What follows belongs to an exercise in optimizing a design on an open flow for small area, a short achievable clock period and few clock cycles; a production flow would make more cautious choices.
The RTL was checked by simulation tests, not by an equivalence proof against the original design.
Some runs may be left out. An edit can pass the tests and still lose a function that they never use.
Power figures rest on the tool's default switching activity, not on a simulated workload.

==> design.v <==
`default_nettype none
module fadd_pipe
   ( input wire [31:0] x1,
     input wire [31:0] x2,
     output wire [31:0] y,
     input wire clk);
   wire s1, s2;
   wire [7:0] e1, e2;
   wire [22:0] m1, m2;
   assign {s1, e1, m1} = x1;
   assign {s2, e2, m2} = x2;
   wire [24:0] m1a, m2a;
   assign m1a = (e1 == 8'd0) ? {2'b0, m1} : {2'b1, m1};
   assign m2a = (e2 == 8'd0) ? {2'b0, m2} : {2'b1, m2};
   wire [7:0] e1a, e2a;
   assign e1a = (e1 == 8'd0) ? 8'd1 : e1;
   assign e2a = (e2 == 8'd0) ? 8'd1 : e2;
   wire [7:0] e2ai;
   assign e2ai = ~e2a;
   wire [8:0] te;
   assign te = {1'b0, e1a} + {1'b0, e2ai};
   wire ce;
   wire [7:0] tde;
   assign ce = (te[8] == 1'b1) ? 1'b0 : 1'b1;
   wire [8:0] tmp1;
   wire [7:0] tmp2;
   assign tmp1 = te + 9'd1;
   assign tmp2 = ~te[7:0];
   assign tde = (te[8] == 1'b1) ? tmp1[7:0] : tmp2[7:0];
   wire [4:0] de;
   assign de = (|(tde[7:5])) ? 5'd31 : tde[4:0];
   wire sel;
   assign sel = (de == 5'b0) ? ((m1a > m2a) ? 1'b0 : 1'b1) : ce;
   wire [24:0] ms, mi;
   wire [7:0] es;
   wire ss;
   assign ms = (sel == 1'b0) ? m1a : m2a;
   assign mi = (sel == 1'b0) ? m2a : m1a;
   assign es = (sel == 1'b0) ? e1a : e2a;
   assign ss = (sel == 1'b0) ? s1 : s2;
   wire [55:0] mie;
   assign mie = {mi, 31'b0};
   wire [55:0] mia;
   assign mia = mie >> de;
   wire tstck;
   assign tstck = |(mia[28:0]);
   reg [24:0] ms_1;
   reg [26:0] mia_1;
   reg tstck_1;
   reg [7:0] es_1;
   reg ss_1;
   wire [26:0] mye;
   assign mye = (s1 == s2) ? {ms_1, 2'b0} + mia_1 : {ms_1, 2'b0} - mia_1;
   wire [7:0] esi;
   assign esi = es_1 + 8'd1;
   wire [7:0] eyd;
   wire [26:0] myd;
   wire stck;
   assign eyd = (mye[26] == 1'b1) ? ((esi == 8'd255) ? 8'd255 : esi) : es_1;
   assign myd = (mye[26] == 1'b1) ? ((esi == 8'd255) ? {2'b01, 25'b0} : mye >> 1) : mye;
   assign stck = (mye[26] == 1'b1) ? tstck_1 || mye[0] : tstck_1;
   wire [4:0] se;
   assign se = (myd[25] == 1) ? 5'b00000 :
               (myd[24] == 1) ? 5'b00001 :
               (myd[23] == 1) ? 5'b00010 :
               (myd[22] == 1) ? 5'b00011 :
               (myd[21] == 1) ? 5'b00100 :
               (myd[20] == 1) ? 5'b00101 :
               (myd[19] == 1) ? 5'b00110 :
               (myd[18] == 1) ? 5'b00111 :
               (myd[17] == 1) ? 5'b01000 :
               (myd[16] == 1) ? 5'b01001 :
               (myd[15] == 1) ? 5'b01010 :
               (myd[14] == 1) ? 5'b01011 :
               (myd[13] == 1) ? 5'b01100 :
               (myd[12] == 1) ? 5'b01101 :
               (myd[11] == 1) ? 5'b01110 :
               (myd[10] == 1) ? 5'b01111 :
               (myd[9] == 1) ? 5'b10000 :
               (myd[8] == 1) ? 5'b10001 :
               (myd[7] == 1) ? 5'b10010 :
               (myd[6] == 1) ? 5'b10011 :
               (myd[5] == 1) ? 5'b10100 :
               (myd[4] == 1) ? 5'b10101 :
               (myd[3] == 1) ? 5'b10110 :
               (myd[2] == 1) ? 5'b10111 :
               (myd[1] == 1) ? 5'b11000 :
               (myd[0] == 1) ? 5'b11001 : 5'b11010;
   reg [7:0] eyd_2;
   reg [26:0] myd_2;
   reg stck_2;
   reg [4:0] se_2;
   reg ss_2;
   wire signed [8:0] eyf;
   assign eyf = $signed({1'b0,eyd_2}) - $signed({4'b0,se_2});
   wire [7:0] eyr;
   wire [26:0] myf;
   assign myf = ($signed(eyf) > $signed(8'b0)) ? myd_2 << se_2 : myd_2 << (eyd_2[4:0]-1);
   assign eyr = ($signed(eyf) > $signed(8'b0)) ? eyf[7:0] : 8'b0;
   reg [26:0] myf_3;
   reg [7:0] eyr_3;
   reg stck_3;
   reg ss_3;
   wire [24:0] myr;
   assign myr = ((myf_3[1] == 1 && myf_3[0] == 0 & stck_3 == 0 && myf_3[2] == 1) || (myf_3[1] == 1 && myf_3[0] == 0 && s1 == s2 && stck_3 == 1) || myf_3[1] == 1 && myf_3[0] == 1) ? myf_3[26:2] + 25'b1 : myf_3[26:2];
   wire [7:0] eyri;
   assign eyri = eyr_3 + 8'b1;
   wire [7:0] ey;
   wire [22:0] my;
   assign ey = (myr[24] == 1) ? eyri : ((myr[23:0] == 24'b0) ? 8'd0 : eyr_3);
   assign my = (myr[24] == 1) ? 23'b0 : ((myr[23:0] == 24'b0) ? 23'b0 : myr[22:0]);
   wire sy;
   assign sy = (ey == 0 && my == 0) ? s1 && s2 : ss_3;
   wire nzm1, nzm2;
   assign nzm1 = |(m1[22:0]);
   assign nzm2 = |(m2[22:0]);
   assign y = (e1 == 255 && e2 != 255) ? {s1,8'd255,nzm1,m1[21:0]} : ((e2 == 255 && e1 != 255) ? {s2,8'd255,nzm2,m2[21:0]} : ((e1 == 255 && e2 == 255 && nzm2) ? {s2,8'd255,1'b1,m2[21:0]} : ((e1 == 255 && e2 == 255 && nzm1) ? {s1,8'd255,1'b1,m1[21:0]} : ((e1 == 255 && e2 == 255 && s1==s2) ? {s1,8'd255,23'b0} : ((e1 == 255 && e2 == 255) ? {1'b1,8'd255,1'b1,22'b0} : {sy,ey,my})))));
   always @(posedge clk) begin
      ms_1 <= ms;
      mia_1 <= mia[55:29];
      tstck_1 <= tstck;
      es_1 <= es;
      ss_1 <= ss;
      eyd_2 <= eyd;
      myd_2 <= myd;
      stck_2 <= stck;
      se_2 <= se;
      ss_2 <= ss_1;
      myf_3 <= myf;
      eyr_3 <= eyr;
      stck_3 <= stck_2;
      ss_3 <= ss_2;
   end
endmodule
`default_nettype wire
`default_nettype none
module fmul_pipe
   ( input wire [31:0] x1,
     input wire [31:0] x2,
     output wire [31:0] y,
     input wire clk);
   wire s1, s2;
   wire [7:0] e1, e2;
   wire [22:0] m1, m2;
   assign {s1, e1, m1} = x1;
   assign {s2, e2, m2} = x2;
   wire [23:0] ma, mb;
   assign ma = {1'b1, m1};
   assign mb = {1'b1, m2};
   reg [35:0] p_lo, p_hi;
   always @(posedge clk) begin
     p_lo <= ma * mb[11:0];
     p_hi <= ma * mb[23:12];
   end
   wire s;
   assign s = s1 ^ s2;
   wire [47:0] tmp_m;
   assign tmp_m = {p_hi, 12'd0} + {12'd0, p_lo};
   wire [22:0] m;
   assign m = (tmp_m[47] == 1'b0) ? tmp_m[45:23] : tmp_m[46:24];
   wire [8:0] tmp_e;
   assign tmp_e = (tmp_m[47] == 1'b0) ? {1'b0, e1} + {1'b0, e2} : {1'b0, e1} + {1'b0, e2} + 9'd1;
   wire [8:0] tmp_tmp_e;
   wire [7:0] e;
   assign tmp_tmp_e = tmp_e - 9'd127;
   assign e = tmp_tmp_e[7:0];
   wire unf, ovf;
   assign unf = (tmp_e <= 9'd127) || (e1 == 8'd0 || e2 == 8'd0);
   assign ovf = (tmp_e >= 9'd382);
   assign y = (unf) ? 32'd0 :
              (ovf) ? {s, 31'b1111111100000000000000000000000} : {s, e, m};
endmodule
`default_nettype wire
`default_nettype none
module itof
   ( input wire [31:0] x,
     output wire [31:0] y);
   wire s;
   wire [30:0] i;
   assign {s, i} = x;
   wire [30:0] i_abs;
   assign i_abs = (s == 1'b0) ? i : ~(i - 31'b1);
   wire [4:0] l;
   function [4:0] SE (
     input [30:0] M
   );
     begin
     casex(M)
       31'b1xxxxxxxxxxxxxxxxxxxxxxxxxxxxxx: SE = 5'd0;
       31'b01xxxxxxxxxxxxxxxxxxxxxxxxxxxxx: SE = 5'd1;
       31'b001xxxxxxxxxxxxxxxxxxxxxxxxxxxx: SE = 5'd2;
       31'b0001xxxxxxxxxxxxxxxxxxxxxxxxxxx: SE = 5'd3;
       31'b00001xxxxxxxxxxxxxxxxxxxxxxxxxx: SE = 5'd4;
       31'b000001xxxxxxxxxxxxxxxxxxxxxxxxx: SE = 5'd5;
       31'b0000001xxxxxxxxxxxxxxxxxxxxxxxx: SE = 5'd6;
       31'b00000001xxxxxxxxxxxxxxxxxxxxxxx: SE = 5'd7;
       31'b000000001xxxxxxxxxxxxxxxxxxxxxx: SE = 5'd8;
       31'b0000000001xxxxxxxxxxxxxxxxxxxxx: SE = 5'd9;
       31'b00000000001xxxxxxxxxxxxxxxxxxxx: SE = 5'd10;
       31'b000000000001xxxxxxxxxxxxxxxxxxx: SE = 5'd11;
       31'b0000000000001xxxxxxxxxxxxxxxxxx: SE = 5'd12;
       31'b00000000000001xxxxxxxxxxxxxxxxx: SE = 5'd13;
       31'b000000000000001xxxxxxxxxxxxxxxx: SE = 5'd14;
       31'b0000000000000001xxxxxxxxxxxxxxx: SE = 5'd15;
       31'b00000000000000001xxxxxxxxxxxxxx: SE = 5'd16;
       31'b000000000000000001xxxxxxxxxxxxx: SE = 5'd17;
       31'b0000000000000000001xxxxxxxxxxxx: SE = 5'd18;
       31'b00000000000000000001xxxxxxxxxxx: SE = 5'd19;
       31'b000000000000000000001xxxxxxxxxx: SE = 5'd20;
       31'b0000000000000000000001xxxxxxxxx: SE = 5'd21;
       31'b00000000000000000000001xxxxxxxx: SE = 5'd22;
       31'b000000000000000000000001xxxxxxx: SE = 5'd23;
       31'b0000000000000000000000001xxxxxx: SE = 5'd24;
       31'b00000000000000000000000001xxxxx: SE = 5'd25;
       31'b000000000000000000000000001xxxx: SE = 5'd26;
       31'b0000000000000000000000000001xxx: SE = 5'd27;
       31'b00000000000000000000000000001xx: SE = 5'd28;
       31'b000000000000000000000000000001x: SE = 5'd29;
       31'b0000000000000000000000000000001: SE = 5'd30;
       31'b0000000000000000000000000000000: SE = 5'd31;
     endcase
     end
   endfunction
   assign l = SE(i_abs);
   wire [7:0] e;
   wire [22:0] m;
   wire [30:0] tmp_i;
   assign tmp_i = i_abs << (l + 5'd1);
   assign m = tmp_i[30:8];
   assign e = 8'd157 - {3'd0, l};
   assign y = (i == 0) ? 32'd0 :
              (x == 32'd4294967295) ? {1'b1, 8'd0, 23'd158} : {s, e, m};
endmodule
`default_nettype wire
`default_nettype none
module ftoi
   ( input wire [31:0] x,
     output wire [31:0] y,
     output wire ovf);
   wire s;
   wire [7:0] e;
   wire [22:0] m;
   assign {s, e, m} = x;
   wire [23:0] m1;
   assign m1 = {1'b1, m};
   wire [53:0] shift_m1;
   assign shift_m1 = m1 << (e - 8'd127);
   wire [30:0] i;
   assign i = (e == 8'd126) ? 31'd1 :
              (e <= 8'd125) ? 31'd0 :
              (e >= 8'd150) ? shift_m1[53:23] : shift_m1[53:23] + {30'b0, shift_m1[22]};
   assign ovf = (e >= 8'd158);
   assign y = (s == 0) ? {s, i} : {1'b1, ~i} + 32'd1;
endmodule
`default_nettype wire
module RegisterFile (
    input  wire        CLK,
    input  wire [4:0]  ra1,
    input  wire [4:0]  ra2,
    output wire [31:0] rd1,
    output wire [31:0] rd2,
    input  wire        we,
    input  wire [4:0]  wa,
    input  wire [31:0] wd);
    reg [31:0] RF [1:31];
    assign rd1 = (ra1 == 5'd0) ? 32'd0 : RF[ra1];
    assign rd2 = (ra2 == 5'd0) ? 32'd0 : RF[ra2];
    always @(posedge CLK) begin
        if (we && wa != 5'd0) RF[wa] <= wd;
    end
endmodule
module Processor(
  output wire [31:0] inst_addr,
  output wire [31:0] inst_wdata,
  input wire [31:0]  inst_rdata,
  output wire [3:0]  inst_we,
  output wire        inst_en,
  input wire [31:0] mem_rdata,
  output wire [31:0] mem_wdata,
  output wire [31:0] mem_addr,
  output wire [3:0] mem_wenable,
  output wire mem_enable,
  output wire io_read_req,
  output wire io_write_req,
  input wire io_ready,
  input wire io_done,
  output wire [7:0] io_wdata,
  input wire [7:0] io_rdata,
  output wire boot_ready,
  output wire [7:0] err,
  input wire CLK,
  input wire RSTN
);
  reg        booted;
  reg        b_start;
  reg        b_req;
  reg [16:0] b_nacc;      
  reg [16:0] b_nrec;      
  reg [15:0] b_len;
  reg [31:0] b_buf;
  reg [3:0]  b_mask;
  reg        b_wr;
  reg        b_last;
  reg [31:0] b_waddr;
  reg [31:0] b_wdata;
  reg [3:0]  b_we;
  wire [16:0] b_j = b_nrec - 17'd2;             
  wire        b_islast = (b_nrec == {1'b0, b_len} + 17'd1);
  reg  [31:0] b_bufn;
  reg  [3:0]  b_lane;
  always @(*) begin
    b_bufn = b_buf;
    case (b_j[1:0])
      2'd0: begin b_bufn[31:24] = io_rdata; b_lane = 4'b1000; end
      2'd1: begin b_bufn[23:16] = io_rdata; b_lane = 4'b0100; end
      2'd2: begin b_bufn[15:8]  = io_rdata; b_lane = 4'b0010; end
      default: begin b_bufn[7:0] = io_rdata; b_lane = 4'b0001; end
    endcase
  end
  always @(posedge CLK) begin
    if (~RSTN) begin
      booted <= 1'b0;
      b_start <= 1'b0;
      b_req <= 1'b0;
      b_nacc <= 17'd0;
      b_nrec <= 17'd0;
      b_len <= 16'd0;
      b_mask <= 4'd0;
      b_wr <= 1'b0;
      b_last <= 1'b0;
      b_we <= 4'd0;
    end else if (!booted) begin
      if (!b_start) begin
        b_start <= 1'b1;
        b_req <= 1'b1;
      end
      if (b_req & io_ready) begin
        b_nacc <= b_nacc + 17'd1;
        if (b_nacc >= 17'd2 && b_nacc == {1'b0, b_len} + 17'd1) b_req <= 1'b0;
      end
      b_wr <= 1'b0;
      b_we <= 4'd0;
      if (io_done) begin
        b_nrec <= b_nrec + 17'd1;
        if (b_nrec == 17'd0) b_len[15:8] <= io_rdata;
        else if (b_nrec == 17'd1) b_len[7:0] <= io_rdata;
        else begin
          b_buf <= b_bufn;
          if (b_j[1:0] == 2'd3 || b_islast) begin
            b_wr <= 1'b1;
            b_we <= b_mask | b_lane;
            b_wdata <= b_bufn;
            b_waddr <= {13'd0, b_j[16:2], 2'b00};
            b_mask <= 4'd0;
            b_last <= b_islast;
          end else begin
            b_mask <= b_mask | b_lane;
          end
        end
      end
      if (b_wr && b_last) booted <= 1'b1;
    end
  end
  reg [31:0] fpc;         
  reg [31:0] dpc;         
  reg        d_valid;
  reg        e_valid;
  reg        ebusy;
  reg [1:0]  ecnt;
  reg        e_fix;       
  reg [4:0]  erd;
  reg [31:0] opA, opB, e_imm, e_lr1;
  reg        e_useimm;
  reg        e_wi, e_wf, e_win;
  reg        k_add, k_sub, k_shl, k_shr, k_li, k_mr, k_mflr, k_ld, k_st, k_cvt, k_itof;
  reg        k_fadd, k_fflip, k_fmul, k_in, k_out, k_halt, k_ba, k_lrw, k_mtlr, k_cmp, k_fcmp;
  reg [31:0] linkreg;
  reg        c_lt, c_eq;
  reg        c_rreq, c_wreq, c_rdout;
  reg [7:0]  c_wdata;
  reg        halted;
  reg [31:0] cvt_q;
  wire [31:0] inst = inst_rdata;
  wire [5:0]  op = inst[31:26];
  wire [4:0]  f_rd = inst[25:21];
  wire [4:0]  f_ra = inst[20:16];
  wire [4:0]  f_rb = inst[15:11];
  wire o_li = op == 6'd0, o_mr = op == 6'd1, o_addi = op == 6'd2, o_add = op == 6'd3;
  wire o_sub = op == 6'd4, o_slwi = op == 6'd5, o_srwi = op == 6'd6, o_fadd = op == 6'd7;
  wire o_fsub = op == 6'd8, o_fmul = op == 6'd10, o_fmr = op == 6'd13, o_b = op == 6'd14;
  wire o_beq = op == 6'd15, o_bne = op == 6'd16, o_blt = op == 6'd17, o_bl = op == 6'd18;
  wire o_blr = op == 6'd19, o_mflr = op == 6'd20, o_mtlr = op == 6'd21, o_cmpwi = op == 6'd22;
  wire o_cmpw = op == 6'd23, o_fcmpw = op == 6'd24, o_ld = op == 6'd25, o_st = op == 6'd26;
  wire o_fld = op == 6'd27, o_fst = op == 6'd28, o_slw = op == 6'd29, o_srw = op == 6'd30;
  wire o_itof = op == 6'd32, o_ftoi = op == 6'd33, o_ba = op == 6'd34, o_bal = op == 6'd35;
  wire o_in = op == 6'd62, o_out = op == 6'd63;
  wire o_halt = (op == 6'd9) | (op == 6'd11) | (op == 6'd12) | (op == 6'd31) |
                ((op >= 6'd36) & (op <= 6'd61));
  wire a_f  = o_fadd | o_fsub | o_fmul | o_fcmpw | o_ftoi;      
  wire b_f  = o_fadd | o_fsub | o_fmul | o_fcmpw | o_fst;       
  wire b_di = o_st | o_mtlr | o_ba | o_bal | o_out;             
  wire [4:0] ia2 = b_di ? f_rd : f_rb;
  wire [4:0] fa2 = o_fst ? f_rd : f_rb;
  wire [31:0] ip1, ip2, fp1, fp2;
  wire [31:0] eres;
  wire        iw_en, fw_en;
  RegisterFile iregs(.CLK(CLK), .ra1(f_ra), .ra2(ia2), .rd1(ip1), .rd2(ip2),
                     .we(iw_en), .wa(erd), .wd(eres));
  RegisterFile fregs(.CLK(CLK), .ra1(f_ra), .ra2(fa2), .rd1(fp1), .rd2(fp2),
                     .we(fw_en), .wa(erd), .wd(eres));
  wire fw_i = e_valid & e_wi;
  wire fw_f = e_valid & e_wf;
  wire a_fwd = a_f ? (fw_f & (erd == f_ra)) : (fw_i & (erd == f_ra));
  wire b_fwd = b_f ? (fw_f & (erd == fa2)) : (fw_i & (erd == ia2));
  wire [31:0] opA_n = a_fwd ? eres : (a_f ? fp1 : ip1);
  wire [31:0] opB_n = b_fwd ? eres : (b_f ? fp2 : ip2);
  wire [31:0] b2 = e_useimm ? e_imm : opB;
  wire [31:0] addsub = k_sub ? (opA - b2) : (opA + b2);
  wire        shbig = |b2[31:5];
  wire [31:0] shl = shbig ? 32'd0 : (opA << b2[4:0]);
  wire [31:0] shr = shbig ? 32'd0 : (opA >> b2[4:0]);
  wire [31:0] fx2 = {opB[31] ^ k_fflip, opB[30:0]};
  wire [31:0] fadd_y, fmul_y, itof_y, ftoi_y;
  wire        ftoi_ovf;
  fadd_pipe u_fadd(.x1(opA), .x2(fx2), .y(fadd_y), .clk(CLK));
  fmul_pipe u_fmul(.x1(opA), .x2(opB), .y(fmul_y), .clk(CLK));
  itof u_itof(opA, itof_y);
  ftoi u_ftoi(opA, ftoi_y, ftoi_ovf);
  always @(posedge CLK) cvt_q <= k_itof ? itof_y : ftoi_y;
  assign eres = ({32{k_add | k_sub}} & addsub) |
                ({32{k_shl}} & shl) |
                ({32{k_shr}} & shr) |
                ({32{k_li}} & e_imm) |
                ({32{k_mr}} & opA) |
                ({32{k_mflr}} & linkreg) |
                ({32{k_ld}} & mem_rdata) |
                ({32{k_cvt}} & cvt_q) |
                ({32{k_fadd}} & fadd_y) |
                ({32{k_fmul}} & fmul_y) |
                ({32{k_in}} & {24'd0, io_rdata});
  wire in_done = k_in & c_rdout & io_done;
  assign iw_en = e_valid & ((e_wi & ~ebusy) | (e_win & in_done));
  assign fw_en = e_valid & e_wf & ~ebusy;
  wire e_ccw = e_valid & (k_cmp | k_fcmp);
  wire e_lt = k_fcmp ? fadd_y[31] : addsub[31];
  wire e_eq = k_fcmp ? (fadd_y[30:23] != 8'd0) : (addsub == 32'd0);
  wire cc_lt = e_ccw ? e_lt : c_lt;
  wire cc_eq = e_ccw ? e_eq : c_eq;
  wire e_lrw = e_valid & k_lrw;
  wire [31:0] e_lrv = k_mtlr ? opB : e_lr1;
  wire [31:0] lr_f = e_lrw ? e_lrv : linkreg;
  wire e_redir = e_valid & k_ba;
  wire [31:0] d_rel = dpc + {{6{inst[25]}}, inst[25:0]};
  wire d_taken = o_b | o_bl | o_blr | (o_beq & cc_eq) | (o_bne & ~cc_eq) | (o_blt & cc_lt);
  wire [31:0] d_tgt = o_blr ? lr_f : d_rel;
  wire d_ok = d_valid & ~e_redir;
  wire go = booted & ~ebusy;
  assign inst_addr  = booted ? {fpc[29:0], 2'b00} : b_waddr;
  assign inst_en    = booted ? ~ebusy : b_wr;
  assign inst_we    = b_we;
  assign inst_wdata = b_wdata;
  assign mem_addr    = opA + e_imm;
  assign mem_wdata   = opB;
  assign mem_enable  = e_valid & ((k_ld & ebusy) | k_st);
  assign mem_wenable = {4{e_valid & k_st}};
  assign io_read_req  = booted ? c_rreq : b_req;
  assign io_write_req = c_wreq;
  assign io_wdata     = c_wdata;
  assign boot_ready = booted;
  assign err = {3'b000, halted, 4'b0000};
  always @(posedge CLK) begin
    if (~RSTN) begin
      fpc <= 32'd0;
      dpc <= 32'd0;
      d_valid <= 1'b0;
      e_valid <= 1'b0;
      ebusy <= 1'b0;
      ecnt <= 2'd0;
      e_fix <= 1'b0;
      c_rreq <= 1'b0;
      c_wreq <= 1'b0;
      c_rdout <= 1'b0;
      c_wdata <= 8'd0;
      halted <= 1'b0;
      c_lt <= 1'b0;
      c_eq <= 1'b0;
      linkreg <= 32'd0;
    end else begin
      if (c_wreq & io_ready) c_wreq <= 1'b0;
      if (c_rreq & io_ready) begin
        c_rreq <= 1'b0;
        c_rdout <= 1'b1;
      end
      if (ebusy) begin
        if (e_fix) begin
          if (ecnt == 2'd0) ebusy <= 1'b0;
          else ecnt <= ecnt - 2'd1;
        end
        if (k_in) begin
          if (~c_rreq & ~c_rdout & ~c_wreq) c_rreq <= 1'b1;
          if (c_rdout & io_done) begin
            c_rdout <= 1'b0;
            ebusy <= 1'b0;
          end
        end
        if (k_out) begin
          if (~c_wreq & ~c_rreq & ~c_rdout) begin
            c_wreq <= 1'b1;
            c_wdata <= opB[7:0];
            ebusy <= 1'b0;
          end
        end
        if (k_halt) begin
          if (~c_wreq & ~c_rreq & ~c_rdout) halted <= 1'b1;
        end
      end else if (booted) begin
        if (e_valid & (k_cmp | k_fcmp)) begin
          c_lt <= e_lt;
          c_eq <= e_eq;
        end
        if (e_lrw) linkreg <= e_lrv;
        dpc <= fpc;
        if (e_redir) begin
          fpc <= opB;
          d_valid <= 1'b0;
        end else if (d_ok & d_taken) begin
          fpc <= d_tgt;
          d_valid <= 1'b0;
        end else begin
          fpc <= fpc + 32'd1;
          d_valid <= 1'b1;
        end
        e_valid <= d_ok;
        if (d_ok) begin
          ebusy <= o_ld | o_fld | o_itof | o_ftoi | o_fmul | o_fadd | o_fsub | o_fcmpw |
                   o_in | o_out | o_halt;
          e_fix <= o_ld | o_fld | o_itof | o_ftoi | o_fmul | o_fadd | o_fsub | o_fcmpw;
          ecnt <= (o_fadd | o_fsub | o_fcmpw) ? 2'd2 : 2'd0;
        end
      end
    end
  end
  always @(posedge CLK) begin
    if (go & d_ok) begin
      opA <= opA_n;
      opB <= opB_n;
      e_imm <= (o_slwi | o_srwi) ? {27'd0, f_rb} : {{16{inst[15]}}, inst[15:0]};
      e_lr1 <= dpc + 32'd1;
      erd <= f_rd;
      e_useimm <= o_addi | o_cmpwi | o_slwi | o_srwi;
      e_wi <= (o_li | o_mr | o_addi | o_add | o_sub | o_slwi | o_srwi | o_slw | o_srw |
               o_mflr | o_ld | o_ftoi) & (f_rd != 5'd0);
      e_wf <= (o_fadd | o_fsub | o_fmul | o_fmr | o_fld | o_itof) & (f_rd != 5'd0);
      e_win <= o_in & (f_rd != 5'd0);
      k_add <= o_add | o_addi;
      k_sub <= o_sub | o_cmpw | o_cmpwi;
      k_shl <= o_slwi | o_slw;
      k_shr <= o_srwi | o_srw;
      k_li <= o_li;
      k_mr <= o_mr | o_fmr;
      k_mflr <= o_mflr;
      k_ld <= o_ld | o_fld;
      k_st <= o_st | o_fst;
      k_cvt <= o_itof | o_ftoi;
      k_itof <= o_itof;
      k_fadd <= o_fadd | o_fsub | o_fcmpw;
      k_fflip <= o_fsub | o_fcmpw;
      k_fmul <= o_fmul;
      k_in <= o_in;
      k_out <= o_out;
      k_halt <= o_halt;
      k_ba <= o_ba | o_bal;
      k_lrw <= o_bl | o_bal | o_mtlr;
      k_mtlr <= o_mtlr;
      k_cmp <= o_cmpw | o_cmpwi;
      k_fcmp <= o_fcmpw;
    end
  end
endmodule
==> run.sh <==
#!/bin/bash
# synth_recipe.tcl (not shown) runs the flow's synth.tcl, then flattens the netlist and writes it again
# the make line also repeats each setting of config.mk as NAME=value (left out here)
make -C /OpenROAD-flow-scripts/flow DESIGN_CONFIG=/design/flow/config.mk WORK_HOME=/design/flow/orfs CLKGATE_MAP_FILE= SYNTH_SCRIPT=/design/flow/synth_recipe.tcl finish
==> config.mk <==
export PLATFORM = sky130hd
export DESIGN_NAME = Processor
export DESIGN_NICKNAME = Processor
export VERILOG_FILES = /design/flow/design.v
export SDC_FILE = /design/flow/constraint.sdc
export NUM_CORES = 4
export LEC_CHECK = 0
export CAP_MARGIN = 20
export CORE_MARGIN = 2
export CORE_UTILIZATION = 40
export SLEW_MARGIN = 20
==> constraint.sdc <==
create_clock -name core_clock -period 17.0 [get_ports {CLK}]
set_input_delay 3.4000 -clock core_clock [delete_from_list [all_inputs] [get_ports {CLK}]]
set_output_delay 3.4000 -clock core_clock [all_outputs]
set_load 0.01 [all_outputs]
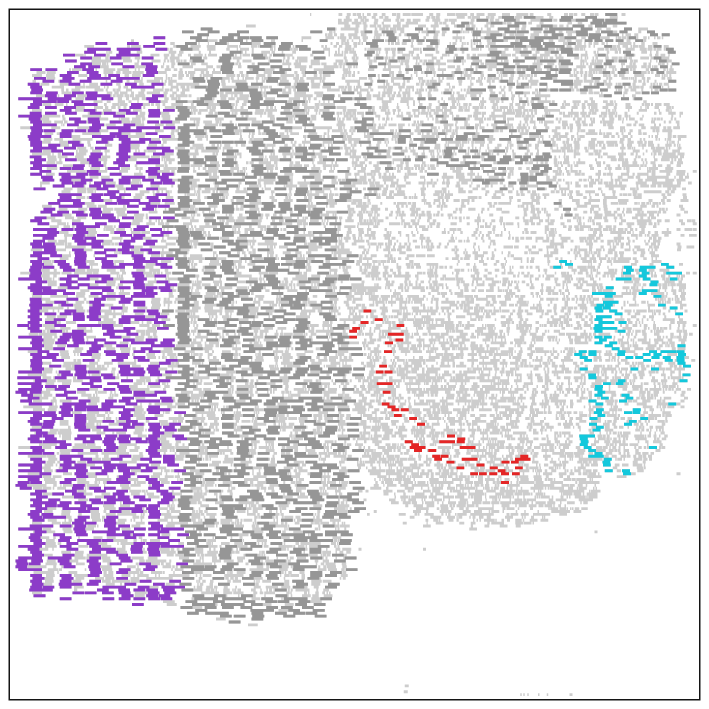
Figure 1: run 1, hierarchy map of the flops.
Other sequential cells in the stronger gray, the rest of the logic in the fainter gray.
legend:
  purple:
    scope: iregs
    sequential_cells: 992
    where: a vertical strip on the left
  red:
    scope: u_fmul
    sequential_cells: 60
  cyan:
    scope: u_fadd
    sequential_cells: 138
    where: right middle
Post-Layout Cell Count: 20,200
utilization after layout: 0.447
Die ar.: 0.416 mm2

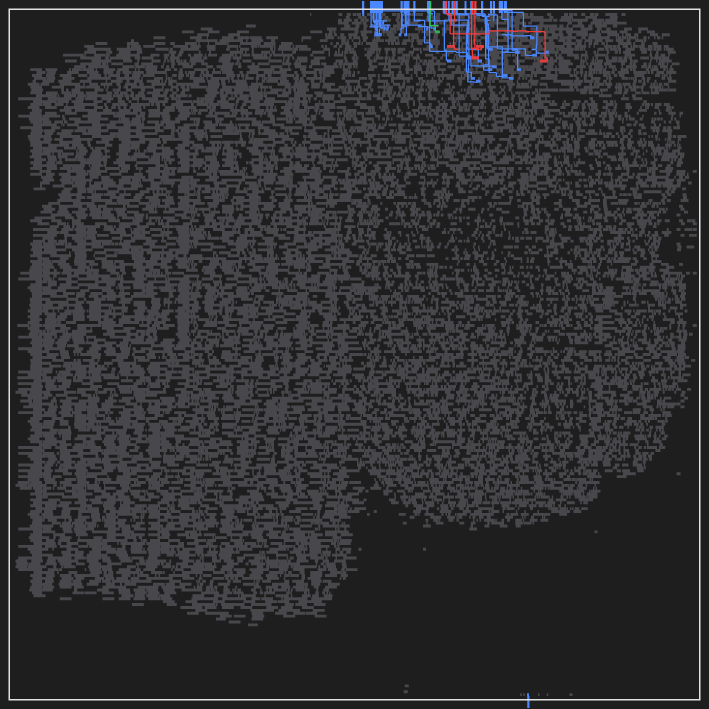
Figure 2: run 1, wires at chosen ports, followed through buffers.
legend:
  green:
    port: io_read_req
    bits: 1
    direction: output
    end_cells: 1
    buffers: 1
    wire: 27.3 um
  blue:
    port: inst_addr
    bits: 32
    direction: output
    end_cells: 32
    buffers: 30
    wire: 1,640 um
  red:
    port: inst_we
    bits: 4
    direction: output
    end_cells: 4
    buffers: 4
    wire: 299 um
buffers added on ports: 223
number of I/O pins: 233

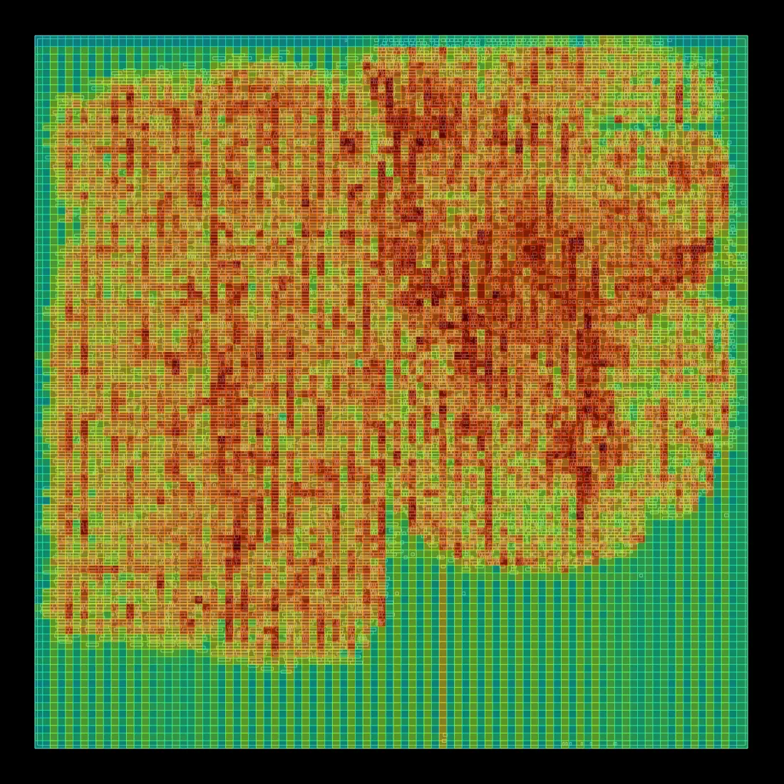
Figure 3: run 1, routing congestion.
average detailed-routed wire length per instance: 29.2 um
all-layer global routing usage: 0.277
grt met3 use: 0.0602
met2 track utilization from global routing: 0.428

==> summary.txt, run 1 <==
Hold path
  – Depth of the worst hold-timing path: 0
  – Hold worst-path end: u_fadd.ss_3
  – Hold Crit Start: u_fadd.ss_2
  – Class of the tightest hold or removal check: flop to flop

Detailed routing
  – Count of vias placed by the detailed router: around 130k
  – Detailed-route wire length: 590 mm
  – 1st-iter DRT viols: approximately 17,000
  – 1st-pass router iterations: 8
  – DRC viols: 0
  – Count of nets left with antenna violations after detail routing: 0
  – DR vias/cell: 6.25

Yosys
  – Adder-cell area share of the yosys netlist: 0.0859
  – Synth Warn #: 5
  – Leading cell types by total area after synthesis: edfxtp_1 40%, mux4_2 12%, fa_1 5.4%
  – Multiplexer fraction of the synthesized cell area: 0.152
  – Sequential area share after synthesis: 0.453
  – Synthesized area per cell: 11.2 um2
  – Combinational family with the most area after synthesis: multiplexers
  – Leading area contributor after synthesis: edfxtp_1
  – Syn Std Cell Area: 0.164 mm2
  – Yosys cell types: 111
  – Most frequent cell after synthesis: edfxtp_1
  – Synthesized-area fraction occupied by and/or/nand/nor cells: 0.133
  – Fraction of registers with async set/reset: 0
  – Number of flops mapped to enable cells by yosys: 2,206
  – Most frequent cells after synthesis: 2,206 x edfxtp_1, 2,174 x nand2_1, 894 x nor2_1
  – Xor and xnor fraction of the mapped netlist area: 0.0280
  – Count of mapped cells out of synthesis: 14,700
  – Most used flip-flop cell after synthesis: edfxtp_1
  – Flops & latches, synth: 2,615
  – Area share of the leading cell type in the synthesized netlist: 0.403

Pwr
  – Power consumed by sequential cells: 6.89 mW
  – Pint: roughly 11 mW
  – Power of the clock network: 6.58 mW
  – Power group with the largest share: registers
  – Leak: 64.4 nW
  – Switching Share: 0.236
  – Portion of total power attributed to sequential cells: 0.476
  – Power density relative to cell area: approximately 79 mW/mm2
  – Worst IR drop on VDD: approximately 0.093 mV
  – Sw Pwr: about 3.4 mW
  – Comb. pwr: roughly 1 mW
  – Combinational share of power: 0.071
  – Total power after layout: 14.5 mW
  – Clock network fraction of design power: 0.454

Worst setup path
  – Cell count of the worst reg-to-reg path: 26
  – Critical Path Start Type: flop
  – Crit path capture type: output port
  – Required time reported for the critical path endpoint: 13.60 ns
  – Critical Path, Cell by Cell: buf_4 -> buf_4 -> ha_1 -> a21oi_1 -> nor2_1 -> o2111ai_1 -> nand3_1 -> a211oi_1 -> o31ai_1 -> a41o_1 -> a31oi_1 -> nor2b_1 -> o21a_1 -> o41a_1 -> and2_1 -> o21ai_0 -> o21ai_0 -> xnor2_1 -> clkdlybuf4s50_1
  – Critical path class: flop to output port
  – Critical Path AT: 6.34 ns
  – Largest fanout of any net on the critical path: 21
  – Buf+Inv Stages, Crit Path: 3
  – Critical path origin: opA[1]
  – Category of cells accounting for the largest share of critical-path delay: compound AO/OA/AOI/OAI gates
  – Number of stages on the worst setup path: 19
  – Timing endpoint of the critical path: mem_addr[31]
  – Destination of the worst register-to-register timing path: fpc[24]
  – Setup slack, reg-to-reg: 8.10 ns
  – Startpoint of the worst register-to-register path: e_useimm
  – Slowest cell on the critical path: clkdlybuf4s50_1
  – Maximum single-stage delay on the critical path: 0.62 ns

Place
  – Count of placed standard cells including taps: 19,700
  – Detailed placer's ending HPWL: 385 mm
  – Post-Place Worst Slack: 6.70 ns
  – Placer congestion estimate: 0.997
  – Instance area at placement: 0.173 mm2

Clock tree
  – Post-CTS Setup Bufs: 0
  – Clock tree from TritonCTS: built
  – Sink count of the clock tree: 2,615
  – Clock slew at reported path FFs: roughly 0.060 ns
  – H-Tree Depth: 5
  – Number of hold-repair buffers added at the cts stage: 0
  – Clk root buf: clkbuf_16
  – Number of buffers inserted during clock tree synthesis: 293
  – Number of buffers between clock root and the deepest sink: 4
  – Clock latency reported for the late side of the worst-skew pair: 0.96 ns
  – Cts repair resizes: 0

Die
  – Width of the chip: 645 um
  – Effective utilization at floorplan: 0.401
  – Die span in y: 645 um
  – Placement row count: 235
  – Std-Cell Core Area: 0.409 mm2

Finish
  – Final nets: 15,500
  – P&R area growth vs syn: 11.4%
  – Post-route cell area: 0.183 mm2
  – Commonest non-fill, non-tap cell in the layout: edfxtp_1
  – Fraction of layout instances using a drive strength above 1: 0.138
  – Commonest non-fill, non-tap cells in the layout: 2,206 x edfxtp_1, 2,173 x nand2_1, 861 x mux4_2

Status
  – Run status: no timing/DRC/antenna violations

Timing
  – Final worst-path cycle share: 0.573
  – Final worst hold slack: 0.327 ns
  – Worst setup skew after layout: between 0.07 and 0.08 ns
  – RSZ-0062 raised after global routing: false
  – # setup viols final: 0
  – Top achievable clock speed: 103 MHz
  – Final worst slack: 7.26 ns
  – Pins Over Slew Limit: 0
  – Max transition margin: 0.183
  – Actual slew at the worst max-slew pin: 1.21 ns
  – Total count of hold-check failures in the final report: 0
  – Shortest period the worst path allows: 9.74 ns
  – Setup tns final: 0 ns

Global route
  – Vias in the first global route: approximately 120k
  – Sum of overflow across all layers after global routing: 0
  – Antenna violations before repair: 37
  – Maximum number of pins on one net before global-route repair: 164
  – Wire length of the first global-routing pass: 853 mm

Flow run
  – Max cap viols: 0
Testbench counts for the RTL of run 1, summed over its fixed seeds: cycles 269,459.
run 1: per-layer routing:
layer / part of all wire / GRT usage
met1: 0.40 / 0.377
met2: 0.45 / 0.428
met3: 0.11 / 0.0602
met4: 0.049 / 0.119
met5: 0.00021 / 0
run 1: registers in the layout (all words and copies together) (netlist names), 16 cells and up:
signal / count
linkreg: 32
fregs.RF: 992
cvt_q: 32
b_nrec: 17
e_imm: 16
u_fmul.p_lo: 24
iregs.RF: 992
dpc: 32
u_fadd.myd_2: 26
e_lr1: 32
b_nacc: 17
opA: 32
fpc: 32
u_fadd.mia_1: 26
u_fadd.ms_1: 24
u_fadd.myf_3: 27
b_buf: 32
b_len: 16
u_fmul.p_hi: 36
b_wdata: 32
opB: 32
run 1: layout make-up:
type,count,area [um2]
Clock inverter,183,2230
Inverter,714,2690
Timing Repair Buffer,597,5280
Tap cell,5451,6820
Multi-Input combinational cell,10300,83800
Sequential cell,2615,74400
Antenna cell,13,32.5
Fill cell,37600,226000
Clock buffer,349,7640
--- run 2 (changed files replaced; the others as in run 1) ---
removed: run.sh
==> design.v <==
`default_nettype none
module fadd_pipe
   ( input wire [31:0] x1,
     input wire [31:0] x2,
     output wire [31:0] y,
     input wire clk);
   wire s1, s2;
   wire [7:0] e1, e2;
   wire [22:0] m1, m2;
   assign {s1, e1, m1} = x1;
   assign {s2, e2, m2} = x2;
   wire [24:0] m1a, m2a;
   assign m1a = (e1 == 8'd0) ? {2'b0, m1} : {2'b1, m1};
   assign m2a = (e2 == 8'd0) ? {2'b0, m2} : {2'b1, m2};
   wire [7:0] e1a, e2a;
   assign e1a = (e1 == 8'd0) ? 8'd1 : e1;
   assign e2a = (e2 == 8'd0) ? 8'd1 : e2;
   wire [7:0] e2ai;
   assign e2ai = ~e2a;
   wire [8:0] te;
   assign te = {1'b0, e1a} + {1'b0, e2ai};
   wire ce;
   wire [7:0] tde;
   assign ce = (te[8] == 1'b1) ? 1'b0 : 1'b1;
   wire [8:0] tmp1;
   wire [7:0] tmp2;
   assign tmp1 = te + 9'd1;
   assign tmp2 = ~te[7:0];
   assign tde = (te[8] == 1'b1) ? tmp1[7:0] : tmp2[7:0];
   wire [4:0] de;
   assign de = (|(tde[7:5])) ? 5'd31 : tde[4:0];
   wire sel;
   assign sel = (de == 5'b0) ? ((m1a > m2a) ? 1'b0 : 1'b1) : ce;
   wire [24:0] ms, mi;
   wire [7:0] es;
   wire ss;
   assign ms = (sel == 1'b0) ? m1a : m2a;
   assign mi = (sel == 1'b0) ? m2a : m1a;
   assign es = (sel == 1'b0) ? e1a : e2a;
   assign ss = (sel == 1'b0) ? s1 : s2;
   wire [55:0] mie;
   assign mie = {mi, 31'b0};
   wire [55:0] mia;
   assign mia = mie >> de;
   reg [24:0] ms_1;
   reg [26:0] mia_1;
   reg [24:0] mi_1;
   reg [4:0] de_1;
   reg [7:0] es_1;
   reg ss_1;
   wire [24:0] tmask;
   genvar j;
   generate
     for (j = 0; j < 25; j = j + 1) begin : g_tm
       assign tmask[j] = ({1'b0, de_1} >= j + 3);
     end
   endgenerate
   wire tstck_1;
   assign tstck_1 = |(mi_1 & tmask);
   wire [26:0] mye;
   assign mye = (s1 == s2) ? {ms_1, 2'b0} + mia_1 : {ms_1, 2'b0} - mia_1;
   wire [7:0] esi;
   assign esi = es_1 + 8'd1;
   wire [7:0] eyd;
   wire [26:0] myd;
   wire stck;
   assign eyd = (mye[26] == 1'b1) ? ((esi == 8'd255) ? 8'd255 : esi) : es_1;
   assign myd = (mye[26] == 1'b1) ? ((esi == 8'd255) ? {2'b01, 25'b0} : mye >> 1) : mye;
   assign stck = (mye[26] == 1'b1) ? tstck_1 || mye[0] : tstck_1;
   wire [4:0] se;
   assign se = (myd[25] == 1) ? 5'b00000 :
               (myd[24] == 1) ? 5'b00001 :
               (myd[23] == 1) ? 5'b00010 :
               (myd[22] == 1) ? 5'b00011 :
               (myd[21] == 1) ? 5'b00100 :
               (myd[20] == 1) ? 5'b00101 :
               (myd[19] == 1) ? 5'b00110 :
               (myd[18] == 1) ? 5'b00111 :
               (myd[17] == 1) ? 5'b01000 :
               (myd[16] == 1) ? 5'b01001 :
               (myd[15] == 1) ? 5'b01010 :
               (myd[14] == 1) ? 5'b01011 :
               (myd[13] == 1) ? 5'b01100 :
               (myd[12] == 1) ? 5'b01101 :
               (myd[11] == 1) ? 5'b01110 :
               (myd[10] == 1) ? 5'b01111 :
               (myd[9] == 1) ? 5'b10000 :
               (myd[8] == 1) ? 5'b10001 :
               (myd[7] == 1) ? 5'b10010 :
               (myd[6] == 1) ? 5'b10011 :
               (myd[5] == 1) ? 5'b10100 :
               (myd[4] == 1) ? 5'b10101 :
               (myd[3] == 1) ? 5'b10110 :
               (myd[2] == 1) ? 5'b10111 :
               (myd[1] == 1) ? 5'b11000 :
               (myd[0] == 1) ? 5'b11001 : 5'b11010;
   reg [7:0] eyd_2;
   reg [26:0] myd_2;
   reg stck_2;
   reg [4:0] se_2;
   reg ss_2;
   wire signed [8:0] eyf;
   assign eyf = $signed({1'b0,eyd_2}) - $signed({4'b0,se_2});
   wire [7:0] eyr;
   wire [26:0] myf;
   assign myf = ($signed(eyf) > $signed(8'b0)) ? myd_2 << se_2 : myd_2 << (eyd_2[4:0]-1);
   assign eyr = ($signed(eyf) > $signed(8'b0)) ? eyf[7:0] : 8'b0;
   reg [26:0] myf_3;
   reg [7:0] eyr_3;
   reg stck_3;
   reg ss_3;
   wire [24:0] myr;
   assign myr = ((myf_3[1] == 1 && myf_3[0] == 0 & stck_3 == 0 && myf_3[2] == 1) || (myf_3[1] == 1 && myf_3[0] == 0 && s1 == s2 && stck_3 == 1) || myf_3[1] == 1 && myf_3[0] == 1) ? myf_3[26:2] + 25'b1 : myf_3[26:2];
   wire [7:0] eyri;
   assign eyri = eyr_3 + 8'b1;
   wire [7:0] ey;
   wire [22:0] my;
   assign ey = (myr[24] == 1) ? eyri : ((myr[23:0] == 24'b0) ? 8'd0 : eyr_3);
   assign my = (myr[24] == 1) ? 23'b0 : ((myr[23:0] == 24'b0) ? 23'b0 : myr[22:0]);
   wire sy;
   assign sy = (ey == 0 && my == 0) ? s1 && s2 : ss_3;
   wire nzm1, nzm2;
   assign nzm1 = |(m1[22:0]);
   assign nzm2 = |(m2[22:0]);
   assign y = (e1 == 255 && e2 != 255) ? {s1,8'd255,nzm1,m1[21:0]} : ((e2 == 255 && e1 != 255) ? {s2,8'd255,nzm2,m2[21:0]} : ((e1 == 255 && e2 == 255 && nzm2) ? {s2,8'd255,1'b1,m2[21:0]} : ((e1 == 255 && e2 == 255 && nzm1) ? {s1,8'd255,1'b1,m1[21:0]} : ((e1 == 255 && e2 == 255 && s1==s2) ? {s1,8'd255,23'b0} : ((e1 == 255 && e2 == 255) ? {1'b1,8'd255,1'b1,22'b0} : {sy,ey,my})))));
   always @(posedge clk) begin
      ms_1 <= ms;
      mia_1 <= mia[55:29];
      mi_1 <= mi;
      de_1 <= de;
      es_1 <= es;
      ss_1 <= ss;
      eyd_2 <= eyd;
      myd_2 <= myd;
      stck_2 <= stck;
      se_2 <= se;
      ss_2 <= ss_1;
      myf_3 <= myf;
      eyr_3 <= eyr;
      stck_3 <= stck_2;
      ss_3 <= ss_2;
   end
endmodule
`default_nettype wire
`default_nettype none
module fmul_pipe
   ( input wire [31:0] x1,
     input wire [31:0] x2,
     output wire [31:0] y,
     input wire clk);
   wire s1, s2;
   wire [7:0] e1, e2;
   wire [22:0] m1, m2;
   assign {s1, e1, m1} = x1;
   assign {s2, e2, m2} = x2;
   wire [23:0] ma, mb;
   assign ma = {1'b1, m1};
   assign mb = {1'b1, m2};
   wire [24*48-1:0] pp;
   genvar i;
   generate
     for (i = 0; i < 24; i = i + 1) begin : g_pp
       assign pp[i*48 +: 48] = {24'd0, ma & {24{mb[i]}}} << i;
     end
   endgenerate
   wire [16*48-1:0] r1;
   wire [11*48-1:0] r2;
   wire [8*48-1:0]  r3;
   wire [6*48-1:0]  r4;
   wire [4*48-1:0]  r5;
   wire [3*48-1:0]  r6;
   wire [2*48-1:0]  r7;
   csa_level #(.N(24)) l1 (.in(pp), .out(r1));
   csa_level #(.N(16)) l2 (.in(r1), .out(r2));
   csa_level #(.N(11)) l3 (.in(r2), .out(r3));
   csa_level #(.N(8))  l4 (.in(r3), .out(r4));
   csa_level #(.N(6))  l5 (.in(r4), .out(r5));
   csa_level #(.N(4))  l6 (.in(r5), .out(r6));
   csa_level #(.N(3))  l7 (.in(r6), .out(r7));
   reg [47:0] row_s, row_c;
   reg [47:0] tmp_m;
   always @(posedge clk) begin
     row_s <= r7[47:0];
     row_c <= r7[95:48];
     tmp_m <= row_s + row_c;
   end
   wire s;
   assign s = s1 ^ s2;
   wire [22:0] m;
   assign m = (tmp_m[47] == 1'b0) ? tmp_m[45:23] : tmp_m[46:24];
   wire [8:0] tmp_e;
   assign tmp_e = (tmp_m[47] == 1'b0) ? {1'b0, e1} + {1'b0, e2} : {1'b0, e1} + {1'b0, e2} + 9'd1;
   wire [8:0] tmp_tmp_e;
   wire [7:0] e;
   assign tmp_tmp_e = tmp_e - 9'd127;
   assign e = tmp_tmp_e[7:0];
   wire unf, ovf;
   assign unf = (tmp_e <= 9'd127) || (e1 == 8'd0 || e2 == 8'd0);
   assign ovf = (tmp_e >= 9'd382);
   assign y = (unf) ? 32'd0 :
              (ovf) ? {s, 31'b1111111100000000000000000000000} : {s, e, m};
endmodule
module csa_level #(parameter N = 3)
   ( input wire [N*48-1:0] in,
     output wire [(2*(N/3)+(N%3))*48-1:0] out);
   genvar g;
   generate
     for (g = 0; g < N/3; g = g + 1) begin : g_fa
       wire [47:0] a = in[(3*g)*48 +: 48];
       wire [47:0] b = in[(3*g+1)*48 +: 48];
       wire [47:0] c = in[(3*g+2)*48 +: 48];
       assign out[(2*g)*48 +: 48] = a ^ b ^ c;
       assign out[(2*g+1)*48 +: 48] = ((a & b) | (a & c) | (b & c)) << 1;
     end
     for (g = 0; g < N%3; g = g + 1) begin : g_pass
       assign out[(2*(N/3)+g)*48 +: 48] = in[(3*(N/3)+g)*48 +: 48];
     end
   endgenerate
endmodule
`default_nettype wire
`default_nettype none
module itof
   ( input wire [31:0] x,
     output wire [31:0] y);
   wire s;
   wire [30:0] i;
   assign {s, i} = x;
   wire [30:0] i_abs;
   assign i_abs = (s == 1'b0) ? i : ~(i - 31'b1);
   wire [4:0] l;
   function [4:0] SE (
     input [30:0] M
   );
     begin
     casex(M)
       31'b1xxxxxxxxxxxxxxxxxxxxxxxxxxxxxx: SE = 5'd0;
       31'b01xxxxxxxxxxxxxxxxxxxxxxxxxxxxx: SE = 5'd1;
       31'b001xxxxxxxxxxxxxxxxxxxxxxxxxxxx: SE = 5'd2;
       31'b0001xxxxxxxxxxxxxxxxxxxxxxxxxxx: SE = 5'd3;
       31'b00001xxxxxxxxxxxxxxxxxxxxxxxxxx: SE = 5'd4;
       31'b000001xxxxxxxxxxxxxxxxxxxxxxxxx: SE = 5'd5;
       31'b0000001xxxxxxxxxxxxxxxxxxxxxxxx: SE = 5'd6;
       31'b00000001xxxxxxxxxxxxxxxxxxxxxxx: SE = 5'd7;
       31'b000000001xxxxxxxxxxxxxxxxxxxxxx: SE = 5'd8;
       31'b0000000001xxxxxxxxxxxxxxxxxxxxx: SE = 5'd9;
       31'b00000000001xxxxxxxxxxxxxxxxxxxx: SE = 5'd10;
       31'b000000000001xxxxxxxxxxxxxxxxxxx: SE = 5'd11;
       31'b0000000000001xxxxxxxxxxxxxxxxxx: SE = 5'd12;
       31'b00000000000001xxxxxxxxxxxxxxxxx: SE = 5'd13;
       31'b000000000000001xxxxxxxxxxxxxxxx: SE = 5'd14;
       31'b0000000000000001xxxxxxxxxxxxxxx: SE = 5'd15;
       31'b00000000000000001xxxxxxxxxxxxxx: SE = 5'd16;
       31'b000000000000000001xxxxxxxxxxxxx: SE = 5'd17;
       31'b0000000000000000001xxxxxxxxxxxx: SE = 5'd18;
       31'b00000000000000000001xxxxxxxxxxx: SE = 5'd19;
       31'b000000000000000000001xxxxxxxxxx: SE = 5'd20;
       31'b0000000000000000000001xxxxxxxxx: SE = 5'd21;
       31'b00000000000000000000001xxxxxxxx: SE = 5'd22;
       31'b000000000000000000000001xxxxxxx: SE = 5'd23;
       31'b0000000000000000000000001xxxxxx: SE = 5'd24;
       31'b00000000000000000000000001xxxxx: SE = 5'd25;
       31'b000000000000000000000000001xxxx: SE = 5'd26;
       31'b0000000000000000000000000001xxx: SE = 5'd27;
       31'b00000000000000000000000000001xx: SE = 5'd28;
       31'b000000000000000000000000000001x: SE = 5'd29;
       31'b0000000000000000000000000000001: SE = 5'd30;
       31'b0000000000000000000000000000000: SE = 5'd31;
     endcase
     end
   endfunction
   assign l = SE(i_abs);
   wire [7:0] e;
   wire [22:0] m;
   wire [30:0] tmp_i;
   assign tmp_i = i_abs << (l + 5'd1);
   assign m = tmp_i[30:8];
   assign e = 8'd157 - {3'd0, l};
   assign y = (i == 0) ? 32'd0 :
              (x == 32'd4294967295) ? {1'b1, 8'd0, 23'd158} : {s, e, m};
endmodule
`default_nettype wire
`default_nettype none
module ftoi
   ( input wire [31:0] x,
     output wire [31:0] y,
     output wire ovf);
   wire s;
   wire [7:0] e;
   wire [22:0] m;
   assign {s, e, m} = x;
   wire [23:0] m1;
   assign m1 = {1'b1, m};
   wire [53:0] shift_m1;
   assign shift_m1 = m1 << (e - 8'd127);
   wire [30:0] i;
   assign i = (e == 8'd126) ? 31'd1 :
              (e <= 8'd125) ? 31'd0 :
              (e >= 8'd150) ? shift_m1[53:23] : shift_m1[53:23] + {30'b0, shift_m1[22]};
   assign ovf = (e >= 8'd158);
   assign y = (s == 0) ? {s, i} : {1'b1, ~i} + 32'd1;
endmodule
`default_nettype wire
module RegisterFile (
    input  wire        CLK,
    input  wire [4:0]  ra1,
    input  wire [4:0]  ra2,
    output wire [31:0] rd1,
    output wire [31:0] rd2,
    input  wire        we,
    input  wire [4:0]  wa,
    input  wire [31:0] wd);
    reg [31:0] RF [1:31];
    assign rd1 = (ra1 == 5'd0) ? 32'd0 : RF[ra1];
    assign rd2 = (ra2 == 5'd0) ? 32'd0 : RF[ra2];
    always @(posedge CLK) begin
        if (we && wa != 5'd0) RF[wa] <= wd;
    end
endmodule
module KSAdd32 (
    input  wire [31:0] a,
    input  wire [31:0] b,
    input  wire        cin,
    output wire [31:0] s);
    wire [31:0] p0 = a ^ b;
    wire [31:0] g0 = (a & b) | {31'd0, p0[0] & cin};
    wire [31:0] g1, p1, g2, p2, g3, p3, g4, p4, g5;
    genvar i;
    generate
      for (i = 0; i < 32; i = i + 1) begin : g_pref
        if (i >= 1) begin : l1
          assign g1[i] = g0[i] | (p0[i] & g0[i-1]);
          assign p1[i] = p0[i] & p0[i-1];
        end else begin : l1n
          assign g1[i] = g0[i];
          assign p1[i] = p0[i];
        end
        if (i >= 2) begin : l2
          assign g2[i] = g1[i] | (p1[i] & g1[i-2]);
          assign p2[i] = p1[i] & p1[i-2];
        end else begin : l2n
          assign g2[i] = g1[i];
          assign p2[i] = p1[i];
        end
        if (i >= 4) begin : l3
          assign g3[i] = g2[i] | (p2[i] & g2[i-4]);
          assign p3[i] = p2[i] & p2[i-4];
        end else begin : l3n
          assign g3[i] = g2[i];
          assign p3[i] = p2[i];
        end
        if (i >= 8) begin : l4
          assign g4[i] = g3[i] | (p3[i] & g3[i-8]);
          assign p4[i] = p3[i] & p3[i-8];
        end else begin : l4n
          assign g4[i] = g3[i];
          assign p4[i] = p3[i];
        end
        if (i >= 16) begin : l5
          assign g5[i] = g4[i] | (p4[i] & g4[i-16]);
        end else begin : l5n
          assign g5[i] = g4[i];
        end
      end
    endgenerate
    assign s = p0 ^ {g5[30:0], cin};
endmodule
module KSAdd10 (
    input  wire [9:0]  a,
    input  wire [9:0]  b,
    output wire [10:0] s);
    wire [9:0] p0 = a ^ b;
    wire [9:0] g0 = a & b;
    wire [9:0] g1, p1, g2, p2, g3, p3, g4;
    genvar i;
    generate
      for (i = 0; i < 10; i = i + 1) begin : g_pref
        if (i >= 1) begin : l1
          assign g1[i] = g0[i] | (p0[i] & g0[i-1]);
          assign p1[i] = p0[i] & p0[i-1];
        end else begin : l1n
          assign g1[i] = g0[i];
          assign p1[i] = p0[i];
        end
        if (i >= 2) begin : l2
          assign g2[i] = g1[i] | (p1[i] & g1[i-2]);
          assign p2[i] = p1[i] & p1[i-2];
        end else begin : l2n
          assign g2[i] = g1[i];
          assign p2[i] = p1[i];
        end
        if (i >= 4) begin : l3
          assign g3[i] = g2[i] | (p2[i] & g2[i-4]);
          assign p3[i] = p2[i] & p2[i-4];
        end else begin : l3n
          assign g3[i] = g2[i];
          assign p3[i] = p2[i];
        end
        if (i >= 8) begin : l4
          assign g4[i] = g3[i] | (p3[i] & g3[i-8]);
        end else begin : l4n
          assign g4[i] = g3[i];
        end
      end
    endgenerate
    assign s = {g4[9], p0 ^ {g4[8:0], 1'b0}};
endmodule
module RegisterFile3 (
    input  wire        CLK,
    input  wire [4:0]  ra1,
    input  wire [4:0]  ra2,
    input  wire [4:0]  ra3,
    output wire [31:0] rd1,
    output wire [31:0] rd2,
    output wire [31:0] rd3,
    input  wire        we,
    input  wire [4:0]  wa,
    input  wire [31:0] wd);
    reg [31:0] RF [1:31];
    assign rd1 = (ra1 == 5'd0) ? 32'd0 : RF[ra1];
    assign rd2 = (ra2 == 5'd0) ? 32'd0 : RF[ra2];
    assign rd3 = (ra3 == 5'd0) ? 32'd0 : RF[ra3];
    always @(posedge CLK) begin
        if (we && wa != 5'd0) RF[wa] <= wd;
    end
endmodule
module Processor(
  output wire [31:0] inst_addr,
  output wire [31:0] inst_wdata,
  input wire [31:0]  inst_rdata,
  output wire [3:0]  inst_we,
  output wire        inst_en,
  input wire [31:0] mem_rdata,
  output wire [31:0] mem_wdata,
  output wire [31:0] mem_addr,
  output wire [3:0] mem_wenable,
  output wire mem_enable,
  output wire io_read_req,
  output wire io_write_req,
  input wire io_ready,
  input wire io_done,
  output wire [7:0] io_wdata,
  input wire [7:0] io_rdata,
  output wire boot_ready,
  output wire [7:0] err,
  input wire CLK,
  input wire RSTN
);
  reg        booted;
  reg        b_start;
  reg [16:0] b_nacc;      
  reg [16:0] b_nrec;      
  reg [15:0] b_len;
  reg [31:0] b_buf;
  reg [3:0]  b_mask;
  reg        b_last;
  reg [31:0] b_wdata;
  reg [3:0]  b_we;
  reg [31:0] fpc;         
  reg [31:0] dpc;         
  reg [21:0] dhp1, dhm1;   
  reg        d_valid;
  reg        e_valid;
  reg        ebusy;       
  reg        e_long;      
  reg        pbusy;       
  reg [4:0]  erd;
  reg [31:0] opA, opB, e_imm, e_pc;
  reg [31:0] xA, xB;      
  reg        e_useimm;
  reg        e_wi, e_wf, e_win;
  reg        k_add, k_sub, k_shl, k_shr, k_li, k_mr, k_mflr, k_ld, k_st, k_cvt, k_itof;
  reg        k_fadd, k_fflip, k_fmul, k_in, k_out, k_halt, k_ba, k_lrw, k_mtlr, k_cmp, k_fcmp;
  reg        k_lbr;       
  reg        e_outpost;   
  reg        lu_valid;
  reg [1:0]  lu_cnt;      
  reg [4:0]  lu_rd;
  reg        lu_wi, lu_wf, lu_ld, lu_fadd, lu_fmul, lu_cvt, lu_fcmp;
  reg [31:0] linkreg;
  reg        c_lt, c_eq;
  reg        c_rreq, c_wreq, c_rdout;
  reg [7:0]  c_wdata;
  reg        halted;
  reg [31:0] cvt_q;
  reg [31:0] m_addr, m_wdata;
  reg        m_en, m_we;
  wire [16:0] b_j = b_nrec - 17'd2;             
  wire        b_islast = (b_nrec == {1'b0, b_len} + 17'd1);
  reg  [31:0] b_bufn;
  reg  [3:0]  b_lane;
  always @(*) begin
    b_bufn = b_buf;
    case (b_j[1:0])
      2'd0: begin b_bufn[31:24] = io_rdata; b_lane = 4'b1000; end
      2'd1: begin b_bufn[23:16] = io_rdata; b_lane = 4'b0100; end
      2'd2: begin b_bufn[15:8]  = io_rdata; b_lane = 4'b0010; end
      default: begin b_bufn[7:0] = io_rdata; b_lane = 4'b0001; end
    endcase
  end
  wire [31:0] inst = inst_rdata;
  wire [5:0]  op = inst[31:26];
  wire [4:0]  f_rd = inst[25:21];
  wire [4:0]  f_ra = inst[20:16];
  wire [4:0]  f_rb = inst[15:11];
  wire o_li = op == 6'd0, o_mr = op == 6'd1, o_addi = op == 6'd2, o_add = op == 6'd3;
  wire o_sub = op == 6'd4, o_slwi = op == 6'd5, o_srwi = op == 6'd6, o_fadd = op == 6'd7;
  wire o_fsub = op == 6'd8, o_fmul = op == 6'd10, o_fmr = op == 6'd13, o_b = op == 6'd14;
  wire o_beq = op == 6'd15, o_bne = op == 6'd16, o_blt = op == 6'd17, o_bl = op == 6'd18;
  wire o_blr = op == 6'd19, o_mflr = op == 6'd20, o_mtlr = op == 6'd21, o_cmpwi = op == 6'd22;
  wire o_cmpw = op == 6'd23, o_fcmpw = op == 6'd24, o_ld = op == 6'd25, o_st = op == 6'd26;
  wire o_fld = op == 6'd27, o_fst = op == 6'd28, o_slw = op == 6'd29, o_srw = op == 6'd30;
  wire o_itof = op == 6'd32, o_ftoi = op == 6'd33, o_ba = op == 6'd34, o_bal = op == 6'd35;
  wire o_in = op == 6'd62, o_out = op == 6'd63;
  wire o_halt = (op == 6'd9) | (op == 6'd11) | (op == 6'd12) | (op == 6'd31) |
                ((op >= 6'd36) & (op <= 6'd61));
  wire a_f  = o_fadd | o_fsub | o_fmul | o_fcmpw | o_ftoi;      
  wire b_f  = o_fadd | o_fsub | o_fmul | o_fcmpw | o_fst;       
  wire b_di = o_st | o_mtlr | o_ba | o_bal | o_out;             
  wire [4:0] fa2 = o_fst ? f_rd : f_rb;
  wire x_fp   = o_fadd | o_fsub | o_fmul | o_fcmpw | o_itof | o_ftoi;
  wire x_long = o_ld | o_fld | x_fp;
  wire x_wi   = o_li | o_mr | o_addi | o_add | o_sub | o_slwi | o_srwi | o_slw | o_srw |
                o_mflr | o_ld | o_ftoi;
  wire x_wf   = o_fadd | o_fsub | o_fmul | o_fmr | o_fld | o_itof;
  wire a_used = o_mr | o_addi | o_add | o_sub | o_slwi | o_srwi | o_slw | o_srw | o_fmr |
                o_cmpwi | o_cmpw | o_ld | o_st | o_fld | o_fst | x_fp;
  wire b_used = o_add | o_sub | o_slw | o_srw | o_cmpw | o_st | o_fst | o_mtlr | o_ba |
                o_bal | o_out | o_fadd | o_fsub | o_fmul | o_fcmpw;
  wire x_shadow = ~x_long & ~o_in & ~o_out & ~o_halt & ~o_ba & ~o_bal;
  wire [31:0] ip1, ip2, ip3, fp1, fp2;
  wire [31:0] eres, lu_res;
  wire lu_fin = lu_valid & (lu_cnt == 2'd0);    
  wire in_done = k_in & c_rdout & io_done;
  wire e_wr_i = e_valid & ~e_long & e_wi & ~ebusy;
  wire e_wr_f = e_valid & ~e_long & e_wf;
  wire l_wr_i = lu_fin & lu_wi;
  wire l_wr_f = lu_fin & lu_wf;
  wire iw_en = e_wr_i | l_wr_i | (e_valid & e_win & in_done);
  wire fw_en = e_wr_f | l_wr_f;
  wire [4:0]  iw_a = l_wr_i ? lu_rd : erd;
  wire [4:0]  fw_a = l_wr_f ? lu_rd : erd;
  wire [31:0] iw_d = l_wr_i ? lu_res : eres;
  wire [31:0] fw_d = l_wr_f ? lu_res : eres;
  RegisterFile3 iregs(.CLK(CLK), .ra1(f_ra), .ra2(f_rb), .ra3(f_rd),
                      .rd1(ip1), .rd2(ip2), .rd3(ip3),
                      .we(iw_en), .wa(iw_a), .wd(iw_d));
  RegisterFile fregs(.CLK(CLK), .ra1(f_ra), .ra2(fa2), .rd1(fp1), .rd2(fp2),
                     .we(fw_en), .wa(fw_a), .wd(fw_d));
  wire fwi = e_wr_i | l_wr_i;
  wire fwf = e_wr_f | l_wr_f;
  wire a_fwd = a_f ? (fwf & (fw_a == f_ra)) : (fwi & (iw_a == f_ra));
  wire bi_rb = fwi & (iw_a == f_rb);
  wire bi_rd = fwi & (iw_a == f_rd);
  wire bf_rb = fwf & (fw_a == f_rb);
  wire bf_rd = fwf & (fw_a == f_rd);
  wire b_fwd = b_f ? (o_fst ? bf_rd : bf_rb) : (b_di ? bi_rd : bi_rb);
  wire [31:0] opA_n = a_fwd ? (a_f ? fw_d : iw_d) : (a_f ? fp1 : ip1);
  wire [31:0] opB_n = b_fwd ? (b_f ? fw_d : iw_d) : (b_f ? fp2 : (b_di ? ip3 : ip2));
  wire [31:0] b2 = e_useimm ? e_imm : opB;
  wire [31:0] addsub;
  KSAdd32 u_alu_add(.a(opA), .b(k_sub ? ~b2 : b2), .cin(k_sub), .s(addsub));
  wire        shbig = |b2[31:5];
  wire [31:0] shl = shbig ? 32'd0 : (opA << b2[4:0]);
  wire [31:0] shr = shbig ? 32'd0 : (opA >> b2[4:0]);
  assign eres = ({32{k_add | k_sub}} & addsub) |
                ({32{k_shl}} & shl) |
                ({32{k_shr}} & shr) |
                ({32{k_li}} & e_imm) |
                ({32{k_mr}} & opA) |
                ({32{k_mflr}} & linkreg) |
                ({32{k_in}} & {24'd0, io_rdata});
  wire [31:0] fx2 = {xB[31] ^ k_fflip, xB[30:0]};
  reg         fflip_q;
  wire [31:0] fadd_y, fmul_y, itof_y, ftoi_y;
  wire        ftoi_ovf;
  fadd_pipe u_fadd(.x1(xA), .x2({xB[31] ^ fflip_q, xB[30:0]}), .y(fadd_y), .clk(CLK));
  fmul_pipe u_fmul(.x1(xA), .x2(xB), .y(fmul_y), .clk(CLK));
  itof u_itof(xA, itof_y);
  ftoi u_ftoi(xA, ftoi_y, ftoi_ovf);
  reg         itof_q;
  always @(posedge CLK) cvt_q <= itof_q ? itof_y : ftoi_y;
  assign lu_res = ({32{lu_ld}} & mem_rdata) |
                  ({32{lu_cvt}} & cvt_q) |
                  ({32{lu_fadd}} & fadd_y) |
                  ({32{lu_fmul}} & fmul_y);
  wire [31:0] maddr;
  KSAdd32 u_maddr(.a(opA), .b(e_imm), .cin(1'b0), .s(maddr));
  wire m_go_st = e_valid & k_st;
  wire m_go_ld = e_valid & k_ld;
  wire m_go = m_go_st | m_go_ld;
  wire e_ccw = e_valid & k_cmp;
  wire l_ccw = lu_fin & lu_fcmp;
  wire e_lt = addsub[31];
  wire e_eq = (addsub == 32'd0);
  wire l_lt = fadd_y[31];
  wire l_eq = (fadd_y[30:23] != 8'd0);
  wire cc_lt = e_ccw ? e_lt : (l_ccw ? l_lt : c_lt);
  wire cc_eq = e_ccw ? e_eq : (l_ccw ? l_eq : c_eq);
  wire e_lrw = e_valid & k_lrw;
  wire [31:0] e_lr1 = e_pc + 32'd1;
  wire [31:0] e_lrv = k_mtlr ? opB : e_lr1;
  wire [31:0] lr_f = e_lrw ? e_lrv : linkreg;
  wire e_redir = e_valid & (k_ba | k_lbr);
  wire [31:0] e_btgt;
  KSAdd32 u_ebr(.a(e_pc), .b(e_imm), .cin(1'b0), .s(e_btgt));
  wire [31:0] e_rtgt = k_ba ? opB : e_btgt;
  wire e_lp = e_valid & e_long;
  wire [4:0] p_rd = e_lp ? erd : lu_rd;
  wire p_wi = e_lp ? e_wi : lu_wi;
  wire p_wf = e_lp ? e_wf : lu_wf;
  wire p_fcmp = e_lp ? k_fcmp : lu_fcmp;
  wire p_rem1 = e_lp ? k_cvt : (lu_cnt == 2'd1);    
  wire hz_raw_a = a_used & (a_f ? p_wf : p_wi) & (p_rd == f_ra);
  wire p_hit_rb = (p_rd == f_rb);
  wire p_hit_rd = (p_rd == f_rd);
  wire hz_raw_b = b_used & (b_f ? (p_wf & (o_fst ? p_hit_rd : p_hit_rb))
                               : (p_wi & (b_di ? p_hit_rd : p_hit_rb)));
  wire hz_waw = ((x_wi & p_wi) | (x_wf & p_wf)) & p_hit_rd;
  wire hz_port = p_rem1 & ((x_wi & p_wi) | (x_wf & p_wf));
  wire hz_flag = p_fcmp & (o_beq | o_bne | o_blt | o_cmpw | o_cmpwi);
  wire hz = pbusy & (~x_shadow | hz_raw_a | hz_raw_b | hz_waw | hz_port | hz_flag);
  wire [10:0] d_lo;
  KSAdd10 u_dlo(.a(dpc[9:0]), .b(inst[9:0]), .s(d_lo));
  wire        d_short = (inst[25:10] == 16'h0000) | (inst[25:10] == 16'hffff);
  wire [21:0] d_hi = (inst[25] == d_lo[10]) ? dpc[31:10] : (d_lo[10] ? dhp1 : dhm1);
  wire [31:0] d_rel = {d_hi, d_lo[9:0]};
  wire d_rtaken = o_b | o_bl | (o_beq & cc_eq) | (o_bne & ~cc_eq) | (o_blt & cc_lt);
  wire d_taken = (d_rtaken & d_short) | o_blr;
  wire [31:0] d_tgt = o_blr ? lr_f : d_rel;
  wire fetch = ~d_valid | (~ebusy & ~pbusy);
  wire d_adv = booted & d_valid & ~ebusy & ~e_redir & ~hz;
  wire d_redir = booted & d_valid & ~ebusy & ~e_redir & d_taken &
                 ~(pbusy & p_fcmp & (o_beq | o_bne | o_blt));
  wire io_idle = ~(c_wreq & ~io_ready) & ~(e_valid & k_out & e_outpost) &
                 ~c_rreq & ~c_rdout;
  assign inst_addr  = {fpc[29:0], 2'b00};
  assign inst_en    = fetch;
  assign inst_we    = b_we;
  assign inst_wdata = b_wdata;
  assign mem_addr    = m_addr;
  assign mem_wdata   = m_wdata;
  assign mem_enable  = m_en;
  assign mem_wenable = {4{m_we}};
  assign io_read_req  = c_rreq;
  assign io_write_req = c_wreq;
  assign io_wdata     = c_wdata;
  assign boot_ready = booted;
  assign err = {3'b000, halted, 4'b0000};
  always @(posedge CLK) begin
    if (~RSTN) begin
      booted <= 1'b0;
      b_start <= 1'b0;
      b_nacc <= 17'd0;
      b_nrec <= 17'd0;
      b_len <= 16'd0;
      b_mask <= 4'd0;
      b_last <= 1'b0;
      b_we <= 4'd0;
      fpc <= 32'd0;
      dpc <= 32'd0;
      d_valid <= 1'b0;
      e_valid <= 1'b0;
      ebusy <= 1'b0;
      e_long <= 1'b0;
      pbusy <= 1'b0;
      lu_valid <= 1'b0;
      lu_cnt <= 2'd0;
      c_rreq <= 1'b0;
      c_wreq <= 1'b0;
      c_rdout <= 1'b0;
      c_wdata <= 8'd0;
      halted <= 1'b0;
      c_lt <= 1'b0;
      c_eq <= 1'b0;
      linkreg <= 32'd0;
      m_en <= 1'b0;
      m_we <= 1'b0;
    end else if (!booted) begin
      if (!b_start) begin
        b_start <= 1'b1;
        c_rreq <= 1'b1;
      end
      if (c_rreq & io_ready) begin
        b_nacc <= b_nacc + 17'd1;
        if (b_nacc >= 17'd2 && b_nacc == {1'b0, b_len} + 17'd1) c_rreq <= 1'b0;
      end
      b_we <= 4'd0;
      if (io_done) begin
        b_nrec <= b_nrec + 17'd1;
        if (b_nrec == 17'd0) b_len[15:8] <= io_rdata;
        else if (b_nrec == 17'd1) b_len[7:0] <= io_rdata;
        else begin
          b_buf <= b_bufn;
          if (b_j[1:0] == 2'd3 || b_islast) begin
            b_we <= b_mask | b_lane;
            b_wdata <= b_bufn;
            fpc <= {17'd0, b_j[16:2]};
            b_mask <= 4'd0;
            b_last <= b_islast;
          end else begin
            b_mask <= b_mask | b_lane;
          end
        end
      end
      if (b_we != 4'd0 && b_last) begin
        booted <= 1'b1;
        fpc <= 32'd0;
      end
    end else begin
      if (c_wreq & io_ready) c_wreq <= 1'b0;
      if (c_rreq & io_ready) begin
        c_rreq <= 1'b0;
        c_rdout <= 1'b1;
      end
      m_en <= m_go;
      m_we <= m_go_st;
      if (m_go) begin
        m_addr <= maddr;
        m_wdata <= opB;
      end
      if (e_lp) begin
        lu_valid <= 1'b1;
        lu_cnt <= k_cvt ? 2'd0 : (k_fadd ? 2'd2 : 2'd1);
        lu_rd <= erd;
        lu_wi <= e_wi;
        lu_wf <= e_wf;
        lu_ld <= k_ld;
        lu_fadd <= k_fadd;
        lu_fmul <= k_fmul;
        lu_cvt <= k_cvt;
        lu_fcmp <= k_fcmp;
      end else if (lu_valid) begin
        if (lu_cnt == 2'd0) lu_valid <= 1'b0;
        else lu_cnt <= lu_cnt - 2'd1;
      end
      pbusy <= (d_adv & x_long) | (e_lp & ~k_cvt) | (lu_valid & lu_cnt[1]);
      if (l_ccw) begin
        c_lt <= l_lt;
        c_eq <= l_eq;
      end
      if (ebusy) begin
        if (k_in) begin
          if (~c_rreq & ~c_rdout & ~c_wreq) c_rreq <= 1'b1;
          if (c_rdout & io_done) begin
            c_rdout <= 1'b0;
            ebusy <= 1'b0;
          end
        end
        if (k_out) begin
          if (~c_wreq & ~c_rreq & ~c_rdout) begin
            c_wreq <= 1'b1;
            c_wdata <= opB[7:0];
            ebusy <= 1'b0;
          end
        end
        if (k_halt) begin
          if (~c_wreq & ~c_rreq & ~c_rdout) halted <= 1'b1;
        end
      end else begin
        if (e_ccw) begin
          c_lt <= e_lt;
          c_eq <= e_eq;
        end
        if (e_lrw) linkreg <= e_lrv;
        if (e_valid & k_out & e_outpost) begin
          c_wreq <= 1'b1;
          c_wdata <= opB[7:0];
        end
        e_valid <= d_adv;
        e_long <= d_adv & x_long;
        if (d_adv) begin
          ebusy <= o_in | (o_out & ~io_idle) | o_halt;
          e_outpost <= o_out & io_idle;
          if (o_in & io_idle) c_rreq <= 1'b1;
        end
      end
      if (fetch) begin
        dpc <= fpc;
        dhp1 <= fpc[31:10] + 22'd1;
        dhm1 <= fpc[31:10] - 22'd1;
      end
      if (e_redir) fpc <= e_rtgt;
      else if (d_redir) fpc <= d_tgt;
      else if (fetch) fpc <= fpc + 32'd1;
      d_valid <= fetch ? ~(e_redir | d_redir) : (d_valid & ~d_adv & ~e_redir);
    end
  end
  wire e_take = booted & ~ebusy;
  wire fp_hold = (e_lp & (k_fadd | k_fmul)) | (lu_valid & (lu_fadd | lu_fmul) & (lu_cnt != 2'd0));
  always @(posedge CLK) begin
    if (e_take & x_fp & ~fp_hold) begin
      xA <= opA_n;
      xB <= opB_n;
      fflip_q <= o_fsub | o_fcmpw;
      itof_q <= o_itof;
    end
    if (e_take) begin
      opA <= opA_n;
      opB <= opB_n;
      e_imm <= (o_slwi | o_srwi) ? {27'd0, f_rb} :
               (o_b | o_bl | o_beq | o_bne | o_blt) ? {{6{inst[25]}}, inst[25:0]} :
               {{16{inst[15]}}, inst[15:0]};
      e_pc <= dpc;
      erd <= f_rd;
      e_useimm <= o_addi | o_cmpwi | o_slwi | o_srwi;
      e_wi <= x_wi & (f_rd != 5'd0);
      e_wf <= x_wf & (f_rd != 5'd0);
      e_win <= o_in & (f_rd != 5'd0);
      k_add <= o_add | o_addi;
      k_sub <= o_sub | o_cmpw | o_cmpwi;
      k_shl <= o_slwi | o_slw;
      k_shr <= o_srwi | o_srw;
      k_li <= o_li;
      k_mr <= o_mr | o_fmr;
      k_mflr <= o_mflr;
      k_ld <= o_ld | o_fld;
      k_st <= o_st | o_fst;
      k_cvt <= o_itof | o_ftoi;
      k_itof <= o_itof;
      k_fadd <= o_fadd | o_fsub | o_fcmpw;
      k_fflip <= o_fsub | o_fcmpw;
      k_fmul <= o_fmul;
      k_in <= o_in;
      k_out <= o_out;
      k_halt <= o_halt;
      k_ba <= o_ba | o_bal;
      k_lrw <= o_bl | o_bal | o_mtlr;
      k_mtlr <= o_mtlr;
      k_cmp <= o_cmpw | o_cmpwi;
      k_fcmp <= o_fcmpw;
      k_lbr <= d_rtaken & ~d_short;
    end
  end
endmodule
==> flow/run.sh <==
#!/bin/bash
# Standard synthesis, then the standard layout with repair_timing asked for a
# larger setup margin, so that it sizes and buffers the design's real critical
# paths (the design's clock and constraints are unchanged). Only the worst
# fifth of the failing endpoints are repaired, to keep the added area down.
set -euo pipefail
bash standard.sh synth > synth.log 2>&1
bash standard.sh SETUP_SLACK_MARGIN=11.5 TNS_END_PERCENT=20 finish > layout.log 2>&1
==> standard.sh <==
#!/bin/bash
# synth_recipe.tcl (not shown) runs the flow's synth.tcl, then flattens the netlist and writes it again
# the make line also repeats each setting of config.mk as NAME=value (left out here)
make -C /OpenROAD-flow-scripts/flow DESIGN_CONFIG=/design/flow/config.mk WORK_HOME=/design/flow/orfs CLKGATE_MAP_FILE= SYNTH_SCRIPT=/design/flow/synth_recipe.tcl "${@:-finish}"
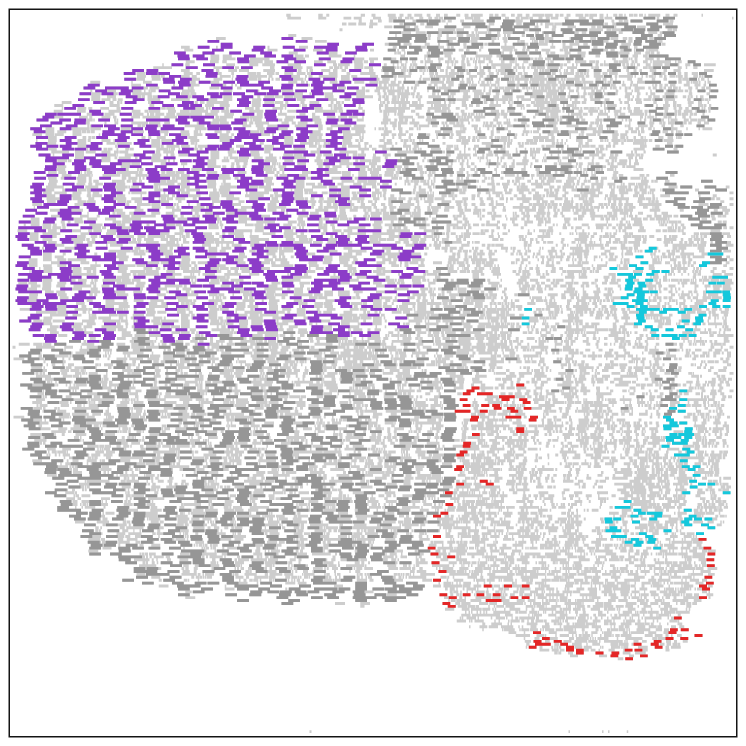
Figure 4: run 2, hierarchy map of the flops.
Other sequential cells in the stronger gray, the rest of the logic in the fainter gray.
legend:
  cyan:
    scope: u_fadd
    sequential_cells: 166
    where: right middle
  purple:
    scope: iregs
    sequential_cells: 992
  red:
    scope: u_fmul
    sequential_cells: 105

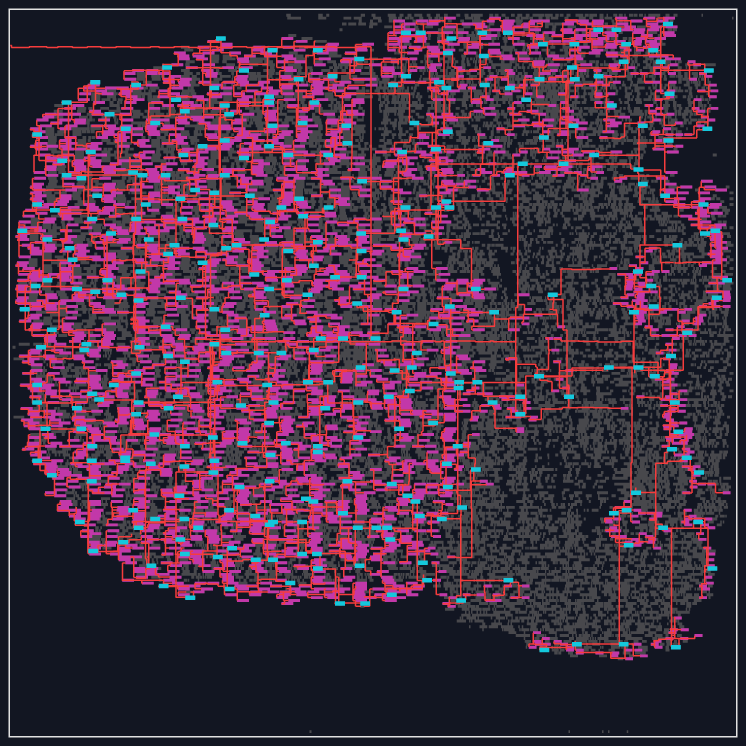
Figure 5: run 2, clock distribution.
legend:
  magenta:
    item: flip-flops
    count: 2,870
  cyan:
    item: clock drivers
    count: 320
  red:
    item: clock wires
    length: 38.9 mm
flops lie: all over the die
routed clock nets: 321

==> run 2 against run 1 <==
  * Critical path depth is 5 higher
  * Hold slack better by 0.0035 ns
  * Sequential share of layout area is 3.1 points lower
  * Largest power group unchanged
  * Non-clock buffer count is 639 higher
  * Utilization is 3.1 points higher
  * Critical path type is now flop to flop
  * Final cell count is 11% higher
  * Flip-flop and latch count is 255 higher
  * Critical endpoint is now u_fadd.mia_1[4]
  * Maximum frequency is 62% higher
  * Register-to-register slack better by 2.9 ns
  * Wire length is 30% higher
==> summary.txt, run 2 <==
Detailed routing
  – Count of nets left with antenna violations after detail routing: 0
  – 1st-iter DRT viols: 21,600
  – 1st-pass router iterations: 12
  – DR vias/cell: 6.60
  – Detailed-route wire length: slightly below 800 mm

Finish
  – Flip-flop and latch count: approximately 2,900
  – Final nets: 17,200
  – Top cell category: multi-input combinational cells
  – Fraction of layout instances using a drive strength above 1: 0.220
  – Number of filler cells placed in the layout: 39,900
  – P&R area growth vs syn: 19.0%
  – Clock-cell share of area: 0.0481
  – Utilization after layout: 0.478
  – Fraction of area in multi-input gates: 0.454
  – Non-clock buffer area fraction after layout: 0.0722
  – Total number of multi-input combinational cells: approximately 11,000

Yosys
  – Most used flip-flop cell after synthesis: edfxtp_1
  – Fraction of registers with async set/reset: 0
  – Xor and xnor fraction of the mapped netlist area: 0.0259
  – Leading cell types by total area after synthesis: edfxtp_1 39%, mux4_2 13%, fa_1 5.5%
  – Adder-cell area share of the yosys netlist: 0.0816
  – Syn Std Cell Area: 0.182 mm2
  – Area share of the leading cell type in the synthesized netlist: 0.394
  – Number of flops mapped to enable cells by yosys: roughly 2,400
  – Flops & latches, synth: ~2,900
  – Synthesized area per cell: 11.5 um2
  – Most frequent cell after synthesis: edfxtp_1

Die
  – Tap cell instance count: 5,976
  – Die ar.: 0.460 mm2
  – Number of I/O pins: approximately 230
  – Std-Cell Core Area: 0.452 mm2
  – Effective utilization at floorplan: 0.402

Timing
  – Top achievable clock speed: 167 MHz
  – Worst setup skew after layout: 0.106 ns
  – Setup tns final: 0 ns
  – # setup viols final: 0
  – RSZ-0062 raised after global routing: true
  – Max transition margin: 0.123
  – Pins Over Slew Limit: 0
  – Final worst-path cycle share: 0.353

Clock tree
  – Post-CTS Setup Bufs: 301
  – Number of buffers inserted during clock tree synthesis: between 300 and 400
  – H-Tree Depth: 5
  – Number of buffers between clock root and the deepest sink: 4
  – Sink count of the clock tree: 2,870

Worst setup path
  – Critical path class: flop to flop
  – Destination of the worst register-to-register timing path: u_fadd.mia_1[4]
  – Number of stages on the worst setup path: 24
  – Maximum single-stage delay on the critical path: 0.51 ns
  – Crit path capture type: flop
  – Slowest cell on the critical path: mux4_2
  – Critical Path, Cell by Cell: buf_4 -> nor3_4 -> buf_12 -> nand2_4 -> nand2_2 -> ha_4 -> fa_2 -> a21o_1 -> a21oi_2 -> xnor2_2 -> and3_1 -> buf_4 -> mux2_4 -> or4_4 -> a21o_4 -> or4b_4 -> a22oi_2 -> buf_6 -> buf_12 -> mux4_2 -> mux2i_2 -> mux2i_1 -> a222oi_1 -> inv_1
  – Critical path origin: xA[30]

Global route
  – Grt met3 use: 0.106
  – Wire length of the first global-routing pass: around 1100 mm
  – Grt met1 use: 0.420
  – Met2 track utilization from global routing: 0.463
  – Sum of overflow across all layers after global routing: 0

Pwr
  – Sw Pwr: 4.03 mW
  – Power consumed by sequential cells: 7.56 mW
  – Clock network fraction of design power: 0.436
  – Power of the clock network: 7.07 mW
  – Leak: 77.7 nW

Status
  – Run status: no timing/DRC/antenna violations

Place
  – Detailed placer's ending HPWL: about 470 mm
  – Placer congestion estimate: 0.981

Flow run
  – Max cap viols: 0
Testbench counts for the RTL of run 2, summed over its fixed seeds: cycles 266,342.
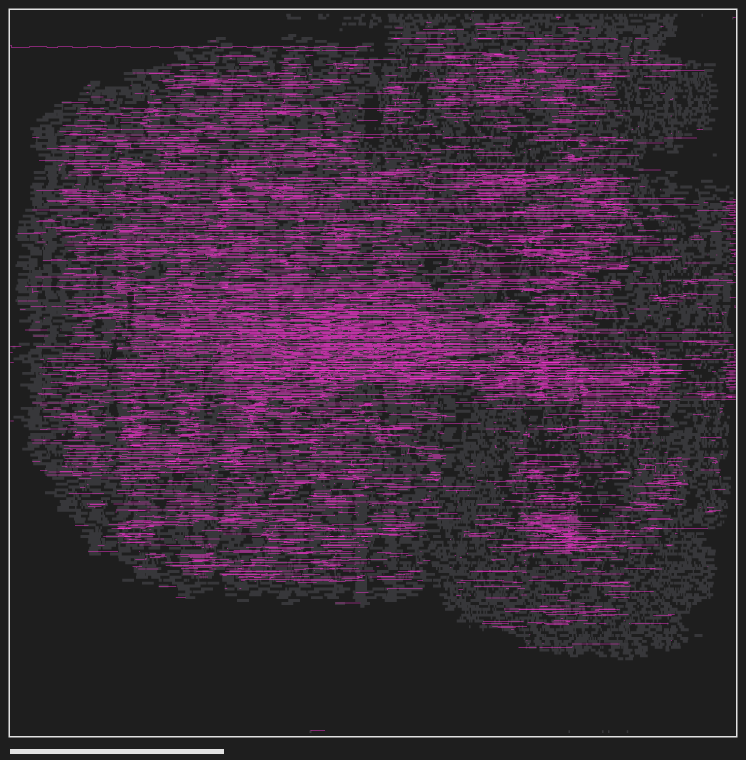
Figure 6: run 2, the metal 3 layer.
Bar = 200 um. Cells faint in the background.
wire length on this layer: 111 mm
share of all routed wire: 14%
nets with wire on the layer: 2,249

-- run 2: cell types whose count changed after synthesis, sizes merged, moves of 91 or more --
cell	delta
and2	-165
mux2i	+282
nand2	-290
a211oi	+91
mux4	+213
nor2	+340
edfxtp	+180
-- run 2: how the worst min path moves through the flow --
stage                        startpoint  slack [ns]             to
after floorplan             u_fadd.ss_1        0.31    u_fadd.ss_2
after detailed placement    u_fadd.ss_1        0.32    u_fadd.ss_2
after global placement    u_fadd.stck_2        0.32  u_fadd.stck_3
after CTS                 u_fadd.stck_2        0.34  u_fadd.stck_3
final                     u_fadd.stck_2        0.33  u_fadd.stck_3
after global routing        u_fadd.ss_2        0.35    u_fadd.ss_3
-- run 2: stage by stage --
step	total power, mW	cells	hold slack (ns)	instance area, um2	worst slack, ns
floorplan	8.56	15800	0.310	184000	10.24
global placement	8.98	21200	0.316	192000	7.92
detailed placement	8.98	21200	0.320	192000	7.91
CTS	16.2	22300	0.335	213000	11.04
global route	16.5	22400	0.348	216000	10.89
finish	16.2	22500	0.331	216000	11.00
-- run 2: per-layer routing --
layer  share of wire  vias to the layer above
li1                -                    60300
met1            0.36                    74300
met2            0.42                    11100
met3            0.14                     2450
met4           0.077                       50
met5          0.0024                        -
==> run 3: changes to the inputs <==
--- a/design.v
+++ b/design.v
@@ -15,18 +15,15 @@
    wire [7:0] e1a, e2a;
    assign e1a = (e1 == 8'd0) ? 8'd1 : e1;
    assign e2a = (e2 == 8'd0) ? 8'd1 : e2;
-   wire [7:0] e2ai;
-   assign e2ai = ~e2a;
-   wire [8:0] te;
-   assign te = {1'b0, e1a} + {1'b0, e2ai};
+   wire gt;
+   assign gt = (e1a > e2a);
+   wire [7:0] d12, d21;
+   assign d12 = e1a - e2a;
+   assign d21 = e2a - e1a;
    wire ce;
    wire [7:0] tde;
-   assign ce = (te[8] == 1'b1) ? 1'b0 : 1'b1;
-   wire [8:0] tmp1;
-   wire [7:0] tmp2;
-   assign tmp1 = te + 9'd1;
-   assign tmp2 = ~te[7:0];
-   assign tde = (te[8] == 1'b1) ? tmp1[7:0] : tmp2[7:0];
+   assign ce = ~gt;
+   assign tde = gt ? d12 : d21;
    wire [4:0] de;
    assign de = (|(tde[7:5])) ? 5'd31 : tde[4:0];
    wire sel;
@@ -219,14 +216,23 @@
 endmodule
 `default_nettype wire
 `default_nettype none
-module itof
+module itof_pipe
    ( input wire [31:0] x,
-     output wire [31:0] y);
+     output wire [31:0] y,
+     input wire clk);
    wire s;
    wire [30:0] i;
    assign {s, i} = x;
    wire [30:0] i_abs;
    assign i_abs = (s == 1'b0) ? i : ~(i - 31'b1);
+   reg [30:0] i_abs_r;
+   reg s_r, iz_r, xm_r;
+   always @(posedge clk) begin
+     i_abs_r <= i_abs;
+     s_r <= s;
+     iz_r <= (i == 0);
+     xm_r <= (x == 32'd4294967295);
+   end
    wire [4:0] l;
    function [4:0] SE (
      input [30:0] M
@@ -268,22 +274,22 @@
      endcase
      end
    endfunction
-   assign l = SE(i_abs);
+   assign l = SE(i_abs_r);
    wire [7:0] e;
    wire [22:0] m;
    wire [30:0] tmp_i;
-   assign tmp_i = i_abs << (l + 5'd1);
+   assign tmp_i = i_abs_r << (l + 5'd1);
    assign m = tmp_i[30:8];
    assign e = 8'd157 - {3'd0, l};
-   assign y = (i == 0) ? 32'd0 :
-              (x == 32'd4294967295) ? {1'b1, 8'd0, 23'd158} : {s, e, m};
+   assign y = iz_r ? 32'd0 :
+              xm_r ? {1'b1, 8'd0, 23'd158} : {s_r, e, m};
 endmodule
 `default_nettype wire
 `default_nettype none
-module ftoi
+module ftoi_pipe
    ( input wire [31:0] x,
      output wire [31:0] y,
-     output wire ovf);
+     input wire clk);
    wire s;
    wire [7:0] e;
    wire [22:0] m;
@@ -296,8 +302,13 @@
    assign i = (e == 8'd126) ? 31'd1 :
               (e <= 8'd125) ? 31'd0 :
               (e >= 8'd150) ? shift_m1[53:23] : shift_m1[53:23] + {30'b0, shift_m1[22]};
-   assign ovf = (e >= 8'd158);
-   assign y = (s == 0) ? {s, i} : {1'b1, ~i} + 32'd1;
+   reg [30:0] i_r;
+   reg s_r;
+   always @(posedge clk) begin
+     i_r <= i;
+     s_r <= s;
+   end
+   assign y = (s_r == 0) ? {s_r, i_r} : {1'b1, ~i_r} + 32'd1;
 endmodule
 `default_nettype wire
 module RegisterFile (
@@ -481,7 +492,6 @@
   reg        c_rreq, c_wreq, c_rdout;
   reg [7:0]  c_wdata;
   reg        halted;
-  reg [31:0] cvt_q;
   reg [31:0] m_addr, m_wdata;
   reg        m_en, m_we;
   wire [16:0] b_j = b_nrec - 17'd2;             
@@ -569,18 +579,17 @@
                 ({32{k_mr}} & opA) |
                 ({32{k_mflr}} & linkreg) |
                 ({32{k_in}} & {24'd0, io_rdata});
-  wire [31:0] fx2 = {xB[31] ^ k_fflip, xB[30:0]};
   reg         fflip_q;
   wire [31:0] fadd_y, fmul_y, itof_y, ftoi_y;
-  wire        ftoi_ovf;
   fadd_pipe u_fadd(.x1(xA), .x2({xB[31] ^ fflip_q, xB[30:0]}), .y(fadd_y), .clk(CLK));
   fmul_pipe u_fmul(.x1(xA), .x2(xB), .y(fmul_y), .clk(CLK));
-  itof u_itof(xA, itof_y);
-  ftoi u_ftoi(xA, ftoi_y, ftoi_ovf);
-  reg         itof_q;
-  always @(posedge CLK) cvt_q <= itof_q ? itof_y : ftoi_y;
+  itof_pipe u_itof(.x(xA), .y(itof_y), .clk(CLK));
+  ftoi_pipe u_ftoi(.x(xA), .y(ftoi_y), .clk(CLK));
+  reg         itof_q, itof_q2;
+  always @(posedge CLK) itof_q2 <= itof_q;
+  wire [31:0] cvt_y = itof_q2 ? itof_y : ftoi_y;
   assign lu_res = ({32{lu_ld}} & mem_rdata) |
-                  ({32{lu_cvt}} & cvt_q) |
+                  ({32{lu_cvt}} & cvt_y) |
                   ({32{lu_fadd}} & fadd_y) |
                   ({32{lu_fmul}} & fmul_y);
   wire [31:0] maddr;
@@ -591,7 +600,7 @@
   wire e_ccw = e_valid & k_cmp;
   wire l_ccw = lu_fin & lu_fcmp;
   wire e_lt = addsub[31];
-  wire e_eq = (addsub == 32'd0);
+  wire e_eq = (opA == b2);              
   wire l_lt = fadd_y[31];
   wire l_eq = (fadd_y[30:23] != 8'd0);
   wire cc_lt = e_ccw ? e_lt : (l_ccw ? l_lt : c_lt);
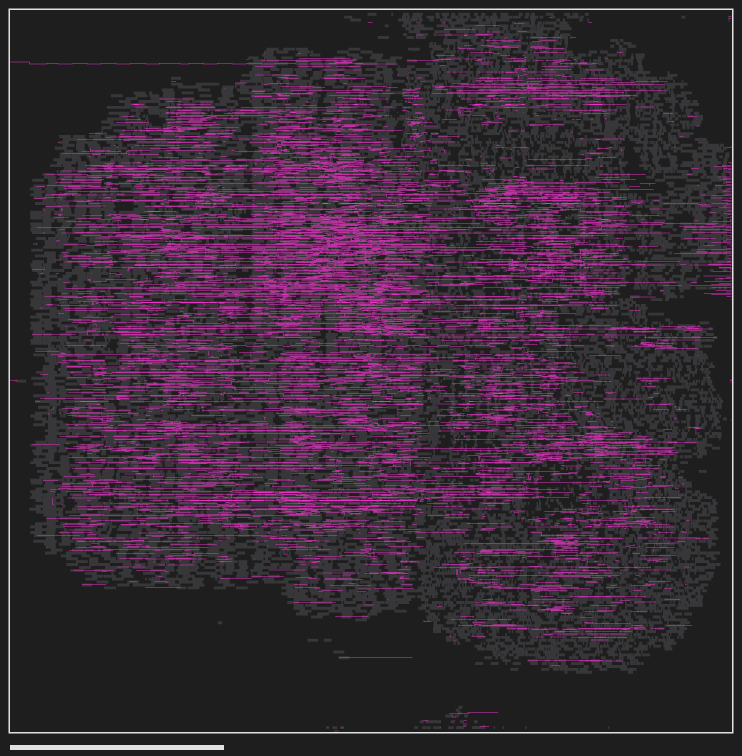
Figure 7: run 3, the metal 3 layer.
Bar = 200 um. Cells faint in the background.
nets with wire on the layer: 2,068
longest straight run: 267 um
main direction: horizontal
wire length on this layer: 94.2 mm
share of all routed wire: 13%

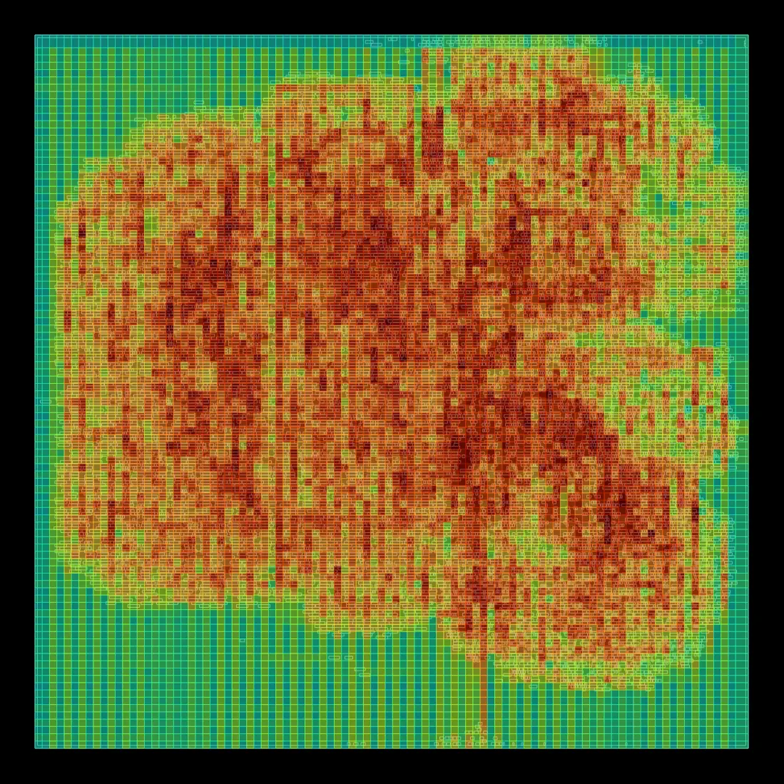
Figure 8: run 3, routing congestion.
grt met3 use: 0.0947
layer carrying the most global-route usage: met2
utilization after layout: 0.475

==> run 3 against run 2 <==
  * Synthesized cell count shrank 7.4%
  * Still clean on timing, DRC and antenna
  * Final cell count is 5.0% lower
  * Design area shrank 1.5%
  * Area after synthesis decreased by 1.1%
  * Hold slack got worse by 0.0025 ns
  * Clock power rose by 3.5%
  * Die area down 1.1%
  * Utilization fell by 0.26 points
  * Flip-flop and latch count grew 34
  * Setup slack gained 0.094 ns
  * First-iteration DRC count fell by 11%
==> summary.txt, run 3 <==
Status
  – Run status: no timing/DRC/antenna violations

Pwr
  – Power group with the largest share: registers
  – Clock network fraction of design power: 0.445
  – Total power after layout: 16.4 mW
  – Sw Pwr: ~4.0 mW
  – Portion of total power attributed to sequential cells: 0.465
  – Power consumed by sequential cells: 7.65 mW
  – Switching Share: 0.240
  – Leak: 75.5 nW
  – Worst IR drop on VDD: 0.0835 mV
  – Power of the clock network: 7.32 mW
  – Power density relative to cell area: around 77 mW/mm2
  – Comb. pwr: 1.48 mW
  – Combinational share of power: 0.090
  – Pint: between 10 and 15 mW

Clock tree
  – Post-CTS Setup Bufs: 252
  – Number of buffers inserted during clock tree synthesis: 328
  – Number of buffers between clock root and the deepest sink: 4
  – Clock latency reported for the late side of the worst-skew pair: between 1 and 1.5 ns
  – Sink count of the clock tree: 2,904
  – Clock slew at reported path FFs: 0.06 ns
  – Clock tree from TritonCTS: built
  – H-Tree Depth: 5
  – Number of hold-repair buffers added at the cts stage: 0
  – Clk root buf: clkbuf_16
  – Cts repair resizes: 846

Die
  – Std-Cell Core Area: 0.448 mm2
  – Die span in y: 674 um
  – Placement row count: approximately 250
  – Width of the chip: 674 um
  – Effective utilization at floorplan: 0.401

Place
  – Placer congestion estimate: 0.979
  – Count of placed standard cells including taps: 20,200
  – Post-Place Worst Slack: 7.91 ns
  – Buffers added on ports: 223
  – Detailed placer's ending HPWL: 445 mm
  – Instance area at placement: 0.190 mm2

Hold path
  – Hold Crit Start: u_fadd.ss_2
  – Class of the tightest hold or removal check: flop to flop
  – Depth of the worst hold-timing path: 0
  – Hold worst-path end: u_fadd.ss_3

Worst setup path
  – Startpoint of the worst register-to-register path: xA[29]
  – Timing endpoint of the critical path: xB[13]
  – Critical Path AT: 6.61 ns
  – Critical Path Start Type: input port
  – Buf+Inv Stages, Crit Path: 5
  – Destination of the worst register-to-register timing path: u_fadd.mia_1[5]
  – Cell count of the worst reg-to-reg path: 27
  – Setup slack, reg-to-reg: approximately 11 ns
  – Critical path origin: inst_rdata[31]
  – Critical path class: input port to flop
  – Slowest cell on the critical path: or3_4
  – Crit path capture type: flop
  – Largest fanout of any net on the critical path: 17
  – Required time reported for the critical path endpoint: 17.70 ns
  – Category of cells accounting for the largest share of critical-path delay: compound AO/OA/AOI/OAI gates
  – Maximum single-stage delay on the critical path: approximately 0.42 ns

Timing
  – Final worst hold slack: 0.328 ns
  – Shortest period the worst path allows: 5.90 ns
  – Final worst slack: 11.10 ns
  – Worst setup skew after layout: 0.0620 ns
  – Pins Over Slew Limit: 0
  – # setup viols final: 0
  – Setup tns final: 0 ns
  – RSZ-0062 raised after global routing: true
  – Max transition margin: 0.113
  – Top achievable clock speed: 169 MHz
  – Total count of hold-check failures in the final report: 0
  – Final worst-path cycle share: 0.347

Finish
  – P&R area growth vs syn: 18.5%
  – Final nets: 16,100
  – Post-route cell area: 0.213 mm2
  – Commonest non-fill, non-tap cell in the layout: edfxtp_1
  – Fraction of layout instances using a drive strength above 1: 0.233
  – Number of filler cells placed in the layout: between 30,000 and 40,000
  – Multi-input combinational cell area: 0.0947 mm2
  – Flip-flop and latch area: around 0.08 mm2
  – Biggest registers after layout: fregs.RF x992, iregs.RF x992
  – Commonest non-fill, non-tap cells in the layout: 2,386 x edfxtp_1, 1,302 x mux4_2, 1,219 x nor2_1

Detailed routing
  – Detailed-route wire length: 721 mm
  – Count of vias placed by the detailed router: 138,000
  – DR vias/cell: 6.49
  – Average detailed-routed wire length per instance: 33.8 um
  – Count of nets left with antenna violations after detail routing: 0
  – 1st-iter DRT viols: ~19,000

Yosys
  – Area share of the leading cell type in the synthesized netlist: 0.399
  – Flops & latches, synth: between 2,000 and 3,000
  – Most frequent cell after synthesis: edfxtp_1
  – Fraction of registers with async set/reset: 0
  – Sequential area share after synthesis: 0.456
  – Yosys cell types: 96
  – Most frequent cells after synthesis: 2,386 x edfxtp_1, 1,321 x nor2_1, 1,302 x mux4_2
  – Number of flops mapped to enable cells by yosys: 2,386
  – Leading cell types by total area after synthesis: edfxtp_1 40%, mux4_2 16%, dfxtp_1 5.8%
  – Synthesized-area fraction occupied by and/or/nand/nor cells: 0.0895
  – Syn Std Cell Area: 0.180 mm2
  – Leading area contributor after synthesis: edfxtp_1
  – Most used flip-flop cell after synthesis: edfxtp_1
  – Synthesized area per cell: around 12 um2
  – Count of mapped cells out of synthesis: 14,600
  – Adder-cell area share of the yosys netlist: 0.0831

Global route
  – Sum of overflow across all layers after global routing: 0
  – Vias in the first global route: between 100k and 150k
  – Maximum number of pins on one net before global-route repair: approximately 120
  – All-layer global routing usage: 0.308
  – Antenna violations before repair: 43
  – Wire length of the first global-routing pass: 1000 mm

Flow run
  – Max cap viols: 0
Testbench counts for the RTL of run 3, summed over its fixed seeds: cycles 266,342.
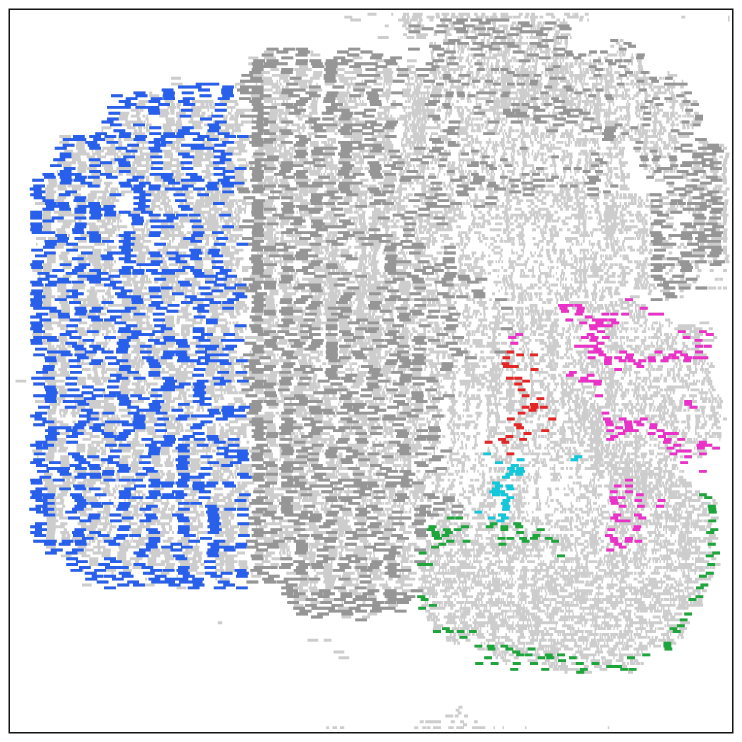
Figure 9: run 3, hierarchy map of the flops.
Other sequential cells in the stronger gray, the rest of the logic in the fainter gray.
Die ar.: 0.455 mm2
Post-Layout Cell Count: 21,300

-- run 3: cell types whose count changed in the layout (fill, tap and decap cells not counted), moves of 41 or more --
cell and change:
nand2_1 -636, nand3_1 -360, a21oi_2 -41, mux4_2 +228, and3_1 -56, o21ai_0 +112, a311oi_1 -100, nor2_1 +78
a31oi_1 -59, a21oi_1 -48
-- run 3: final cells by class --
| cell class | count | share of cell area |
|---|---|---|
| Antenna cell | 39 | 0.000458 |
| Clock buffer | 410 | 0.0417 |
| Clock inverter | 183 | 0.00911 |
| Inverter | 758 | 0.0140 |
| Multi-Input combinational cell | 9904 | 0.444 |
| Sequential cell | 2904 | 0.385 |
| Tap cell | 5952 | 0.0350 |
| Timing Repair Buffer | 1168 | 0.0697 |
| Timing Repair inverter | 17 | 0.000576 |
-- run 3: per-layer routing --
| metal | part of all wire | vias to the layer above | global-route usage |
|---|---|---|---|
| met2 | 0.44 | 9630 | 0.469 |
| met4 | 0.073 | 30 | 0.185 |
| met3 | 0.13 | 2360 | 0.0947 |
| met5 | 0.0015 | - | 0.00500 |
| li1 | - | 56500 | - |
| met1 | 0.35 | 69800 | 0.384 |
==> run 4: changes to the inputs <==
==> flow/run.sh (replaced) <==
#!/bin/bash
# Standard synthesis, then the standard layout with repair_timing asked for a
# larger setup margin, so that it sizes and buffers the design's real critical
# paths (the design's clock and constraints are unchanged). Only the worst
# 8% of the failing endpoints are repaired, to keep the added area down.
set -euo pipefail
bash standard.sh synth > synth.log 2>&1
bash standard.sh SETUP_SLACK_MARGIN=11.5 TNS_END_PERCENT=8 finish > layout.log 2>&1
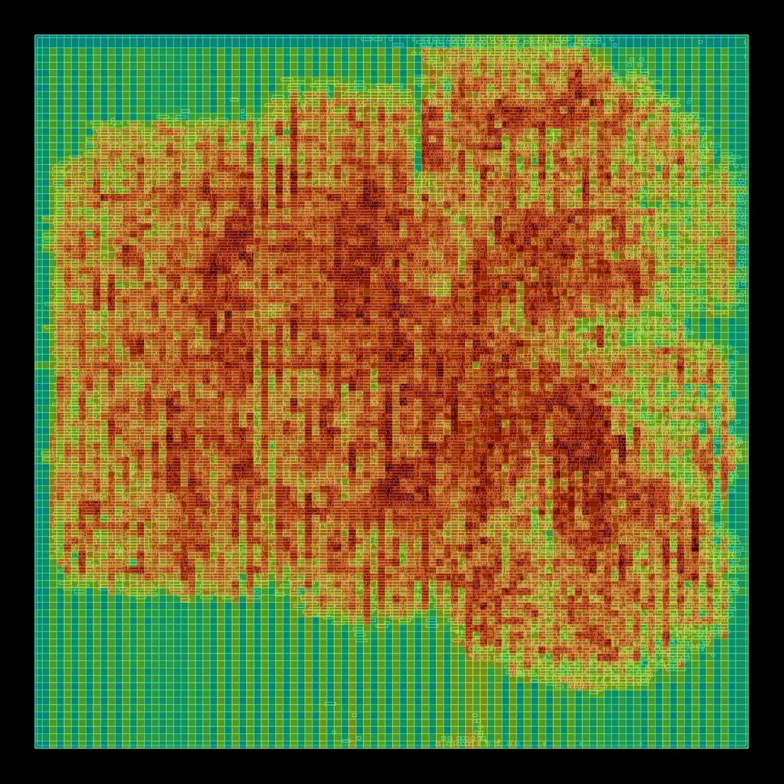
Figure 10: run 4, routing congestion.
grt met3 use: 0.0944
grt met1 use: 0.392
utilization after layout: 0.473

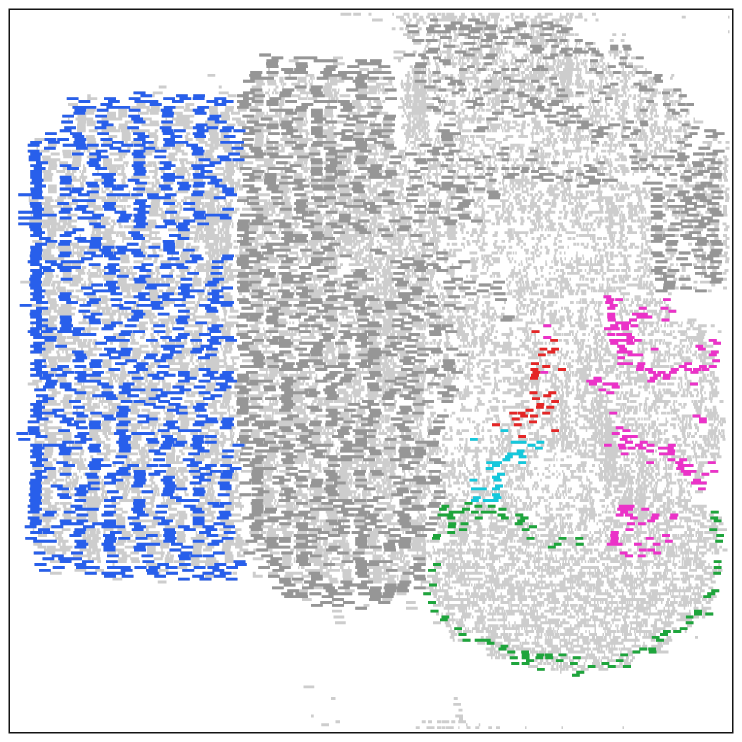
Figure 11: run 4, hierarchy map of the flops.
Other sequential cells in the stronger gray, the rest of the logic in the fainter gray.
Post-Layout Cell Count: 21,300

==> run 4 against run 3 <==
  * Setup slack lost 0.021 ns
  * Utilization shrank 0.20 points
  * Still clean on timing, DRC and antenna
  * Register-to-register slack lost 0.12 ns
  * Count of clock-buffer cells in the layout grew 2
  * Critical endpoint is now xB[16]
  * Sequential power is essentially flat
  * Non-clock buffer count shrank 47
==> summary.txt, run 4 <==
Clock tree
  – Sink count of the clock tree: 2,904
  – Clk root buf: clkbuf_16
  – Clock tree from TritonCTS: built
  – Number of buffers between clock root and the deepest sink: 4

Die
  – Placement row count: 246
  – Std-Cell Core Area: 0.448 mm2
  – Width of the chip: 674 um
  – Effective utilization at floorplan: 0.401

Detailed routing
  – 1st-pass router iterations: 10
  – Average detailed-routed wire length per instance: between 30 and 40 um
  – Count of nets left with antenna violations after detail routing: 0
  – 1st-iter DRT viols: 21,000

Timing
  – Actual slew at the worst max-slew pin: 1.19 ns
  – Shortest period the worst path allows: 5.93 ns
  – # setup viols final: 0
  – Max transition margin: 0.200
  – Worst setup skew after layout: slightly above 0.07 ns
  – Setup tns final: 0 ns

Yosys
  – Syn Std Cell Area: 0.180 mm2
  – Xor and xnor fraction of the mapped netlist area: 0.0277
  – Adder-cell area share of the yosys netlist: 0.0831
  – Yosys cell types: 96
  – Area share of the leading cell type in the synthesized netlist: 0.399
  – Most frequent cell after synthesis: edfxtp_1
  – Combinational family with the most area after synthesis: multiplexers
  – Synth Warn #: 7
  – Flops & latches, synth: approximately 2,900
  – Synthesized-area fraction occupied by and/or/nand/nor cells: 0.0895
  – Leading area contributor after synthesis: edfxtp_1
  – Sequential area share after synthesis: 0.456
  – Leading cell types by total area after synthesis: edfxtp_1 40%, mux4_2 16%, dfxtp_1 5.8%

Hold path
  – Hold Crit Start: u_fadd.stck_2
  – Class of the tightest hold or removal check: flop to flop
  – Depth of the worst hold-timing path: 0

Place
  – Instance area at placement: approximately 0.19 mm2
  – Count of placed standard cells including taps: 20,200

Finish
  – Biggest registers after layout: fregs.RF x992, iregs.RF x992
  – Final nets: 16,000
  – Post-route cell area: around 0.21 mm2
  – Fraction of layout instances using a drive strength above 1: 0.229

Worst setup path
  – Critical Path Start Type: input port
  – Maximum single-stage delay on the critical path: 1.06 ns
  – Setup slack, reg-to-reg: 11.24 ns
  – Destination of the worst register-to-register timing path: u_fadd.mia_1[8]
  – Slowest cell on the critical path: o32ai_2

Pwr
  – Sw Pwr: roughly 3.9 mW
  – Total power after layout: 16.4 mW
  – Power density relative to cell area: 77.5 mW/mm2

Global route
  – Antenna violations before repair: 61
  – Maximum number of pins on one net before global-route repair: 108

Status
  – Run status: no timing/DRC/antenna violations
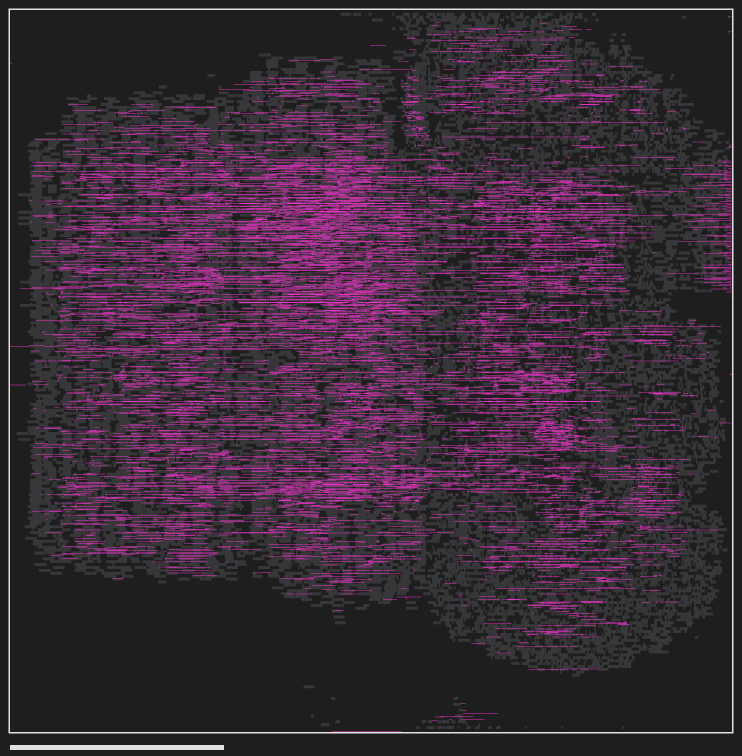
Figure 12: run 4, the metal 3 layer.
Bar = 200 um. Cells faint in the background.
detailed-route wire length: 726 mm
count of vias placed by the detailed router: 139,000

run 4: cell types whose count changed in the layout (fill, tap and decap cells not counted), sizes merged, moves of 2 or more:
cell	previous run	this run
bufinv	32	36
clkinv	124	128
buf	874	845
a31o	10	8
clkinvlp	68	52
clkbuf	428	424
a21o	66	71
diode	39	42
mux2	145	148
bufbuf	78	65
run 4: layout make-up:
type,instances,area (um2),share of cell area
antenna,42,105,0.000495
multi-input combinational,9907,94800,0.447
clock inverter,180,1930,0.00911
sequential,2904,82000,0.387
timing repair buffer,1121,13900,0.0657
clock buffer,412,8870,0.0418
inverter,758,2980,0.0140
timing repair inverter,11,77.6,0.000366
tap,5952,7450,0.0351
run 4: layer usage:
| layer | GRT usage | routed length, um |
|---|---|---|
| met5 | 0 | 319 |
| met4 | 0.193 | 54500 |
| met3 | 0.0944 | 97300 |
| met2 | 0.469 | 318000 |
| met1 | 0.392 | 256000 |
run 4: timing repair:
item | in CTS | in global routing
pin swaps | 187 | 67
gates cloned | 130 | 14
hold buffers | 0 | 0
buffers inserted | 262 | 87
resized for setup | 937 | 155
setup endpoints to repair | 3381 | 2404

separate check: timing with driven ports:
Ports are ideal in the flow. The routed layouts listed here were re-timed in OpenROAD. Step 1 (the two cells are an assumption about what drives the block):
set clk [get_ports {CLK}]
set_driving_cell -lib_cell sky130_fd_sc_hd__clkbuf_16 $clk
set_driving_cell -lib_cell sky130_fd_sc_hd__buf_2 [delete_from_list [all_inputs] $clk]
Step 2 also shifts input and output timing later by t, the mid clock arrival at the registers, as if the neighbouring blocks saw the same clock. Three values: no drivers, after step 1, after step 2; two values: the first two.
run	t (ns)	slack for setup (ns)	worst setup path after step 2	worst slew at a driven data input, ns
run 1	1.031	7.256 / 7.152 / 6.657	input to register	0.06
run 2	1.080	11.001 / 10.973 / 9.945	input to register	0.29
run 3	1.097	11.096 / 11.108 / 10.011	input to register	0.40
run 4	1.079	11.075 / 11.008 / 9.929	input to register	0.42
After both steps setup and hold are still met in every run listed. For run 4, which loses most, drivers alone change the setup slack by -0.067 ns; drivers and shift together by -1.146 ns.
